From an optimization exercise on the open Yosys and OpenROAD flow, aimed at small area and a short achievable clock period; shortcuts taken in it are not production practice. RTL that was checked went through simulation tests only; none was proved equivalent to the original. Not every run is shown, and edits may drop behaviour that the tests do not exercise. The RTL of runs 2 to 4 and 6 was laid out without a check of its function.

## flow/design.v

```verilog
`timescale 1ns / 1ps
module pwm_generator #(parameter clk_frequency = 450_000_000)(
    input clk,
    input resetn,
    input [1:0]freq_select,  
    input [7:0] duty_cycle,  
    output reg pwm_out
    );
    localparam freq_1KHz = clk_frequency/1_000;
    localparam freq_10KHz = clk_frequency/10_000;
    localparam freq_50KHz = clk_frequency/50_000;
    localparam freq_100KHz = clk_frequency/100_000;
    localparam counter_width = $clog2(freq_1KHz); 
    reg [counter_width-1:0] period_reg;      
    reg [counter_width-1:0] duty_compare_reg;  
    reg [counter_width-1:0] counter_reg;       
    always@(*)
        begin
            case(freq_select)
            2'b00: period_reg = freq_1KHz;
            2'b01: period_reg = freq_10KHz;
            2'b10: period_reg = freq_50KHz;
            2'b11: period_reg = freq_100KHz;
            default: period_reg = freq_1KHz;
            endcase
        end
      always@(*)
        begin
            duty_compare_reg = ({8'd0, period_reg} * {{counter_width{1'b0}}, duty_cycle}) >> 8;
        end
        always@(posedge clk or negedge resetn)
            begin
                if(!resetn)
                    begin
                        counter_reg <= 0;
                        pwm_out <= 0;
                    end
                 else begin
                         if (counter_reg >= period_reg - 1)
                                counter_reg <= 0;
                         else 
                                counter_reg <= counter_reg + 1;
                        if(counter_reg < duty_compare_reg)
                            pwm_out <=1;
                        else
                            pwm_out <=0;
                    end
           end                     
endmodule
```

## flow/run.sh

```bash
#!/bin/bash
# synth_recipe.tcl (not shown) runs the flow's synth.tcl, then flattens the netlist and writes it again
# the make line also repeats each setting of config.mk as NAME=value (left out here)
make -C /OpenROAD-flow-scripts/flow DESIGN_CONFIG=/design/flow/config.mk WORK_HOME=/design/flow/orfs CLKGATE_MAP_FILE= SYNTH_SCRIPT=/design/flow/synth_recipe.tcl finish
```

## flow/config.mk

```make
export PLATFORM = sky130hd
export DESIGN_NAME = pwm_generator
export DESIGN_NICKNAME = pwm_generator
export VERILOG_FILES = /design/flow/design.v
export SDC_FILE = /design/flow/constraint.sdc
export NUM_CORES = 4
export LEC_CHECK = 0
export CAP_MARGIN = 20
export CORE_MARGIN = 2
export CORE_UTILIZATION = 40
export SLEW_MARGIN = 20
```

## flow/constraint.sdc

```tcl
create_clock -name core_clock -period 7.0 [get_ports {clk}]
set_input_delay 1.4000 -clock core_clock [delete_from_list [all_inputs] [get_ports {clk}]]
set_output_delay 1.4000 -clock core_clock [all_outputs]
set_load 0.01 [all_outputs]
```

==> run_1/placement_by_type.png <==
Fill, decap, tap and diode cells in grey.
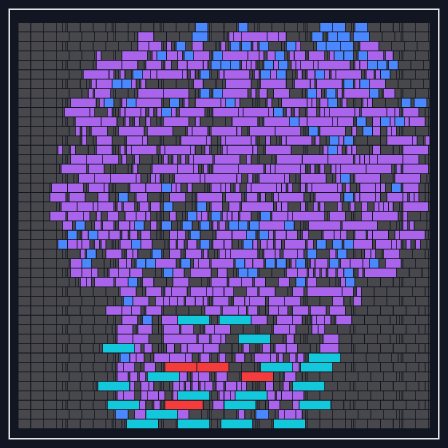
colour	class	cells	share of their area
red	clock drivers and dummy loads	4	1.5%
cyan	sequential cells	20	7.2%
purple	combinational and other logic	622	77%
blue	remaining buffers and delay cells	123	14%

==> run_1/layer_met2.png <==
Cells faint in the background.
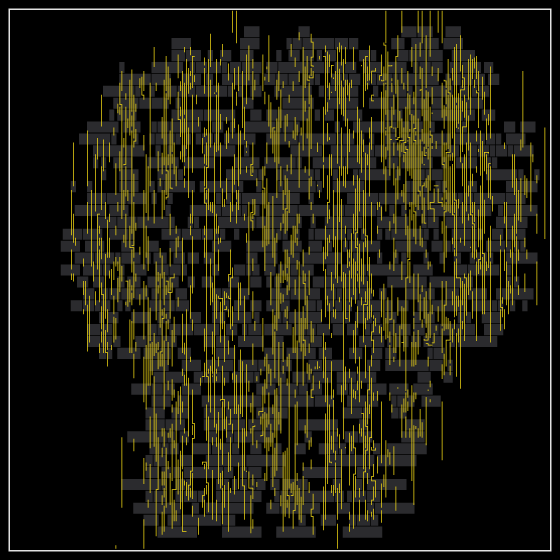
wire length on this layer	6890 um
share of all routed wire	49%
nets with wire on the layer	832
longest straight run	64.9 um
main direction	vertical

==> metrics.md, run 1 <==
| Metric | Value |
|---|---|
| Core Footprint | `0.0139 mm^2` |
| Commonest non-fill, non-tap cell in the layout | `inv_1` |
| Post-Place Cell Area | `0.00677 mm^2` |
| Max-slew violation count | `0` |
| Crit Reg-Reg Endpoint | `counter_reg[1]` |
| Most common cell in the netlist | `inv_1` |
| Synth Register Bits | `20` |
| ClkCell Share | `0.0147` |
| Vias in the first global route | `4991` |
| Reg2reg path depth | `7` |
| CP Max Fanout | `4` |
| Area leader, netlist | `fa_1` |
| RSZ-0062 raised after global routing | `false` |
| Final WS setup | `0.206 ns` |
| Htree depth | `1` |
| Status | `timing/DRC/antenna clean` |
| Seq/total area | `0.0700` |
| Non-clk bufs | `123` |
| GRT Total Usage | `0.195` |
| Max FFs per register | `19` |
| Critical path type | `in2reg` |
| Inverter count | `150` |
| Die Area | `0.0152 mm^2` |
| CTS Hold Bufs | `0` |
| Die W | `123 um` |
| Yosys warnings | `1` |
| Largest net degree at the start of global routing | `21` |
| Via density | `5.06` |
| Setup WS pre-CTS | `-0.641 ns` |
| Drc violations | `0` |
| #MultiIn Comb | `472` |
| Initial antenna violation count | `0` |
| Slew @ Worst Pin | `0.904 ns` |
| Startpoint class of the critical path | `input port` |
| I/O pins | `13` |
| Initial core utilization | `0.410` |
| Tcrit/Tclk final | `0.971` |
| N_diodes | `0` |
| Max-cap violations | `0` |
| GRT Residual Overflow | `0` |
| Die H | `123 um` |
| EDFF count, synth | `0` |
| Max Freq | `147 MHz` |
| Post-synth top cells | `inv_1, ha_1, fa_1` |
| Final hold vios | `0` |
| Vias | `4805` |
| Register-to-Register Setup Slack | `4.57 ns` |
| Cells after synthesis | `654` |
| Setup crit end kind | `flop` |
| Row Count | `43` |
| Req. time, crit path | `7.13 ns` |
| DP Cell Count | `941` |
| Port bufs | `12` |
| Final net count | `952` |
| Reg area | `500 um^2` |
==> run_1/layer_met4.png <==
Supply wires on this layer in grey.
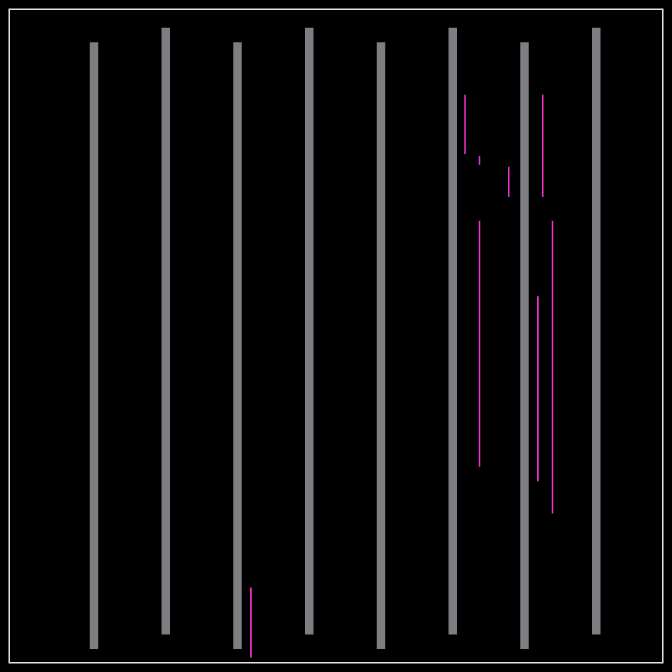
main direction	vertical
longest straight run	55.1 um
nets with wire on the layer	7

run 1: critical path, stage by stage:
cell and delay (ns):
clkdlybuf4s15_1 0.21, inv_2 0.07, buf_4 0.13, ha_1 0.21, nand2b_1 0.16, fa_1 0.46
fa_1 0.49, inv_1 0.06, fa_1 0.53, inv_1 0.05, fa_1 0.53, inv_1 0.07
ha_4 0.27, a2111oi_4 0.33, nor3_1 0.08, buf_4 0.16, a31oi_4 0.17, o211a_4 0.22
buf_4 0.12, nor4_2 0.04, a311o_1 0.27, ha_1 0.28, and4_4 0.22, o31ai_1 0.09
o311a_1 0.29
run 1: per-stage QoR:
| stage | utilization | setup TNS (ns) | hold slack, ns |
|---|---|---|---|
| 6_report | 0.515 | 0 | 0.478 |
| 5_1_grt | 0.515 | 0 | 0.522 |
| 4_1_cts | 0.510 | 0 | 0.490 |
| 3_5_place_dp | 0.488 | -0.641 | 0.481 |
| 3_3_place_gp | 0.488 | -0.477 | 0.473 |
| 2_1_floorplan | - | 0 | 0.441 |
run 1: worst min-delay path by stage:
stage / startpoint / endpoint / slack, ns / depth (start not counted)
after floorplan: counter_reg[0] / counter_reg[0] / 0.44 / 1
after global placement: counter_reg[0] / counter_reg[0] / 0.47 / 1
after detailed placement: counter_reg[0] / counter_reg[0] / 0.48 / 1
after CTS: counter_reg[0] / counter_reg[0] / 0.49 / 1
after global routing: counter_reg[0] / counter_reg[0] / 0.52 / 1
final: counter_reg[0] / counter_reg[0] / 0.48 / 1
run 1: layer usage:
layer	GRT usage	share of wire
met5	0	0
met2	0.328	0.49
met4	0.0277	0.013
met3	0.0277	0.038
met1	0.273	0.46
run 1: repair_timing:
action | 4_1_cts | 5_1_grt
setup buffers | 3 | 1
endpoints found under the setup margin | 1 | 1
resized for setup | 38 | 19
pin swaps | 16 | 10
run 1: kinds of logic (layout without fill, tap and decap cells):
kind of cell    after synthesis  after routing  share of synthesized area
compound gates              117            117                      0.142
xor+xnor                     39             39                     0.0600
fa+ha+maj                   170            170                      0.470
buf+inv                     162            277                      0.111
flops                        20             20                     0.0879
mux                           1              1                    0.00176
other cells                   1              1                   0.000659
simple gates                144            144                      0.126
==> run 2, diff against run 1 <==
==> flow/design.v (replaced) <==
`timescale 1ns / 1ps
module pwm_generator #(parameter clk_frequency = 450_000_000)(
    input clk,
    input resetn,
    input [1:0] freq_select,
    input [7:0] duty_cycle,
    output reg pwm_out
    );
    reg [7:0] z;    
    reg [6:0] r;    
    reg [4:0] k;    
    wire [5:0] v64 = {z[3:0], 2'b00} + {z[0], 5'b0} + r[5:0];    
    wire [5:0] f   = v64 * 6'd37;
    wire long_seg  = f >= 6'd27;
    wire k17       = k[4] & k[0];
    wire k16       = k[4] & ~k[0];
    wire seg_end   = long_seg ? k17 : k16;
    function [3:0] div10(input [6:0] x);
        div10 = x / 7'd10;
    endfunction
    wire [8:0] w100 = {1'b0, z};
    wire [8:0] w10  = (z > 8'd25) ? 9'h1ff : z[4:0] * 9'd10 + div10(r);
    wire [8:0] w2   = (z > 8'd5)  ? 9'h1ff : z[2:0] * 9'd50 + r[6:1];
    wire [8:0] w1   = (z > 8'd2)  ? 9'h1ff : z[1:0] * 9'd100 + r;
    wire wrap1   = (z > 8'd2)   | (z == 8'd2   & (r > 7'd55 | (r == 7'd55 & k17)));
    wire wrap2   = (z > 8'd5)   | (z == 8'd5   & (r > 7'd11 | (r == 7'd11 & k17)));
    wire wrap10  = (z > 8'd25)  | (z == 8'd25  & (r > 7'd59 | (r == 7'd59 & k17)));
    wire wrap100 = (z == 8'd255) & (r == 7'd99) & k17;
    reg [8:0] w;
    reg wrap;
    always @(*) begin
        case (freq_select)
            2'b00: begin w = w100; wrap = wrap100; end
            2'b01: begin w = w10;  wrap = wrap10;  end
            2'b10: begin w = w2;   wrap = wrap2;   end
            default: begin w = w1; wrap = wrap1;   end
        endcase
    end
    always @(posedge clk or negedge resetn) begin
        if (!resetn) begin
            z <= 0;
            r <= 0;
            k <= 0;
            pwm_out <= 0;
        end else begin
            pwm_out <= {1'b0, duty_cycle} > w;
            if (wrap) begin
                z <= 0;
                r <= 0;
                k <= 0;
            end else if (seg_end) begin
                k <= 0;
                if (r == 7'd99) begin
                    r <= 0;
                    z <= z + 1'b1;
                end else begin
                    r <= r + 1'b1;
                end
            end else begin
                k <= k + 1'b1;
            end
        end
    end
endmodule
==> run_2/logic_types.png <==
Scale bar: 20 um.
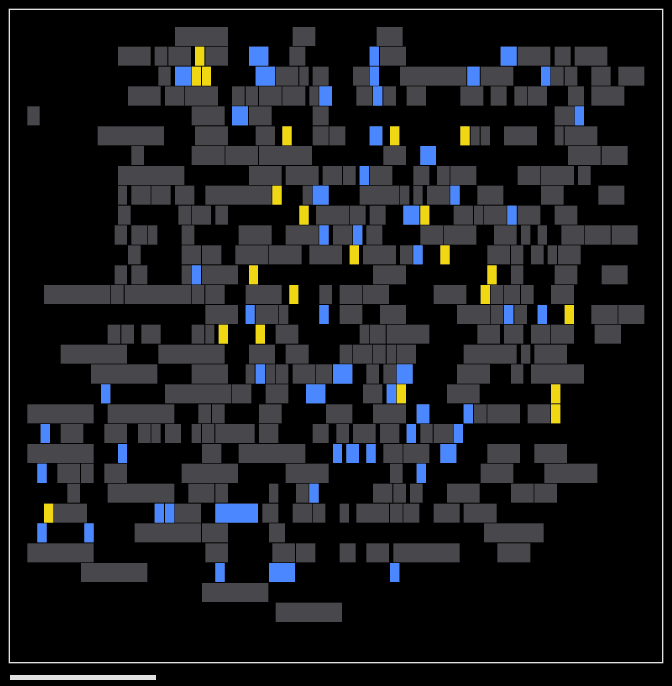
colour	family	cells	most used
yellow	inv cells	22	inv_1
blue	nor cells	54	nor2_1

==> run_2/layer_met2.png <==
Cells faint in the background.
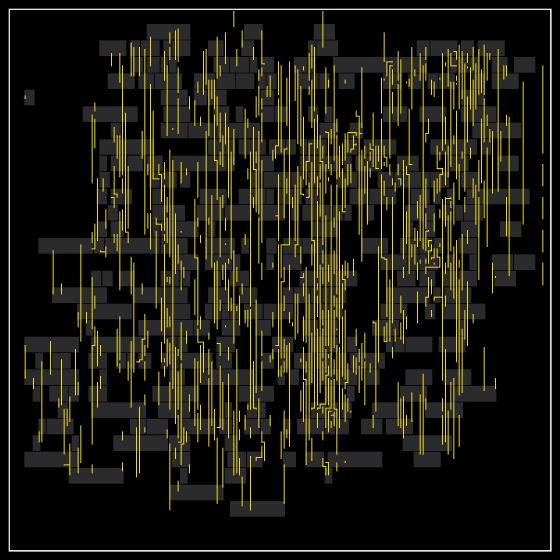
wire length on this layer	3500 um
main direction	vertical
share of all routed wire	45%
nets with wire on the layer	343

==> run 2 against run 1 <==
Net effect:
- cell count decreased by 52%
- register-to-register slack got worse by 2.1 ns
- critical endpoint is now z[5]
- flip-flop and latch count up 1
- fmax grew 49%
- area after synthesis fell by 49%
- core utilization is 7.5 points lower
- highest routed layer unchanged
- worst hold slack improved by 0.078 ns
==> metrics.md, run 2 <==
| Metric | Value |
|---|---|
| Area leader, netlist | `dfrtp_1 (was fa_1)` |
| Min Tclk post-route | `4.55 ns (was 6.79 ns)` |
| I/O pins | `13 (unchanged)` |
| GRT Total Usage | `0.204 (was 0.195)` |
| Tcrit/Tclk final | `0.650 (was 0.971)` |
| CP max-delay cell | `dfrtp_1 (was fa_1)` |
| Max FFs per register | `8 (was 19)` |
| N_diodes | `0 (unchanged)` |
| RSZ-0062 raised after global routing | `false (unchanged)` |
| Area growth syn-to-layout | `7.91% (was 25.6%)` |
| Final hold vios | `0 (unchanged)` |
| CTS Hold Bufs | `0 (unchanged)` |
| Unique masters post-synth | `60 (was 63)` |
| Final net count | `417 (was 952)` |
| Die W | `89.3 um (was 123 um)` |
| Max-cap violations | `0 (unchanged)` |
| Initial antenna violation count | `0 (unchanged)` |
| Xor and xnor area share after synthesis | `0.104 (was 0.0600)` |
| Placed wire-length estimate | `5870 um (was 12200 um)` |
| CTS Sinks | `21 (was 20)` |
| Startpoint class of the critical path | `flop (was input port)` |
| Port bufs | `12 (unchanged)` |
| Metal-1 WL | `3860 um (was 6390 um)` |
| Main combinational cell family by area after synthesis | `compound AO/OA/AOI/OAI gates (was adder cells)` |
| Relative slew margins | `0.377 (was 0.395)` |
| Die H | `89.3 um (was 123 um)` |
| Slew @ Worst Pin | `0.935 ns (was 0.904 ns)` |
| Simple-Gate Fraction of Synth Area | `0.202 (was 0.126)` |
| WL/cell | `17.0 um (was 14.7 um)` |
| Max layer used | `met4 (unchanged)` |
| CTS resizes | `0 (was 38)` |
| Layout cells sized above 1 | `0.0392 (was 0.224)` |
| CTS tree | `built (unchanged)` |
| Cells after synthesis | `355 (was 654)` |
| Post-Synth Adder-Cell Area | `0.218 (was 0.470)` |
| Hold Path Class | `reg2reg (unchanged)` |
| Max clock buf depth | `2 (unchanged)` |
| Mapped Nets | `414 (was 836)` |
| Routed wire length | `7770 um (was 14000 um)` |
| Most common cell in the netlist | `ha_1 (was inv_1)` |
| Compound-Gate Fraction of Synth Area | `0.240 (was 0.142)` |
| Htree depth | `1 (unchanged)` |
| Core Footprint | `0.00714 mm^2 (was 0.0139 mm^2)` |
| Initial DRT Pass Iterations | `4 (was 5)` |
| Worst path cell trace | `ha_1 > ha_1 > fa_1 > ha_1 > ha_1 > ha_1 > xnor2_1 > xnor3_1 > xnor2_2 > o21a_4 > o211ai_4 > or4_1 > a21oi_1` |
| Critical path type | `reg2reg (was in2reg)` |
| EDFF count, synth | `0 (unchanged)` |
| CP Max Fanout | `16 (was 4)` |
| Cell mode on critical path | `ha_1 (was fa_1)` |
| Post-synthesis mux area share | `0.00688 (was 0.00176)` |
| Status | `timing/DRC/antenna clean (unchanged)` |
| Share of the synthesized area in the top cell type | `0.181 (was 0.257)` |
| Critical path's top delay family | `adder cells (unchanged)` |
| Max-slew violation count | `0 (unchanged)` |
| Die Area | `0.00797 mm^2 (was 0.0152 mm^2)` |
| CTS Root Cell | `clkbuf_8 (was clkbuf_16)` |
| Setup crit end kind | `flop (unchanged)` |
| Final WS setup | `2.45 ns (was 0.206 ns)` |
| Post-synth top cells | `ha_1, nor2_1, nand2_1 (was inv_1, ha_1, fa_1)` |
| Via density | `5.86 (was 5.06)` |
| Vias | `2670 (was 4805)` |
| Detail Route Antenna Nets | `0 (unchanged)` |
| Max Freq | `220 MHz (was 147 MHz)` |
| Synth Register Bits | `21 (was 20)` |
| Metal3 WL | `289 um (was 530 um)` |
| Worst EP arrival | `4.74 ns (was 6.93 ns)` |
| Synthesized area | `0.00291 mm^2 (was 0.00569 mm^2)` |
| Setup TNS | `0 ns (unchanged)` |
| Initial core utilization | `0.408 (was 0.410)` |
| Setup WS pre-CTS | `2.41 ns (was -0.641 ns)` |
| Most common flop cell mapped by yosys | `dfrtp_1 (unchanged)` |
| GRT Residual Overflow | `0 (unchanged)` |
| Clock latency on the worst-skew pair | `0.27 ns (was 0.25 ns)` |
| Post-CTS setup buffers | `0 (was 3)` |
| Syn_area_per_cell | `8.20 um^2 (was 8.70 um^2)` |
| Largest net degree at the start of global routing | `22 (was 21)` |
| Worst path buffer plus inverter count | `0 (was 8)` |
| Met2 WL | `3500 um (was 6890 um)` |
| Req. time, crit path | `7.19 ns (was 7.13 ns)` |
| Vias in the first global route | `2528 (was 4991)` |
| CP peak stage delay | `0.71 ns (was 0.53 ns)` |
| Drc violations | `0 (unchanged)` |
| Yosys warnings | `1 (unchanged)` |
| Commonest non-fill, non-tap cell in the layout | `ha_1 (was inv_1)` |
==> run_2/placement.png <==
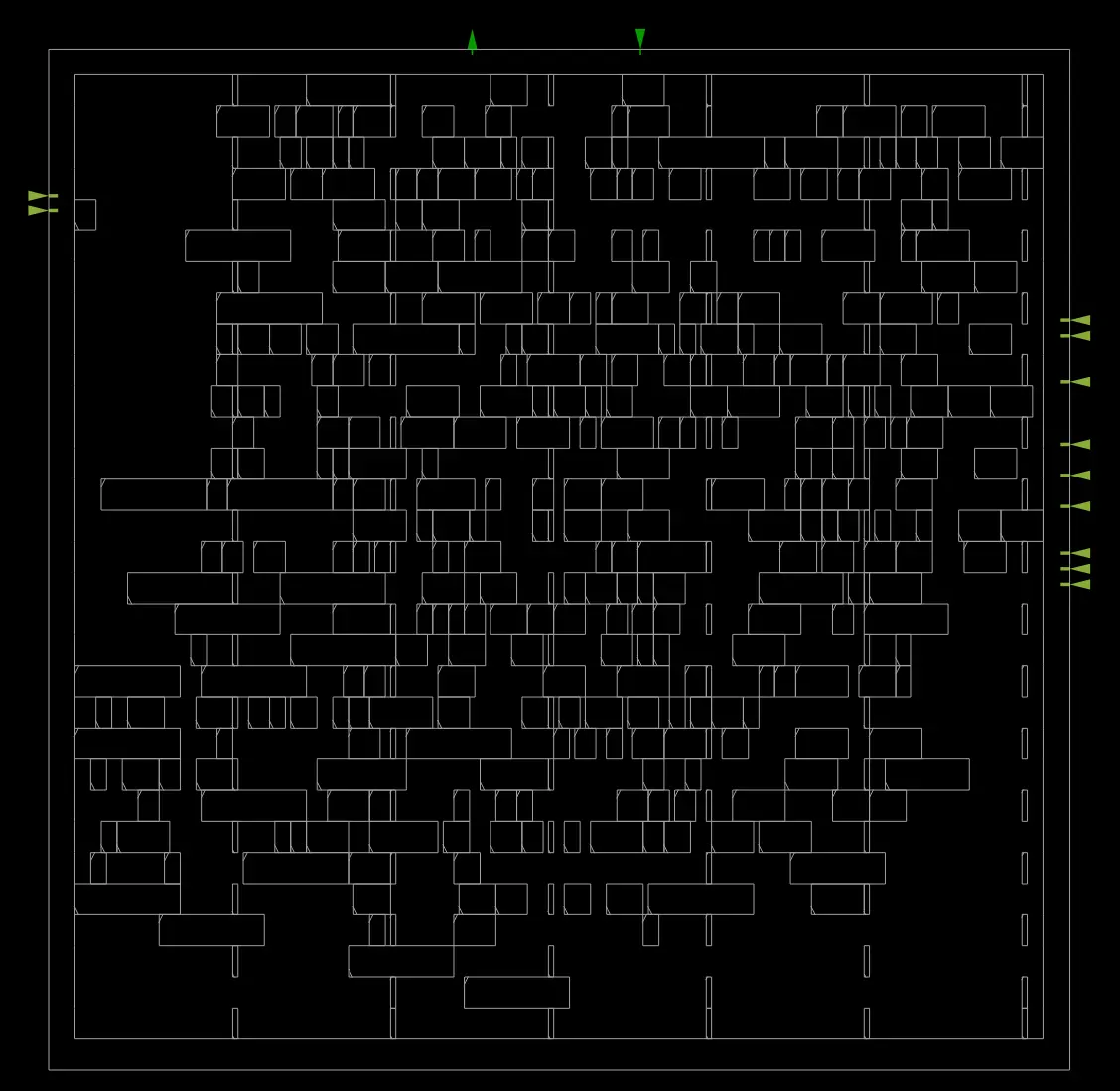
Seq/total area: 0.167
fill count: 751
n_taps: 99
Row Count: 31
non-filler cells in the finished layout: 456

-- run 2: cell families after synthesis --
| kind of cell | after synthesis |
|---|---|
| XOR/XNOR | 32 |
| adder cells (fa/ha/maj) | 48 |
| AO/OA/AOI/OAI | 99 |
| multiplexers | 2 |
| flip-flops | 21 |
| AND/OR/NAND/NOR | 117 |
| buffers and inverters | 36 |
-- run 2: worst reg2reg max path, delay by kind of cell (launching register included) --
| family | cells | cell delay, ns |
|---|---|---|
| AOI/OAI and AO/OA | 3 | 0.50 |
| xor gates and xnor gates | 3 | 0.93 |
| adders and majority gates | 6 | 1.85 |
| DFF | 1 | 0.71 |
| and+or+nand+nor | 1 | 0.50 |
-- run 2: through the flow --
step / hold WS [ns] / cells / util / instance area (um^2)
final: 0.555 / 456 / 0.440 / 3140
after global routing: 0.570 / 456 / 0.440 / 3140
after CTS: 0.560 / 456 / 0.441 / 3150
after detailed placement: 0.534 / 452 / 0.434 / 3100
after global placement: 0.535 / 452 / 0.434 / 3100
after floorplan: 0.505 / 355 / - / 2910
-- run 2: layout make-up --
| class | instances | area (um^2) | area share |
|---|---|---|---|
| clock buffer | 3 | 41.3 | 0.0131 |
| clock inverter | 1 | 7.51 | 0.00239 |
| inverter | 22 | 82.6 | 0.0263 |
| multi-input combinational | 298 | 2240 | 0.715 |
| sequential | 21 | 526 | 0.167 |
| tap | 99 | 124 | 0.0394 |
| timing repair buffer | 12 | 115 | 0.0367 |
-- run 2: worst paths after layout --
path	slack [ns]	startpoint	end	cells past startpoint
min in group asynchronous	1.10	resetn	z[4]	1
max in group asynchronous	5.55	resetn	r[1]	1
worst max register to register	2.45	r[3]	z[5]	13
worst min-delay path	0.56	k[3]	k[3]	2
worst min register to register	0.56	k[3]	k[3]	2
worst max-delay path	2.45	r[3]	z[5]	13
-- run 2: layer usage --
metal / global-route usage / up-vias
met5: 0 / -
met4: 0.0488 / 0
met3: 0.0212 / 8
met2: 0.334 / 67
met1: 0.289 / 1300
li1: - / 1295
==> run 3, diff against run 2 <==
==> flow/design.v (replaced) <==
`timescale 1ns / 1ps
module pwm_generator #(parameter clk_frequency = 450_000_000)(
    input clk,
    input resetn,
    input [1:0] freq_select,
    input [7:0] duty_cycle,
    output reg pwm_out
    );
    reg       zq;     
    reg       last;   
    reg [4:0] k;      
    reg [8:0] vlo;    
    reg [3:0] r0;     
    reg [7:0] x;      
    reg [3:0] r1;     
    reg [7:0] z;      
    function gt8(input [7:0] a, input [7:0] b);
        reg [7:0] g, e;
        reg [3:0] g1, e1;
        reg [1:0] g2, e2;
        integer i;
        begin
            for (i = 0; i < 8; i = i + 1) begin
                g[i] = a[i] & ~b[i];
                e[i] = ~(a[i] ^ b[i]);
            end
            for (i = 0; i < 4; i = i + 1) begin
                g1[i] = g[2*i+1] | (e[2*i+1] & g[2*i]);
                e1[i] = e[2*i+1] & e[2*i];
            end
            for (i = 0; i < 2; i = i + 1) begin
                g2[i] = g1[2*i+1] | (e1[2*i+1] & g1[2*i]);
                e2[i] = e1[2*i+1] & e1[2*i];
            end
            gt8 = g2[1] | (e2[1] & g2[0]);
        end
    endfunction
    function [8:0] inc9(input [8:0] a, input en);
        integer i, j;
        reg p;
        begin
            for (i = 0; i < 9; i = i + 1) begin
                p = 1'b1;
                for (j = i - 1; j >= 0; j = j - 1)
                    p = a[j] & p;
                inc9[i] = a[i] ^ (en & p);
            end
        end
    endfunction
    localparam [63:0] LONG = 64'hd6ad5ad5ab5ab56a;
    wire long_seg = LONG[vlo[5:0]];
    wire k17   = k[4] & k[0];
    wire r0_9  = r0[3] & r0[0];
    wire r1_9  = r1[3] & r1[0];
    wire c10   = last & r0_9;
    wire c100  = c10 & r1_9;
    wire z_ge3   = |z[7:2] | (z[1] & z[0]);
    wire z_eq2   = ~|z[7:2] & z[1] & ~z[0];
    wire z_ge6   = |z[7:3] | (z[2] & z[1]);
    wire z_eq5   = ~|z[7:3] & z[2] & ~z[1] & z[0];
    wire z_ge26  = |z[7:5] | (z[4] & z[3] & (z[2] | (z[1] & z[0])));
    wire z_eq25  = ~|z[7:5] & z[4] & z[3] & ~z[2] & ~z[1] & z[0];
    wire r1_ge6  = r1[3] | (r1[2] & r1[1]);
    wire r1_eq5  = ~r1[3] & r1[2] & ~r1[1] & r1[0];
    wire r1_ge2  = r1[3] | r1[2] | r1[1];
    wire r1_eq1  = ~r1[3] & ~r1[2] & ~r1[1] & r1[0];
    wire r0_ge6  = r0[3] | (r0[2] & r0[1]);
    wire r0_ge2  = r0[3] | r0[2] | r0[1];
    wire ge256   = z_ge3  | (z_eq2  & (r1_ge6 | (r1_eq5 & r0_ge6)));    
    wire ge512   = z_ge6  | (z_eq5  & (r1_ge2 | (r1_eq1 & r0_ge2)));    
    wire ge2560  = z_ge26 | (z_eq25 & r1_ge6);                          
    wire wrap1   = ge256  | (&vlo[7:0] & k17);
    wire wrap2   = ge512  | (&vlo[8:0] & k17);
    wire wrap10  = ge2560 | (&x & r0_9 & k17);
    wire wrap100 = &z & r1_9 & r0_9 & k17;
    wire [7:0] d  = duty_cycle;
    wire hi1      = ~ge256  & gt8(d, vlo[7:0]);
    wire hi2      = ~ge512  & gt8(d, vlo[8:1]);
    wire hi10     = ~ge2560 & gt8(d, x);
    wire hi100    = gt8(d, z);
    reg hi, wrap;
    always @(*) begin
        case (freq_select)
            2'b00: begin hi = hi100; wrap = wrap100; end
            2'b01: begin hi = hi10;  wrap = wrap10;  end
            2'b10: begin hi = hi2;   wrap = wrap2;   end
            default: begin hi = hi1; wrap = wrap1;   end
        endcase
    end
    always @(posedge clk or negedge resetn) begin
        if (!resetn) begin
            zq      <= 1'b1;
            pwm_out <= 1'b0;
        end else begin
            pwm_out <= zq ? |d : hi;
            zq      <= ~zq & wrap;
        end
    end
    wire [8:0] vlo_i = inc9(vlo, last);
    wire [8:0] x_i   = inc9({1'b0, x}, c10);
    wire [8:0] z_i   = inc9({1'b0, z}, c100);
    wire [8:0] k_i   = inc9({4'b0, k}, 1'b1);
    wire [8:0] r0_i  = inc9({5'b0, r0}, 1'b1);
    wire [8:0] r1_i  = inc9({5'b0, r1}, 1'b1);
    always @(posedge clk) begin
        if (zq) begin
            last <= 1'b0;
            k    <= 5'd1;
            vlo  <= 9'd0;
            r0   <= 4'd0;
            x    <= 8'd0;
            r1   <= 4'd0;
            z    <= 8'd0;
        end else begin
            last <= ~last & ((k == 5'd16) | ((k == 5'd15) & ~long_seg));
            k    <= last ? 5'd0 : k_i[4:0];
            vlo  <= vlo_i;
            if (last) r0 <= r0_9 ? 4'd0 : r0_i[3:0];
            x    <= x_i[7:0];
            if (c10) r1 <= r1_9 ? 4'd0 : r1_i[3:0];
            z    <= z_i[7:0];
        end
    end
endmodule
==> run_3/layer_met2.png <==
Cells faint in the background.
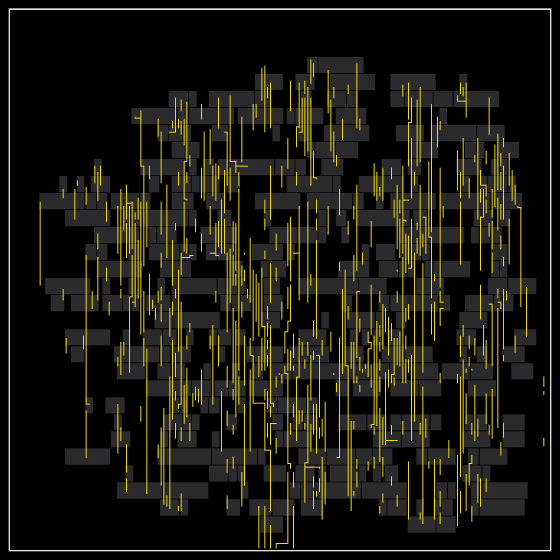
share of all routed wire	42%
longest straight run	28.9 um
nets with wire on the layer	311
main direction	vertical

==> run_3/congestion.png <==
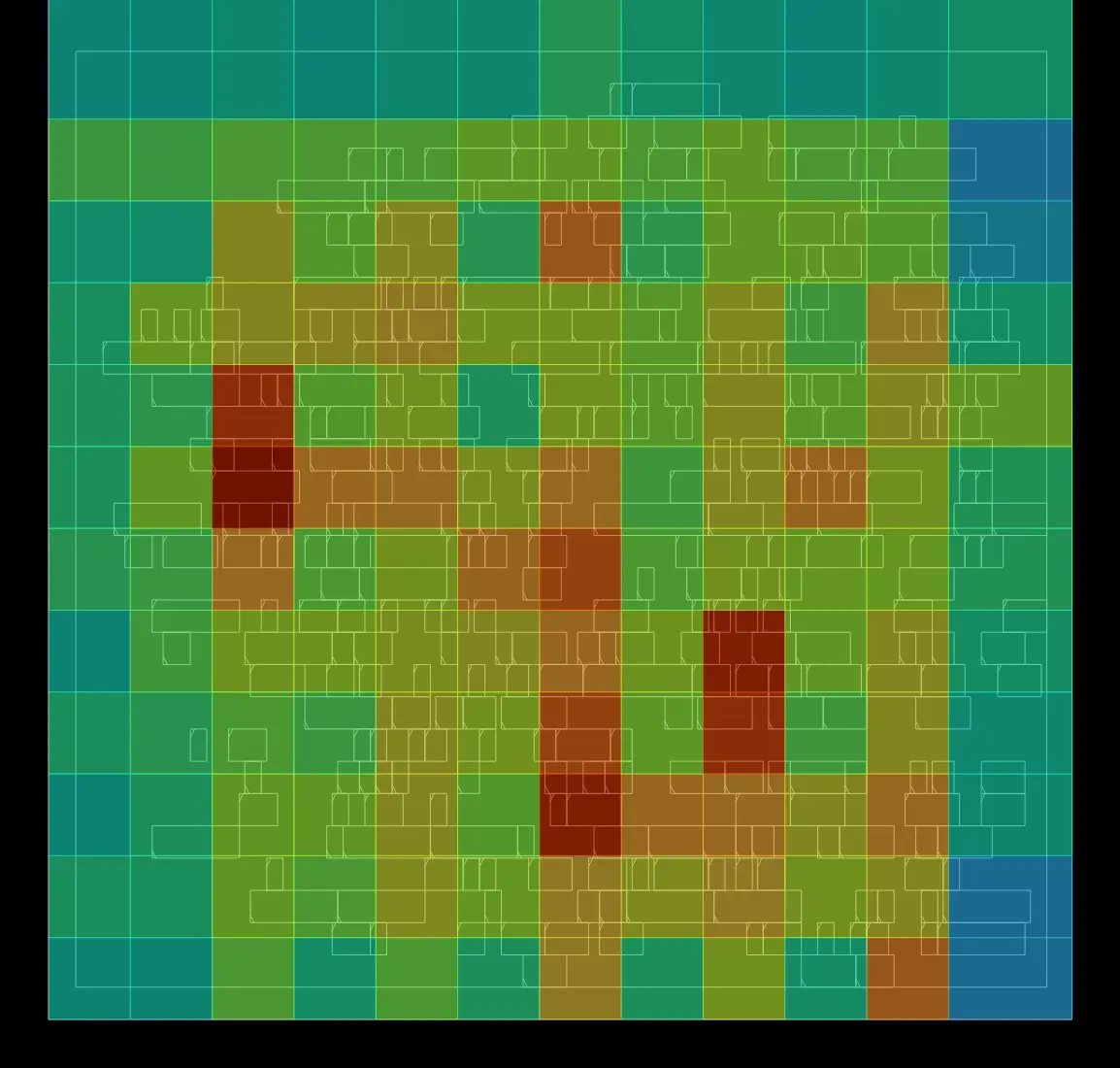
GR Layer Usage met2: 0.253
met3 Use GR: 0.0267

==> run 3 against run 2 <==
Net effect:
- die area decreased by 6.6%
- wire length is 23% lower
- sequential share of layout area rose by 11 points
- fmax increased by 40%
- global-route usage shrank 3.2 points
- final area fell by 5.6%
- first-iteration DRC count decreased by 42%
- clock skew rose by 0.0070 ns
- critical path type is now in2reg
==> metrics.md, run 3 <==
| Metric | Value |
|---|---|
| Max FFs per register | `9 (was 8)` |
| Cells after synthesis | `327 (was 355)` |
| Drc violations | `0 (unchanged)` |
| Vias in the first global route | `2107 (was 2528)` |
| Max clock buf depth | `2 (unchanged)` |
| WL/cell | `14.5 um (was 17.0 um)` |
| CTS Hold Bufs | `0 (unchanged)` |
| Post-CTS setup buffers | `0 (unchanged)` |
| Setup TNS | `0 ns (unchanged)` |
| Relative slew margins | `0.438 (was 0.377)` |
| Critical path type | `in2reg (was reg2reg)` |
| Unique masters post-synth | `51 (was 60)` |
| Worst path cell trace | `clkdlybuf4s50_1 > ha_1 > a21oi_1 > a21oi_1 > a41o_1 > a2111oi_0 > o311a_1 > a31oi_1 (was ha_1 > ha_1 > fa_1 > ha_1 > ha_1 > ha_1 > xnor2_1 > xnor3_1 > xnor2_2 > o21a_4 > o211ai_4 > or4_1 > a21oi_1)` |
| Initial DRT Pass Iterations | `4 (unchanged)` |
| Metal-1 WL | `3170 um (was 3860 um)` |
| CP max-delay cell | `clkdlybuf4s50_1 (was dfrtp_1)` |
| Met2 WL | `2530 um (was 3500 um)` |
| Area growth syn-to-layout | `9.42% (was 7.91%)` |
| Area leader, netlist | `dfxtp_1 (was dfrtp_1)` |
| Setup crit end kind | `flop (unchanged)` |
| Row Count | `29 (was 31)` |
| EDFF count, synth | `0 (unchanged)` |
| I/O pins | `13 (unchanged)` |
| Worst setup path start | `duty_cycle[2] (was r[3])` |
| Status | `timing/DRC/antenna clean (unchanged)` |
| Most common flop cell mapped by yosys | `dfxtp_1 (was dfrtp_1)` |
| CTS Sinks | `41 (was 21)` |
| Max layer used | `met4 (unchanged)` |
| Startpoint class of the critical path | `input port (was flop)` |
| Mapped Nets | `378 (was 414)` |
| Hold Path Class | `reg2reg (unchanged)` |
| Min Tclk post-route | `3.25 ns (was 4.55 ns)` |
| CP peak stage delay | `0.52 ns (was 0.71 ns)` |
| Initial antenna violation count | `0 (unchanged)` |
| CTS tree | `built (unchanged)` |
| Final net count | `388 (was 417)` |
| Die H | `86.3 um (was 89.3 um)` |
| CP Max Fanout | `5 (was 16)` |
| Via density | `5.38 (was 5.86)` |
| Share of the synthesized area in the top cell type | `0.288 (was 0.181)` |
| Core Footprint | `0.00646 mm^2 (was 0.00714 mm^2)` |
| Max-slew violation count | `0 (unchanged)` |
| Synth Register Bits | `41 (was 21)` |
| Die Area | `0.00745 mm^2 (was 0.00797 mm^2)` |
| Critical path's top delay family | `compound AO/OA/AOI/OAI gates (was adder cells)` |
| Initial core utilization | `0.420 (was 0.408)` |
| Clock latency on the worst-skew pair | `0.29 ns (was 0.27 ns)` |
| RSZ-0062 raised after global routing | `false (unchanged)` |
| Cell mode on critical path | `a21oi_1 (was ha_1)` |
| Vias | `2234 (was 2670)` |
| Placed wire-length estimate | `4500 um (was 5870 um)` |
| Post-synth top cells | `dfxtp_1, ha_1, nor2_1 (was ha_1, nor2_1, nand2_1)` |
| Yosys warnings | `1 (unchanged)` |
| Die W | `86.3 um (was 89.3 um)` |
| Final hold vios | `0 (unchanged)` |
| CTS resizes | `0 (unchanged)` |
==> run_3/logic_types.png <==
Scale bar: 20 um.
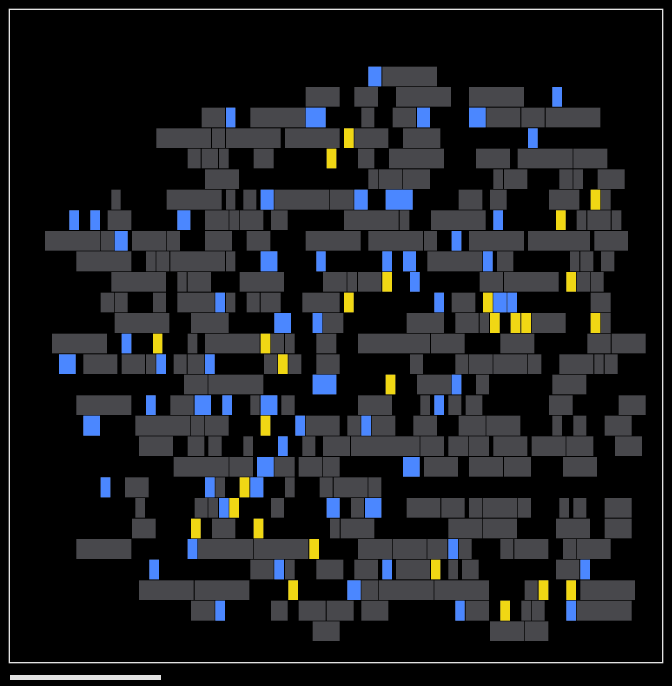
colour	family	cells	most used
yellow	inv cells	27	inv_1
blue	nor cells	61	nor2_1

-- run 3: cell types whose count changed after synthesis, moves of 5 or more --
| cell | delta |
|---|---|
| xor2_1 | -9 |
| a21o_1 | -5 |
| o21ai_0 | -13 |
| nor3_1 | +6 |
| xnor2_1 | +8 |
| dfrtp_1 | -20 |
| a31oi_1 | -5 |
| nand2_1 | +9 |
| fa_1 | -5 |
| dfxtp_1 | +39 |
-- run 3: layout make-up --
class	count	share of cell area
flip-flops and latches	41	0.281
repair buffers	12	0.0405
clock inverters	2	0.00338
clock buffers	6	0.0245
inverters	27	0.0342
multi-input cells	250	0.584
well taps	77	0.0325
-- run 3: final timing paths --
path                            to  slack, ns  cells after the start
setup / recovery           pwm_out       3.75                      8
hold / removal               r0[1]       0.52                      2
setup reg to reg           pwm_out       4.72                      8
hold reg to reg              r0[1]       0.52                      2
max in group asynchronous       zq       5.50                      1
min in group asynchronous  pwm_out       1.28                      1
-- run 3: per-stage QoR --
step / std cells / setup slack, ns / cell area, um^2 / hold WS (ns)
2_1_floorplan: 327 / 4.21 / 2710 / 0.476
3_3_place_gp: 407 / 3.53 / 2880 / 0.500
3_5_place_dp: 407 / 3.43 / 2880 / 0.505
6_report: 415 / 3.75 / 2970 / 0.524
4_1_cts: 415 / 3.73 / 2970 / 0.518
5_1_grt: 415 / 3.61 / 2970 / 0.542
-- run 3: logic make-up (layout without fill, tap and decap cells) --
group | Yosys count | in the layout | synth area share
flip-flops | 41 | 41 | 0.307
adder cells (fa/ha/maj) | 39 | 39 | 0.180
buffers and inverters | 36 | 47 | 0.0536
XOR/XNOR | 29 | 29 | 0.0937
multiplexers | 3 | 3 | 0.0162
AO/OA/AOI/OAI | 51 | 51 | 0.121
AND/OR/NAND/NOR | 128 | 128 | 0.229
-- run 3: routing by layer --
layer | vias up | track usage
met5 | - | 0
met4 | 0 | 0.0398
met3 | 8 | 0.0267
met2 | 31 | 0.253
met1 | 1032 | 0.263
li1 | 1163 | -
==> run 4, diff against run 3 <==
--- a/flow/config.mk
+++ b/flow/config.mk
@@ -6,6 +6,8 @@
 export NUM_CORES = 4
 export LEC_CHECK = 0
+export ABC_CLOCK_PERIOD_IN_PS = 2000
 export CAP_MARGIN = 20
 export CORE_MARGIN = 2
 export CORE_UTILIZATION = 40
+export SETUP_SLACK_MARGIN = 4.7
 export SLEW_MARGIN = 20
==> run_4/placement.png <==
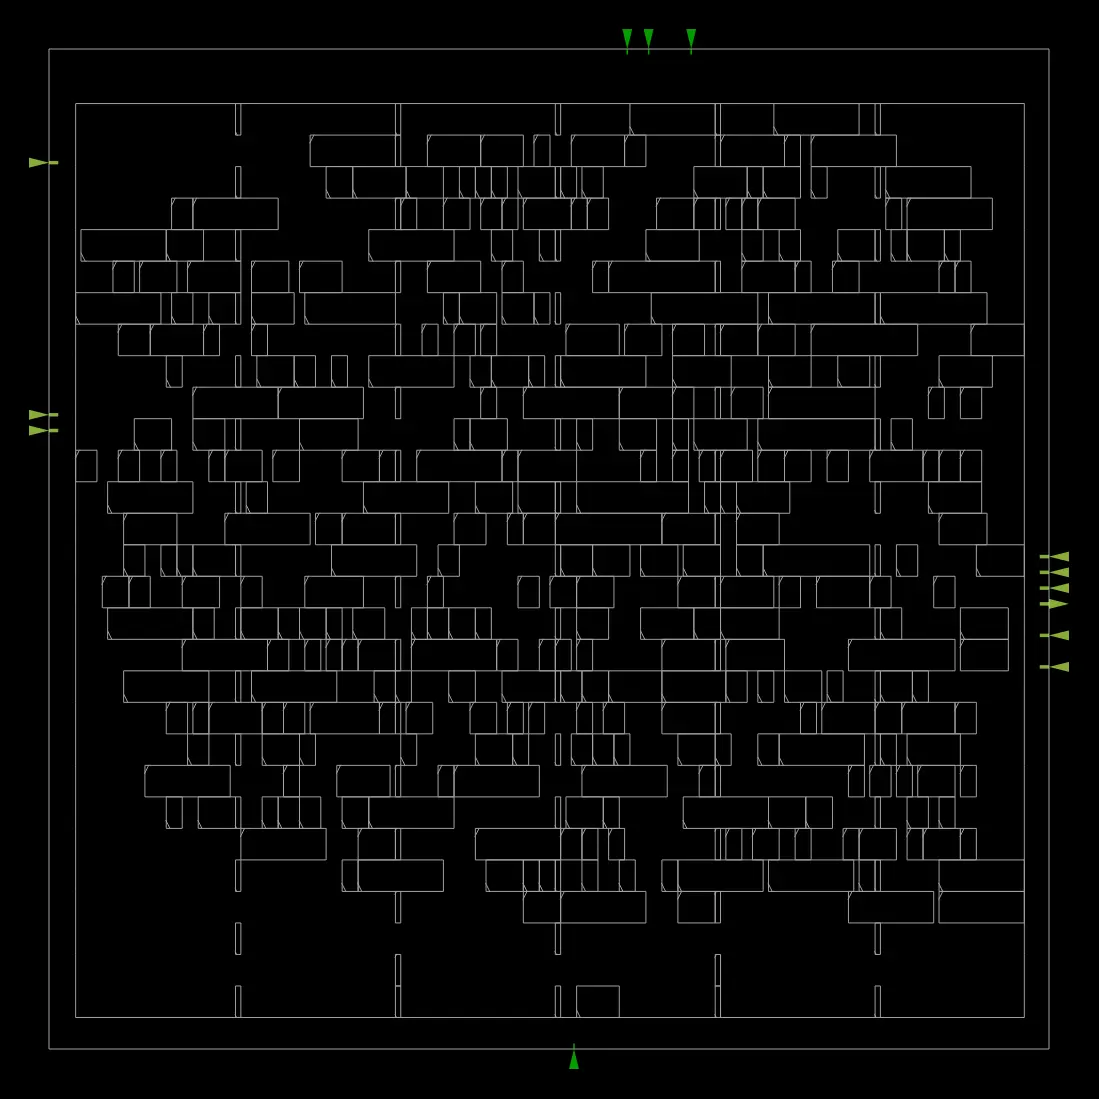
n_taps: 77
fin util: 0.485

==> run_4/congestion.png <==
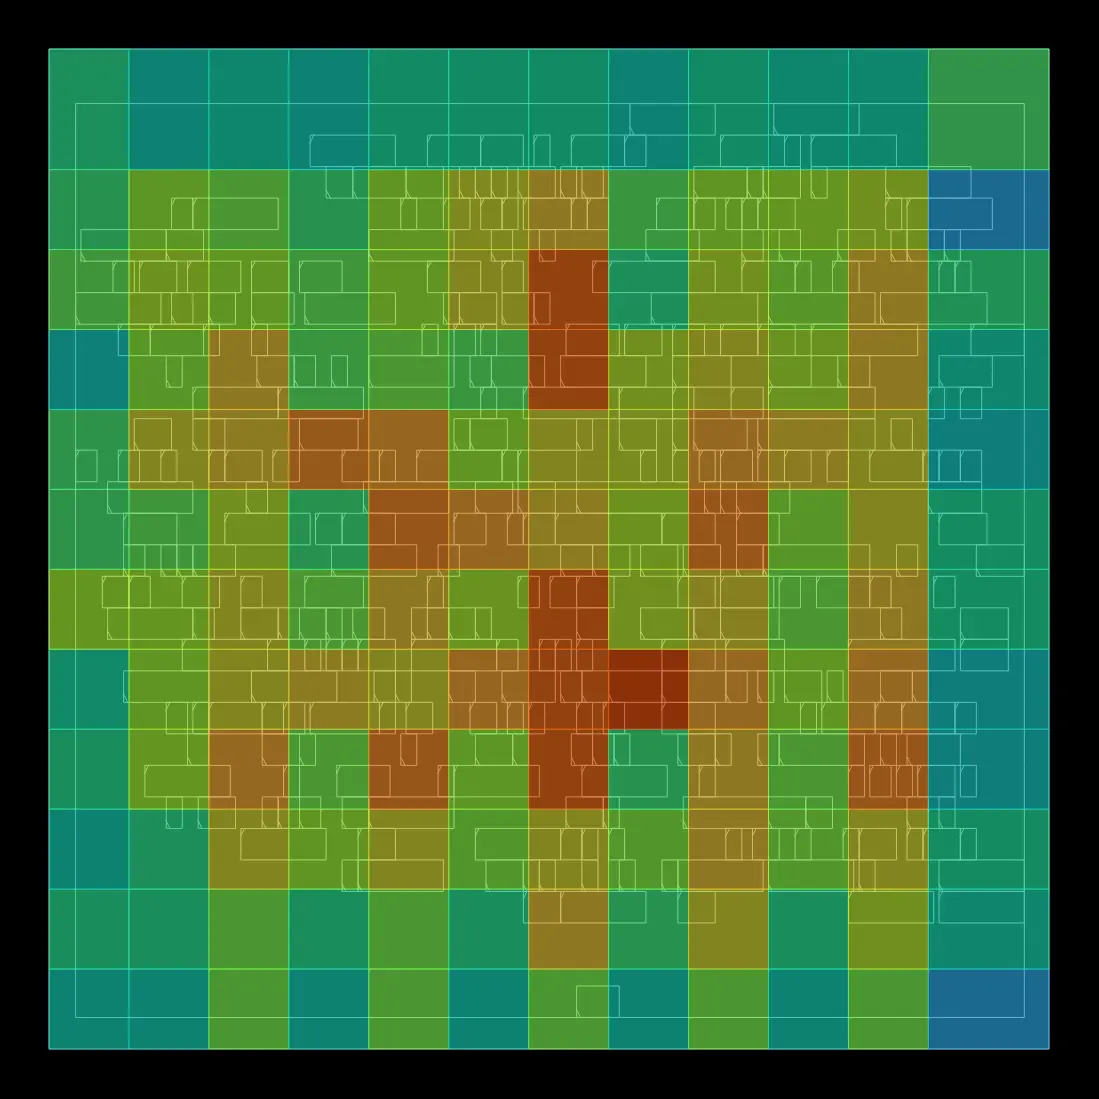
met3 Use GR: 0.0286
WL/cell: 14.3 um
GR Layer Usage met2: 0.259

==> run 4 against run 3 <==
Net effect:
- still clean
- via count fell by 0.27%
- area after synthesis did not move
- worst hold slack got worse by 0.0043 ns
- final area grew 5.7%
- non-clock buffer count increased by 2
- flip-flop and latch count stayed put
- critical path type unchanged
- critical endpoint unchanged
==> metrics.md, run 4 <==
| Metric | Value |
|---|---|
| Status | `timing/DRC/antenna clean (unchanged)` |
| Startpoint class of the critical path | `input port (unchanged)` |
| Min Tclk post-route | `2.48 ns (was 3.25 ns)` |
| EDFF count, synth | `0 (unchanged)` |
| Cells after synthesis | `327 (unchanged)` |
| GRT Total Usage | `0.170 (was 0.172)` |
| Routed wire length | `5940 um (was 6010 um)` |
| Largest net degree at the start of global routing | `43 (unchanged)` |
| Req. time, crit path | `7.17 ns (about the same)` |
| Max-cap violations | `0 (unchanged)` |
| Share of the synthesized area in the top cell type | `0.288 (unchanged)` |
| Detail Route Antenna Nets | `0 (unchanged)` |
| GRT Residual Overflow | `0 (unchanged)` |
| Yosys warnings | `1 (unchanged)` |
| Final net count | `390 (was 388)` |
| Slew @ Worst Pin | `0.811 ns (was 0.843 ns)` |
| Global-route wire length before repair | `10100 um (was 10300 um)` |
| CTS Sinks | `41 (unchanged)` |
| Critical path type | `in2reg (unchanged)` |
| CTS Buf Count | `5 (unchanged)` |
| CTS Root Cell | `clkbuf_8 (unchanged)` |
| Max FFs per register | `9 (unchanged)` |
| Initial DRT Pass Iterations | `4 (unchanged)` |
| Worst EP arrival | `2.65 ns (was 3.42 ns)` |
| Htree depth | `2 (unchanged)` |
| Tcrit/Tclk final | `0.354 (was 0.464)` |
| Die H | `86.3 um (unchanged)` |
| Fill count | `632 (was 652)` |
| Most common flop cell mapped by yosys | `dfxtp_1 (unchanged)` |
| Unique masters post-synth | `51 (unchanged)` |
| Max clock buf depth | `2 (unchanged)` |
| Die Area | `0.00745 mm^2 (unchanged)` |
| Layout cells sized above 1 | `0.130 (was 0.0414)` |
| Post-synth top cells | `dfxtp_1, ha_1, nor2_1 (unchanged)` |
| I/O pins | `13 (unchanged)` |
| Placed wire-length estimate | `4430 um (was 4500 um)` |
| Largest cells by area after synthesis | `dfxtp_1, ha_1, xnor2_1, nor2_1, nand2_1 (unchanged)` |
| Clock latency on the worst-skew pair | `0.29 ns (about the same)` |
| Relative slew margins | `0.459 (was 0.438)` |
| Setup crit end kind | `flop (unchanged)` |
| Max Freq | `403 MHz (was 308 MHz)` |
| Initial antenna violation count | `0 (unchanged)` |
| Clk slew on worst S/H paths | `0.08 ns (was 0.09 ns)` |
| Max-slew violation count | `0 (unchanged)` |
| Setup TNS | `0 ns (unchanged)` |
| GP Congestion | `0.815 (was 0.773)` |
| Port bufs | `12 (unchanged)` |
| Final number of setup-violating endpoints | `0 (unchanged)` |
| Drc violations | `0 (unchanged)` |
| Post-synth ARST share | `0.0488 (unchanged)` |
| Hold Path Class | `reg2reg (unchanged)` |
| Iter 0 DRT Violations | `67 (was 152)` |
| Most frequent cells in the layout | `dfxtp_1, nor2_1, nand2_1 (was ha_1, dfxtp_1, nor2_1)` |
| Syn_area_per_cell | `8.29 um^2 (unchanged)` |
| Die W | `86.3 um (unchanged)` |
| Final WS setup | `4.52 ns (was 3.75 ns)` |
| Synth Register Bits | `41 (unchanged)` |
| Initial core utilization | `0.420 (unchanged)` |
| CTS tree | `built (unchanged)` |
| Core Footprint | `0.00646 mm^2 (unchanged)` |
| Vias | `2228 (was 2234)` |
| Synthesized area | `0.00271 mm^2 (unchanged)` |
| Area leader, netlist | `dfxtp_1 (unchanged)` |
| Setup WS pre-CTS | `3.61 ns (was 3.43 ns)` |
| Final hold vios | `0 (unchanged)` |
| CP Max Fanout | `4 (was 5)` |
| Area growth syn-to-layout | `15.6% (was 9.42%)` |
| N_diodes | `0 (unchanged)` |
| Final setup skew | `0.00321 ns (was 0.00933 ns)` |
| Sequential element share of the synthesized area | `0.307 (unchanged)` |
| Vias in the first global route | `2068 (was 2107)` |
| RSZ-0062 raised after global routing | `true (was false)` |
| Mapped Nets | `378 (unchanged)` |
| Commonest non-fill, non-tap cell in the layout | `dfxtp_1` |
| Row Count | `29 (unchanged)` |
| Via density | `5.36 (was 5.38)` |
==> run_4/placement_by_type.png <==
Fill, decap, tap and diode cells in grey.
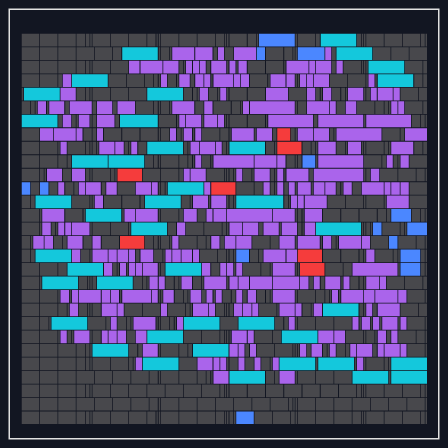
colour	class	cells	share of their area
red	clock drivers and dummy loads	7	3.0%
cyan	sequential cells	41	27%
purple	combinational and other logic	277	65%
blue	remaining buffers and delay cells	14	4.3%

[run 4: area by class of cell]
type	count	area, um^2	area share
Multi-Input combinational cell	250	1880	0.601
Sequential cell	41	833	0.266
Timing Repair Buffer	14	130	0.0415
Inverter	27	101	0.0323
Tap cell	77	96.3	0.0308
Clock buffer	6	82.6	0.0264
Clock inverter	1	7.51	0.00240
[run 4: path summary, 6_finish.rpt]
kind	from	endpoint	slack, ns	cells after the start
min reg2reg	r0[1]	r0[1]	0.52	2
min	r0[1]	r0[1]	0.52	2
max	duty_cycle[2]	pwm_out	4.52	8
min in group asynchronous	resetn	pwm_out	1.29	1
max in group asynchronous	resetn	zq	5.48	1
max reg2reg	vlo[2]	last	4.82	6
[run 4: worst max-delay path: stages]
cell,delay [ns]
buf_8,0.10
ha_4,0.21
a21oi_2,0.12
a21oi_2,0.06
a41o_1,0.23
a2111oi_4,0.27
o311a_1,0.19
a31oi_1,0.07
[run 4: per-stage QoR]
step           cells  utilization  hold WS (ns)  cell area, um^2
2_1_floorplan    327            -         0.476             2780
3_3_place_gp     407        0.458         0.497             2960
3_5_place_dp     407        0.458         0.509             2960
4_1_cts          416        0.483         0.519             3120
5_1_grt          416        0.485         0.569             3130
6_report         416        0.485         0.520             3130
[run 4: timing repair]
| action | 4_1_cts | 5_1_grt |
|---|---|---|
| hold buffers | 0 | 0 |
| gates resized for setup | 56 | 15 |
| pin swaps | 12 | 3 |
| setup buffers | 2 | 0 |
| endpoints found under the setup margin | 3 | 4 |
[run 4: logic make-up after synthesis]
| group | Yosys count | synth area share |
|---|---|---|
| compound gates | 51 | 0.121 |
| xor+xnor | 29 | 0.0937 |
| fa+ha+maj | 39 | 0.180 |
| buf+inv | 36 | 0.0536 |
| flops | 41 | 0.307 |
| mux | 3 | 0.0162 |
| simple gates | 128 | 0.229 |
[run 4: routing by layer]
layer / track usage / routed length, um / vias up
li1: - / - / 1161
met1: 0.251 / 3170 / 1043
met2: 0.259 / 2580 / 19
met3: 0.0286 / 141 / 5
met4: 0.0426 / 46 / 0
met5: 0 / 0 / -
==> run 5, diff against run 4 <==
==> flow/design.v (replaced) <==
`timescale 1ns / 1ps
module pwm_generator #(parameter clk_frequency = 450_000_000)(
    input clk,
    input resetn,
    input [1:0] freq_select,
    input [7:0] duty_cycle,
    output reg pwm_out
    );
    reg       zq;     
    reg       last;   
    reg [4:0] k;      
    reg [8:0] vlo;    
    reg [3:0] r0;     
    reg [3:0] r1;     
    reg [7:0] z;      
    function gt8(input [7:0] a, input [7:0] b);
        integer i;
        reg c;
        begin
            c = 1'b0;
            for (i = 0; i < 8; i = i + 1)
                c = (a[i] & ~b[i]) | ((a[i] | ~b[i]) & c);
            gt8 = c;
        end
    endfunction
    localparam [63:0] LONG = 64'hd6ad5ad5ab5ab56a;
    wire long_seg = LONG[vlo[5:0]];
    wire k17   = k[4] & k[0];
    wire r0_9  = r0[3] & r0[0];
    wire r1_9  = r1[3] & r1[0];
    wire c10   = last & r0_9;
    wire c100  = c10 & r1_9;
    wire z_ge3   = |z[7:2] | (z[1] & z[0]);
    wire z_eq2   = ~|z[7:2] & z[1] & ~z[0];
    wire z_ge6   = |z[7:3] | (z[2] & z[1]);
    wire z_eq5   = ~|z[7:3] & z[2] & ~z[1] & z[0];
    wire z_ge26  = |z[7:5] | (z[4] & z[3] & (z[2] | (z[1] & z[0])));
    wire z_eq25  = ~|z[7:5] & z[4] & z[3] & ~z[2] & ~z[1] & z[0];
    wire r1_ge6  = r1[3] | (r1[2] & r1[1]);
    wire r1_eq5  = ~r1[3] & r1[2] & ~r1[1] & r1[0];
    wire r1_ge2  = r1[3] | r1[2] | r1[1];
    wire r1_eq1  = ~r1[3] & ~r1[2] & ~r1[1] & r1[0];
    wire r0_ge6  = r0[3] | (r0[2] & r0[1]);
    wire r0_ge2  = r0[3] | r0[2] | r0[1];
    wire ge256   = z_ge3  | (z_eq2  & (r1_ge6 | (r1_eq5 & r0_ge6)));    
    wire ge512   = z_ge6  | (z_eq5  & (r1_ge2 | (r1_eq1 & r0_ge2)));    
    wire ge2560  = z_ge26 | (z_eq25 & r1_ge6);                          
    wire [7:0] w10 = {z[4:0], 3'b000} + {z[4:0], 1'b0} + r1;
    wire wrap1   = ge256  | (&vlo[7:0] & k17);
    wire wrap2   = ge512  | (&vlo[8:0] & k17);
    wire wrap10  = ge2560 | (z_eq25 & r1_eq5 & r0_9 & k17);
    wire wrap100 = &z & r1_9 & r0_9 & k17;
    wire [7:0] d  = duty_cycle;
    wire hi1      = ~ge256  & gt8(d, vlo[7:0]);
    wire hi2      = ~ge512  & gt8(d, vlo[8:1]);
    wire hi10     = ~ge2560 & gt8(d, w10);
    wire hi100    = gt8(d, z);
    reg hi, wrap;
    always @(*) begin
        case (freq_select)
            2'b00: begin hi = hi100; wrap = wrap100; end
            2'b01: begin hi = hi10;  wrap = wrap10;  end
            2'b10: begin hi = hi2;   wrap = wrap2;   end
            default: begin hi = hi1; wrap = wrap1;   end
        endcase
    end
    always @(posedge clk or negedge resetn) begin
        if (!resetn) begin
            zq      <= 1'b1;
            pwm_out <= 1'b0;
        end else begin
            pwm_out <= zq ? |d : hi;
            zq      <= ~zq & wrap;
        end
    end
    always @(posedge clk) begin
        if (zq) begin
            last <= 1'b0;
            k    <= 5'd1;
            vlo  <= 9'd0;
            r0   <= 4'd0;
            r1   <= 4'd0;
            z    <= 8'd0;
        end else begin
            last <= ~last & ((k == 5'd16) | ((k == 5'd15) & ~long_seg));
            k    <= last ? 5'd0 : k + 1'b1;
            vlo  <= vlo + last;
            if (last) r0 <= r0_9 ? 4'd0 : r0 + 1'b1;
            if (c10)  r1 <= r1_9 ? 4'd0 : r1 + 1'b1;
            z    <= z + c100;
        end
    end
endmodule
==> run_5/layer_met2.png <==
Cells faint in the background.
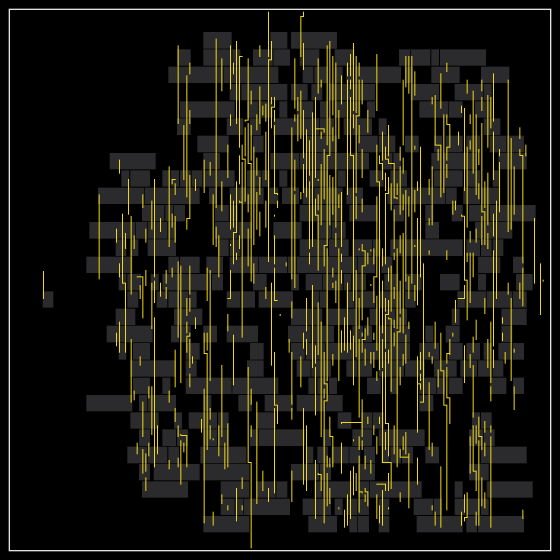
wire length on this layer	2850 um
main direction	vertical
share of all routed wire	44%

==> run_5/cell_density.png <==
Scale bar: 20 um. The die is cut into 9 by 9 equal tiles; dark blue is low, red is high, 0 to 100% covered.
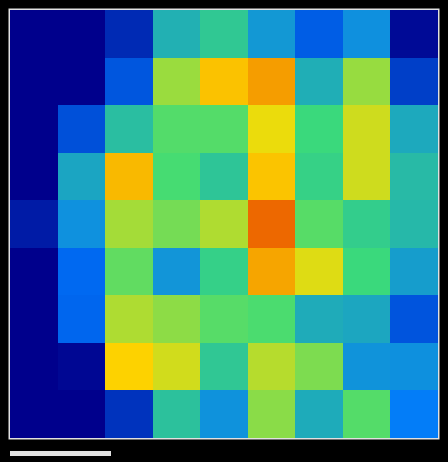
mean over tiles	40%
fullest tile	88%
emptiest ninth of the die	top left
tiles over 75% full	8.6%
nearly empty tiles	15%

==> run 5 against run 4 <==
Net effect:
- cell count up 0.48%
- fmax up 3.1%
- die area down 3.0%
- worst setup slack better by 0.074 ns
- wire length up 7.8%
- clock skew up 0.0013 ns
- via count up 7.5%
- final area down 5.9%
- sequential share of layout area down 3.3 points
- non-clock buffer count up 2
==> metrics.md, run 5 <==
| Metric | Value |
|---|---|
| Status | `timing/DRC/antenna clean (unchanged)` |
| Worst EP arrival | `2.63 ns (was 2.65 ns)` |
| Die H | `85.0 um (was 86.3 um)` |
| Crit Reg-Reg Startpoint | `r1[3] (was vlo[2])` |
| Clock latency on the worst-skew pair | `0.28 ns (was 0.29 ns)` |
| Relative slew margins | `0.557 (was 0.459)` |
| Area leader, netlist | `dfxtp_1 (unchanged)` |
| Min Tclk post-route | `2.41 ns (was 2.48 ns)` |
| CTS Sinks | `33 (was 41)` |
| Placed wire-length estimate | `4620 um (was 4430 um)` |
| CP Max Fanout | `4 (unchanged)` |
| Hold Crit Start | `k[0] (was r0[1])` |
| Hold Path Class | `reg2reg (unchanged)` |
| Share of the synthesized area in the top cell type | `0.236 (was 0.288)` |
| CP max-delay cell | `maj3_1 (was a2111oi_4)` |
| Setup crit end kind | `flop (unchanged)` |
| Iter 0 DRT Violations | `111 (was 67)` |
| Synth Register Bits | `33 (was 41)` |
| Clk slew on worst S/H paths | `0.08 ns (about the same)` |
| Die Area | `0.00723 mm^2 (was 0.00745 mm^2)` |
| Most common cell in the netlist | `dfxtp_1` |
| Detail Route Antenna Nets | `0 (unchanged)` |
| Cells after synthesis | `335 (was 327)` |
| CTS tree | `built (unchanged)` |
| Global-route wire length before repair | `11100 um (was 10100 um)` |
| Largest cells by area after synthesis | `dfxtp_1, ha_1, a21oi_1, nor2_1, o21ai_0 (was dfxtp_1, ha_1, xnor2_1, nor2_1, nand2_1)` |
| CTS Buf Count | `5 (unchanged)` |
| Initial core utilization | `0.413 (was 0.420)` |
| EDFF count, synth | `0 (unchanged)` |
| Most frequent cells in the layout | `dfxtp_1, nor2_1, ha_1 (was dfxtp_1, nor2_1, nand2_1)` |
| Tcrit/Tclk final | `0.344 (was 0.354)` |
| Synthesized area | `0.00263 mm^2 (was 0.00271 mm^2)` |
| Vias | `2395 (was 2228)` |
| CTS Root Cell | `clkbuf_8 (unchanged)` |
| Port bufs | `12 (unchanged)` |
| Max-cap violations | `0 (unchanged)` |
| Cell mode on critical path | `maj3_1 (was a21oi_2)` |
| Final net count | `377 (was 390)` |
| Non-filler cells in the finished layout | `418 (was 416)` |
| I/O pins | `13 (unchanged)` |
| Final hold vios | `0 (unchanged)` |
| Area growth syn-to-layout | `12.3% (was 15.6%)` |
| WL/cell | `15.3 um (was 14.3 um)` |
| Largest net degree at the start of global routing | `36 (was 43)` |
| DP Cell Count | `406 (was 407)` |
| Die W | `85.0 um (was 86.3 um)` |
| Row Count | `29 (unchanged)` |
| Initial antenna violation count | `0 (unchanged)` |
| Final setup skew | `0.00454 ns (was 0.00321 ns)` |
| Initial DRT Pass Iterations | `4 (unchanged)` |
| GP Congestion | `0.904 (was 0.815)` |
| Yosys warnings | `1 (unchanged)` |
| Startpoint class of the critical path | `input port (unchanged)` |
| Final number of setup-violating endpoints | `0 (unchanged)` |
| Setup TNS | `0 ns (unchanged)` |
| GRT Residual Overflow | `0 (unchanged)` |
| CP peak stage delay | `0.35 ns (was 0.27 ns)` |
| Max-slew violation count | `0 (unchanged)` |
| Worst setup path start | `duty_cycle[1] (was duty_cycle[2])` |
| Hold Slack | `0.526 ns (was 0.520 ns)` |
| Max Freq | `416 MHz (was 403 MHz)` |
| Critical path type | `in2reg (unchanged)` |
| Drc violations | `0 (unchanged)` |
| Commonest non-fill, non-tap cell in the layout | `dfxtp_1 (unchanged)` |
| Mapped Nets | `372 (was 378)` |
| Vias in the first global route | `2262 (was 2068)` |
| RSZ-0062 raised after global routing | `true (unchanged)` |
| Unique masters post-synth | `53 (was 51)` |
| Sequential element share of the synthesized area | `0.256 (was 0.307)` |
| Syn_area_per_cell | `7.84 um^2 (was 8.29 um^2)` |
| Slew @ Worst Pin | `0.665 ns (was 0.811 ns)` |
| Req. time, crit path | `7.22 ns (was 7.17 ns)` |
| Htree depth | `2 (unchanged)` |
| Most common flop cell mapped by yosys | `dfxtp_1 (unchanged)` |
| Via density | `5.73 (was 5.36)` |
| GRT Total Usage | `0.188 (was 0.170)` |
| Routed wire length | `6400 um (was 5940 um)` |
| Post-synth ARST share | `0.0606 (was 0.0488)` |
| Layout cells sized above 1 | `0.144 (was 0.130)` |
| Worst path cell trace | `buf_2 > inv_2 > maj3_1 > maj3_1 > a21oi_1 > o211ai_1 > nand4_1 (was buf_8 > ha_4 > a21oi_2 > a21oi_2 > a41o_1 > a2111oi_4 > o311a_1 > a31oi_1)` |
| Max clock buf depth | `2 (unchanged)` |
| N_diodes | `0 (unchanged)` |
| Post-synth top cells | `dfxtp_1, nor2_1, ha_1 (was dfxtp_1, ha_1, nor2_1)` |
| Max FFs per register | `9 (unchanged)` |
==> run_5/placement.png <==
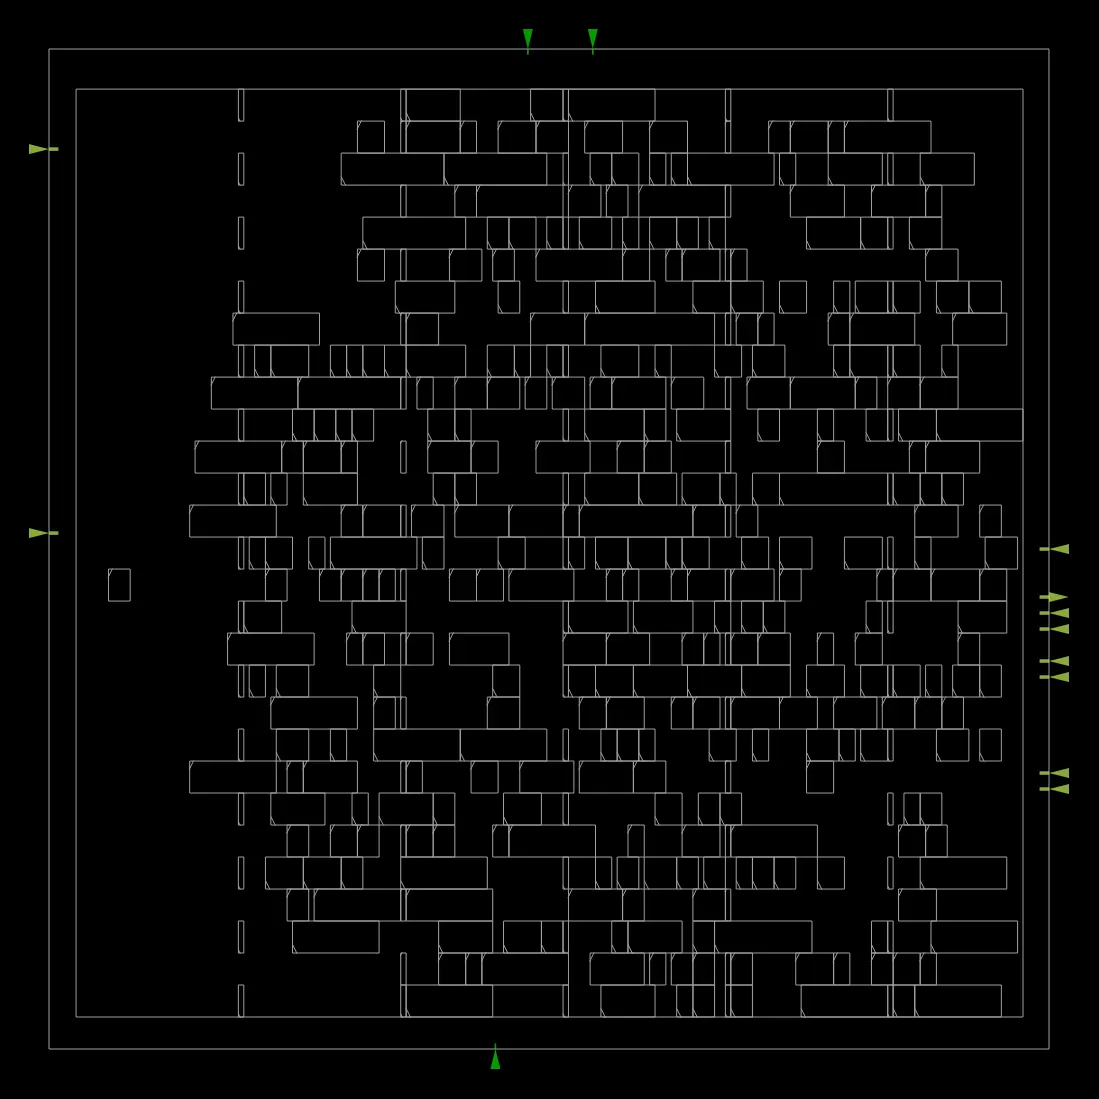
fin util: 0.464
Seq cells: 33
Core Footprint: 0.00635 mm^2

run 5: changes by cell type after synthesis, sizes merged, moves of 5 or more:
cell and change:
ha -16, maj3 +6, clkbuf +7, and3 +7, or3 +5, nand2b +6, nor2b +7, dfxtp -8
nand2 -14, a211oi +10, o21ai +8, nor2 -12, xnor2 -16
run 5: kinds of logic after synthesis:
| family | share of synthesized area |
|---|---|
| AO/OA/AOI/OAI | 0.206 |
| XOR/XNOR | 0.0500 |
| AND/OR/NAND/NOR | 0.269 |
| adder cells (fa/ha/maj) | 0.149 |
| buffers and inverters | 0.0610 |
| multiplexers | 0.00858 |
| flip-flops | 0.256 |
run 5: final timing paths:
check	slack (ns)	depth (start not counted)	end
setup / recovery	4.59	7	pwm_out
max in group asynchronous	5.50	1	zq
min in group asynchronous	1.29	1	pwm_out
setup reg to reg	4.63	10	pwm_out
hold reg to reg	0.53	1	k[0]
hold / removal	0.53	1	k[0]
run 5: worst max-delay path: cells and delay by family:
family	cells	cell delay (ns)
compound gates	2	0.24
simple gates	1	0.08
fa+ha+maj	2	0.68
buf+inv	2	0.22
run 5: metal layers:
metal / share of wire / vias to the layer above / global-route usage
met2: 0.44 / 42 / 0.283
met4: 0.015 / 0 / 0.0577
met1: 0.50 / 1117 / 0.268
met5: 0 / - / 0
li1: - / 1226 / -
met3: 0.042 / 10 / 0.0438
run 5: timing repair:
action,CTS,global route
setup buffers,4,0
resized for setup,62,3
hold buffers,0,0
pin swaps,11,1
setup endpoints to repair,3,3
run 5: final cells by class:
cell class	count	area (um^2)
Sequential cell	33	687
Fill cell	637	3400
Tap cell	77	96.3
Inverter	22	82.6
Multi-Input combinational cell	262	1850
Clock inverter	2	37.5
Timing Repair Buffer	16	116
Clock buffer	6	82.6
run 5: stage by stage:
stage	setup slack [ns]	instance area (um^2)	utilization
after floorplan	4.44	2630	-
after global placement	3.76	2760	0.435
after detailed placement	3.74	2760	0.435
after CTS	4.60	2950	0.464
after global routing	4.46	2950	0.464
final	4.59	2950	0.464
==> run 6, diff against run 5 <==
--- a/flow/design.v
+++ b/flow/design.v
@@ -15,11 +15,22 @@
     reg [7:0] z;      
     function gt8(input [7:0] a, input [7:0] b);
+        reg [7:0] g, p;
+        reg [3:0] g1, p1;
+        reg [1:0] g2, p2;
         integer i;
-        reg c;
         begin
-            c = 1'b0;
-            for (i = 0; i < 8; i = i + 1)
-                c = (a[i] & ~b[i]) | ((a[i] | ~b[i]) & c);
-            gt8 = c;
+            for (i = 0; i < 8; i = i + 1) begin
+                g[i] = a[i] & ~b[i];
+                p[i] = a[i] | ~b[i];
+            end
+            for (i = 0; i < 4; i = i + 1) begin
+                g1[i] = g[2*i+1] | (p[2*i+1] & g[2*i]);
+                p1[i] = p[2*i+1] & p[2*i];
+            end
+            for (i = 0; i < 2; i = i + 1) begin
+                g2[i] = g1[2*i+1] | (p1[2*i+1] & g1[2*i]);
+                p2[i] = p1[2*i+1] & p1[2*i];
+            end
+            gt8 = g2[1] | (p2[1] & g2[0]);
         end
     endfunction
@@ -51,9 +62,13 @@
     wire wrap10  = ge2560 | (z_eq25 & r1_eq5 & r0_9 & k17);
     wire wrap100 = &z & r1_9 & r0_9 & k17;
-    wire [7:0] d  = duty_cycle;
-    wire hi1      = ~ge256  & gt8(d, vlo[7:0]);
-    wire hi2      = ~ge512  & gt8(d, vlo[8:1]);
-    wire hi10     = ~ge2560 & gt8(d, w10);
-    wire hi100    = gt8(d, z);
+    wire [7:0] d    = duty_cycle;
+    wire [7:0] t1   = zq ? 8'd0 : (vlo[7:0] | {8{ge256}});
+    wire [7:0] t2   = zq ? 8'd0 : (vlo[8:1] | {8{ge512}});
+    wire [7:0] t10  = zq ? 8'd0 : (w10      | {8{ge2560}});
+    wire [7:0] t100 = zq ? 8'd0 : z;
+    wire hi1   = gt8(d, t1);
+    wire hi2   = gt8(d, t2);
+    wire hi10  = gt8(d, t10);
+    wire hi100 = gt8(d, t100);
     reg hi, wrap;
     always @(*) begin
@@ -70,5 +85,5 @@
             pwm_out <= 1'b0;
         end else begin
-            pwm_out <= zq ? |d : hi;
+            pwm_out <= hi;
             zq      <= ~zq & wrap;
         end
==> run_6/layer_met4.png <==
Supply wires on this layer in grey.
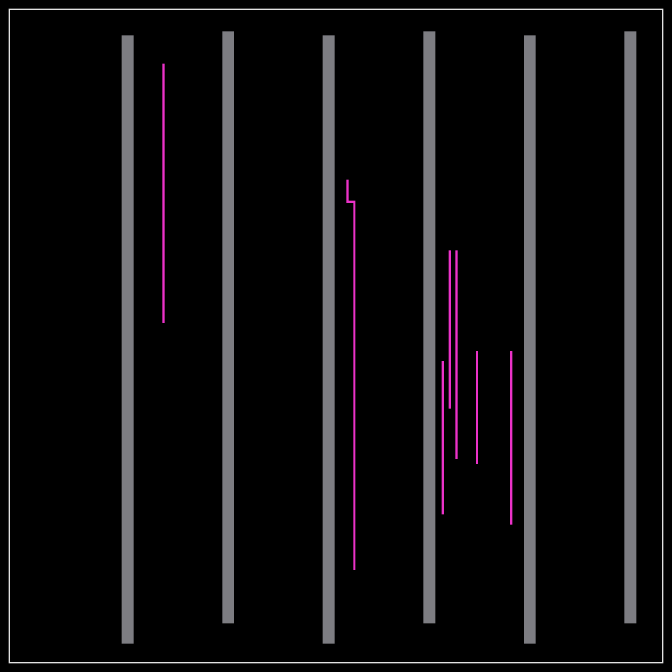
share of all routed wire	2.7%
nets with wire on the layer	7
longest straight run	49.5 um

==> run_6/congestion.png <==
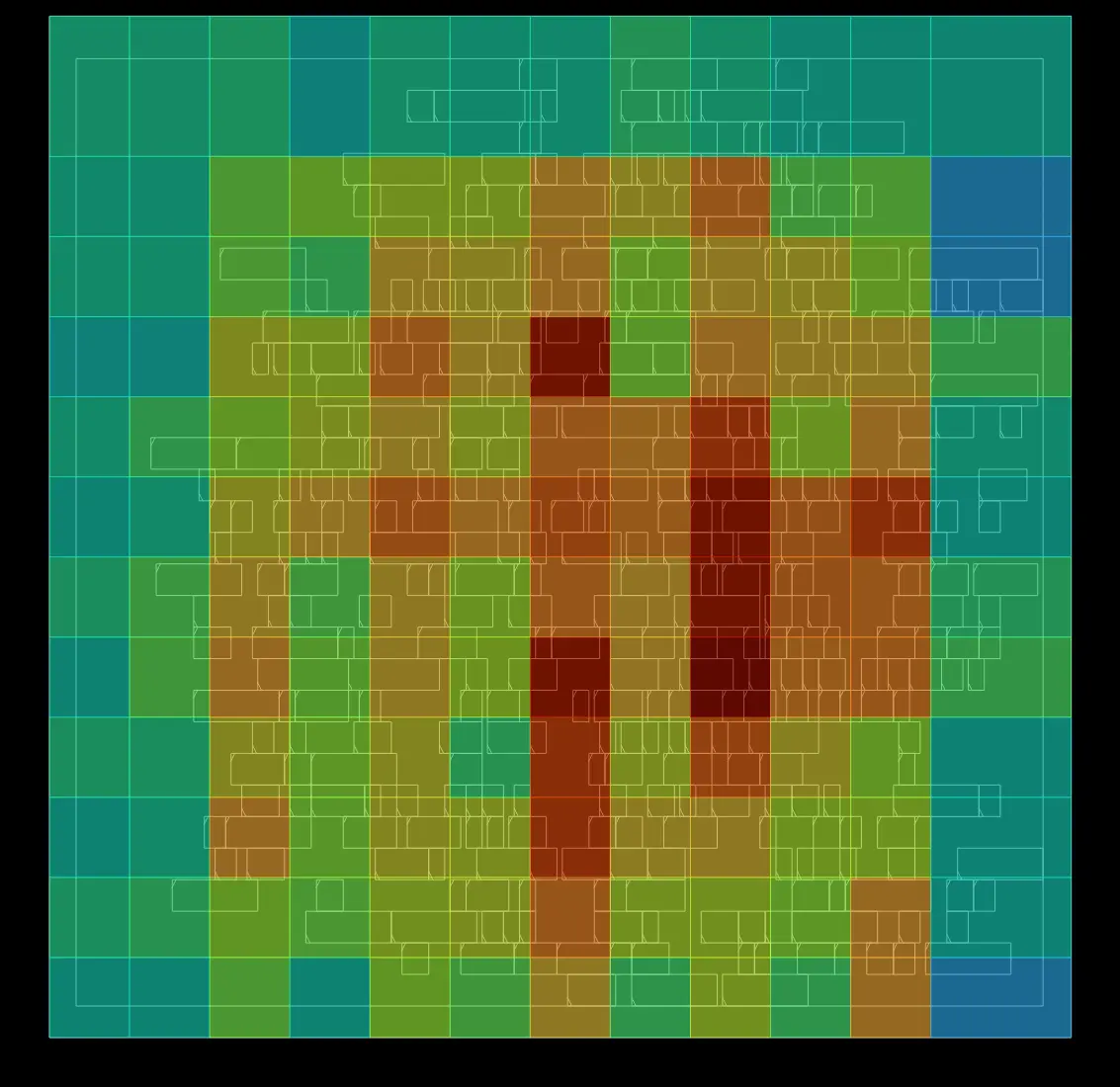
global-route met1 utilization: 0.250
met3 Use GR: 0.0368

==> run 6 against run 5 <==
Net effect:
- still clean
- synthesized cell count up 8.7%
- worst setup slack worse by 0.60 ns
- wire length up 13%
- flip-flop and latch count unchanged
- critical path depth up 3
- critical path type unchanged
==> metrics.md, run 6 <==
| Metric | Value |
|---|---|
| Slew @ Worst Pin | `0.711 ns (was 0.665 ns)` |
| Max layer used | `met4 (unchanged)` |
| Initial core utilization | `0.415 (was 0.413)` |
| Post-synth top cells | `nor2_1, dfxtp_1, inv_1 (was dfxtp_1, nor2_1, ha_1)` |
| CP max-delay cell | `o41a_1 (was maj3_1)` |
| Largest cells by area after synthesis | `dfxtp_1, ha_1, a21oi_1, nor2_1, inv_1 (was dfxtp_1, ha_1, a21oi_1, nor2_1, o21ai_0)` |
| Detail Route Antenna Nets | `0 (unchanged)` |
| Critical path type | `in2reg (unchanged)` |
| Commonest non-fill, non-tap cell in the layout | `nor2_1 (was dfxtp_1)` |
| CTS Buf Count | `5 (unchanged)` |
| Max FFs per register | `9 (unchanged)` |
| Setup WS pre-CTS | `3.15 ns (was 3.74 ns)` |
| Vias | `2698 (was 2395)` |
| GP Congestion | `0.868 (was 0.904)` |
| Initial antenna violation count | `0 (unchanged)` |
| CP peak stage delay | `0.45 ns (was 0.35 ns)` |
| Placed wire-length estimate | `5180 um (was 4620 um)` |
| Iter 0 DRT Violations | `134 (was 111)` |
| I/O pins | `13 (unchanged)` |
| Core Footprint | `0.00679 mm^2 (was 0.00635 mm^2)` |
| Vias in the first global route | `2554 (was 2262)` |
| Port bufs | `12 (unchanged)` |
| Metal3 WL | `321 um (was 271 um)` |
| Final instance area | `0.00321 mm^2 (was 0.00295 mm^2)` |
| Setup TNS | `0 ns (unchanged)` |
| Most common flop cell mapped by yosys | `dfxtp_1 (unchanged)` |
| Initial DRT Pass Iterations | `5 (was 4)` |
| Clk slew on worst S/H paths | `0.07 ns (was 0.08 ns)` |
| Clock latency on the worst-skew pair | `0.29 ns (was 0.28 ns)` |
| Reg2reg path depth | `12 (was 10)` |
| Critical Path Stages | `10 (was 7)` |
| RSZ-0062 raised after global routing | `true (unchanged)` |
| Worst path cell trace | `buf_2 > o41a_1 > buf_4 > nor3_4 > a22oi_1 > o21ai_0 > a21oi_2 > o311ai_2 > o2bb2ai_1 > a32oi_1 (was buf_2 > inv_2 > maj3_1 > maj3_1 > a21oi_1 > o211ai_1 > nand4_1)` |
| Max-cap violations | `0 (unchanged)` |
| GRT Total Usage | `0.195 (was 0.188)` |
| Setup crit end kind | `flop (unchanged)` |
| Cells after synthesis | `364 (was 335)` |
| Most frequent cells in the layout | `nor2_1, inv_1, dfxtp_1 (was dfxtp_1, nor2_1, ha_1)` |
| Relative slew margins | `0.523 (was 0.557)` |
| Fill count | `709 (was 637)` |
| Reg area | `687 um^2 (unchanged)` |
| WL/cell | `15.6 um (was 15.3 um)` |
| Area leader, netlist | `dfxtp_1 (unchanged)` |
| Final net count | `405 (was 377)` |
| Metal-1 WL | `3300 um (was 3190 um)` |
| Req. time, crit path | `7.17 ns (was 7.22 ns)` |
| GRT Residual Overflow | `0 (unchanged)` |
| Die H | `88.0 um (was 85.0 um)` |
| N_diodes | `0 (unchanged)` |
| Row Count | `30 (was 29)` |
| CTS Sinks | `33 (unchanged)` |
| Yosys warnings | `1 (unchanged)` |
| Global-route wire length before repair | `11900 um (was 11100 um)` |
| Drc violations | `0 (unchanged)` |
| Layout cells sized above 1 | `0.178 (was 0.144)` |
| Most common cell in the netlist | `nor2_1 (was dfxtp_1)` |
| Max-slew violation count | `0 (unchanged)` |
| CP Max Fanout | `10 (was 4)` |
| Status | `timing/DRC/antenna clean (unchanged)` |
| Final setup skew | `0.00582 ns (was 0.00454 ns)` |
| Post-Place Cell Area | `0.00295 mm^2 (was 0.00276 mm^2)` |
| Die W | `88.0 um (was 85.0 um)` |
| Largest net degree at the start of global routing | `53 (was 36)` |
| Unique masters post-synth | `62 (was 53)` |
| Mapped Nets | `400 (was 372)` |
| Tcrit/Tclk final | `0.430 (was 0.344)` |
| Routed wire length | `7250 um (was 6400 um)` |
| Hold Path Class | `reg2reg (unchanged)` |
| Min Tclk post-route | `3.01 ns (was 2.41 ns)` |
| CTS tree | `built (unchanged)` |
| GR Layer Usage met2 | `0.322 (was 0.283)` |
| Max clock buf depth | `2 (unchanged)` |
| Worst EP arrival | `3.18 ns (was 2.63 ns)` |
| Die Area | `0.00774 mm^2 (was 0.00723 mm^2)` |
| Share of the synthesized area in the top cell type | `0.220 (was 0.236)` |
| Post-synth ARST share | `0.0606 (unchanged)` |
| EDFF count, synth | `0 (unchanged)` |
| Max Freq | `332 MHz (was 416 MHz)` |
| Worst path buffer plus inverter count | `2 (unchanged)` |
| Final number of setup-violating endpoints | `0 (unchanged)` |
| Critical path's top delay family | `compound AO/OA/AOI/OAI gates (was adder cells)` |
| Final WS setup | `3.99 ns (was 4.59 ns)` |
| Area growth syn-to-layout | `13.8% (was 12.3%)` |
| Via density | `5.79 (was 5.73)` |
| Startpoint class of the critical path | `input port (unchanged)` |
| Met2 WL | `3430 um (was 2850 um)` |
| Area occupied by multi-input gates | `0.00207 mm^2 (was 0.00185 mm^2)` |
==> run_6/placement_by_type.png <==
Fill, decap, tap and diode cells in grey.
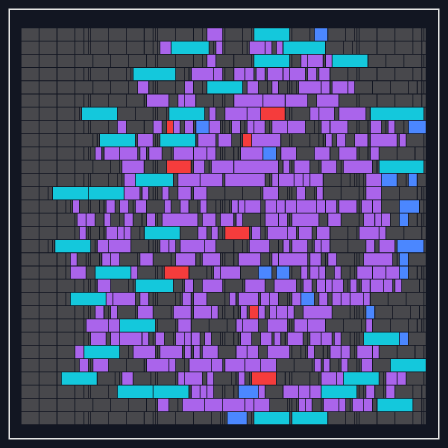
colour	class	cells	share of their area
purple	combinational and other logic	311	70%
cyan	sequential cells	33	22%
blue	remaining buffers and delay cells	18	4.6%
red	clock drivers and dummy loads	8	2.7%

run 6: cell types whose count changed in the layout (fill, tap and decap cells not counted), moves of 4 or more:
cell	delta
o21ai_0	-5
nor2_1	+4
inv_1	+11
nand2b_1	-4
mux2i_1	+4
a21oi_1	+4
run 6: logic make-up (layout without fill, tap and decap cells):
group | after synthesis | after routing | share of synthesized area
AO/OA/AOI/OAI | 100 | 100 | 0.239
XOR/XNOR | 19 | 19 | 0.0590
adder cells (fa/ha/maj) | 32 | 32 | 0.142
buffers and inverters | 50 | 56 | 0.0794
flip-flops | 33 | 33 | 0.238
multiplexers | 4 | 4 | 0.0142
AND/OR/NAND/NOR | 126 | 126 | 0.229
run 6: what timing repair did:
action,CTS,global route
hold buffers,0,0
gates resized for setup,57,33
pin swaps,13,26
setup buffers,3,3
setup endpoints to repair,3,6
run 6: worst paths after layout:
kind | slack (ns) | end | start
max | 3.99 | pwm_out | duty_cycle[3]
min | 0.53 | r0[1] | r0[1]
max reg2reg | 4.19 | pwm_out | z[0]
min reg2reg | 0.53 | r0[1] | r0[1]
max in group asynchronous | 5.54 | zq | resetn
min in group asynchronous | 1.26 | pwm_out | resetn
run 6: area by class of cell:
cell class / count / area share
repair buffers: 18 / 0.0444
inverters: 30 / 0.0351
clock buffers: 6 / 0.0226
well taps: 96 / 0.0374
clock inverters: 2 / 0.00312
multi-input cells: 281 / 0.644
flip-flops and latches: 33 / 0.214
run 6: worst reg2reg max path, delay by kind of cell (launching register included):
kind / cells / cell delay, ns
adder cells (fa/ha/maj): 3 / 1.10
AO/OA/AOI/OAI: 5 / 0.85
flip-flops: 1 / 0.39
XOR/XNOR: 1 / 0.16
buffers and inverters: 2 / 0.15
AND/OR/NAND/NOR: 1 / 0.09
run 6: through the flow:
stage | util | hold slack [ns] | cells
after global routing | 0.473 | 0.571 | 466
after detailed placement | 0.435 | 0.521 | 452
after CTS | 0.461 | 0.531 | 463
after global placement | 0.435 | 0.511 | 452
final | 0.473 | 0.527 | 466
after floorplan | - | 0.469 | 364

## Gallery

Placed cells, one colour a class.
Fill, decap, tap and diode cells in grey.
shot_01.png
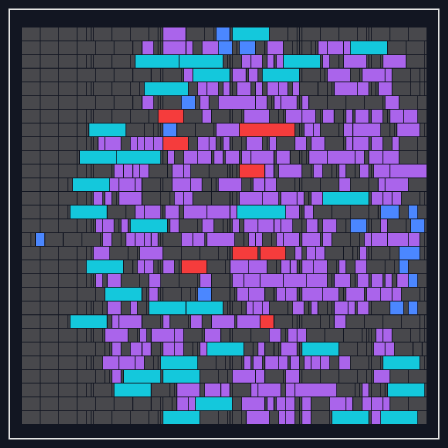
shot_02.png
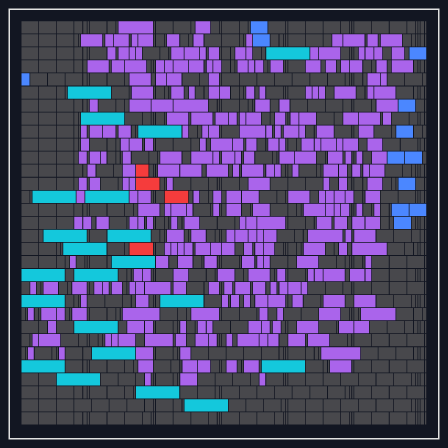
shot_03.png
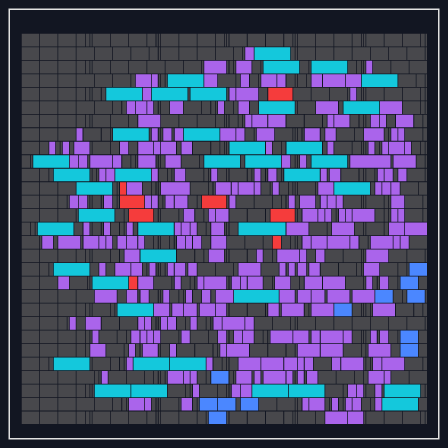
shot_02.png is run 2.
shot_03.png is run 3.
shot_01.png is run 5.
Of these, fewest sequential cells: shot_02.png

Key to shot_02.png:
colour	class	cells	share of their area
red	clock drivers and dummy loads	4	1.6%
cyan	sequential cells	21	17%
blue	remaining buffers and delay cells	12	3.8%
purple	combinational and other logic	320	77%


==> layout pictures side by side <==
Cell density map.
Scale bar: 20 um. The die is cut into 9 by 9 equal tiles; dark blue is low, red is high, 0 to 100% covered.
panel A
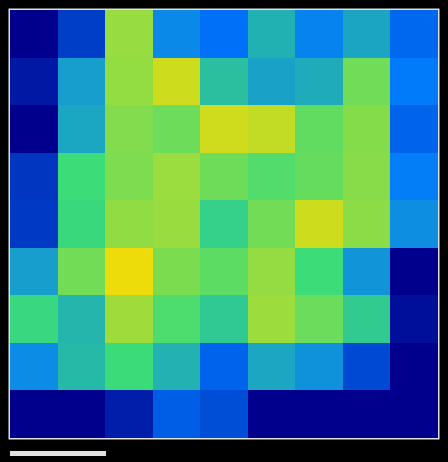
panel B
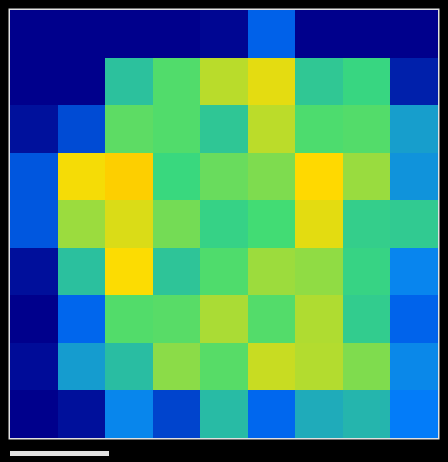
panel C
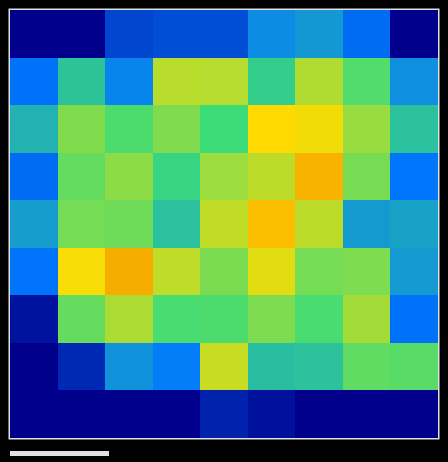
| from | picture |
|---|---|
| run 4 | panel C |
| run 2 | panel A |
| run 3 | panel B |

[afterwards: timing with drivers on the ports]
How much do the figures lean on ideal ports? The routed layouts below were timed once more, with nothing changed but the port constraints.
Step 1, drivers: a clkbuf_16 drives clk and a buf_2 each remaining input, both assumed.
Step 2 times the ports against the registers' clock, not the clock port: input delays grow and output delays shrink by t, the midpoint of the rising clock arrivals with the driver on.
Three values: no drivers, after step 1, after step 2; two values: the first two.
run	t (ns)	setup WS [ns]	worst register clock-pin slew, ns
run 1	0.277	0.206 / 0.197 / -0.080	0.06 / 0.06
run 2	0.295	2.452 / 2.452 / 2.324	0.09 / 0.09
run 3	0.314	3.750 / 3.753 / 3.439	0.09 / 0.09
run 4	0.316	4.520 / 4.506 / 4.190	0.08 / 0.08
run 5	0.310	4.594 / 4.589 / 4.278	0.08 / 0.08
run 6	0.323	3.992 / 4.001 / 3.678	0.07 / 0.07
With both steps, setup timing fails in run 1, where it was met with ideal ports. For run 4, which loses most, drivers alone change the setup slack by -0.014 ns; drivers and shift together by -0.330 ns.
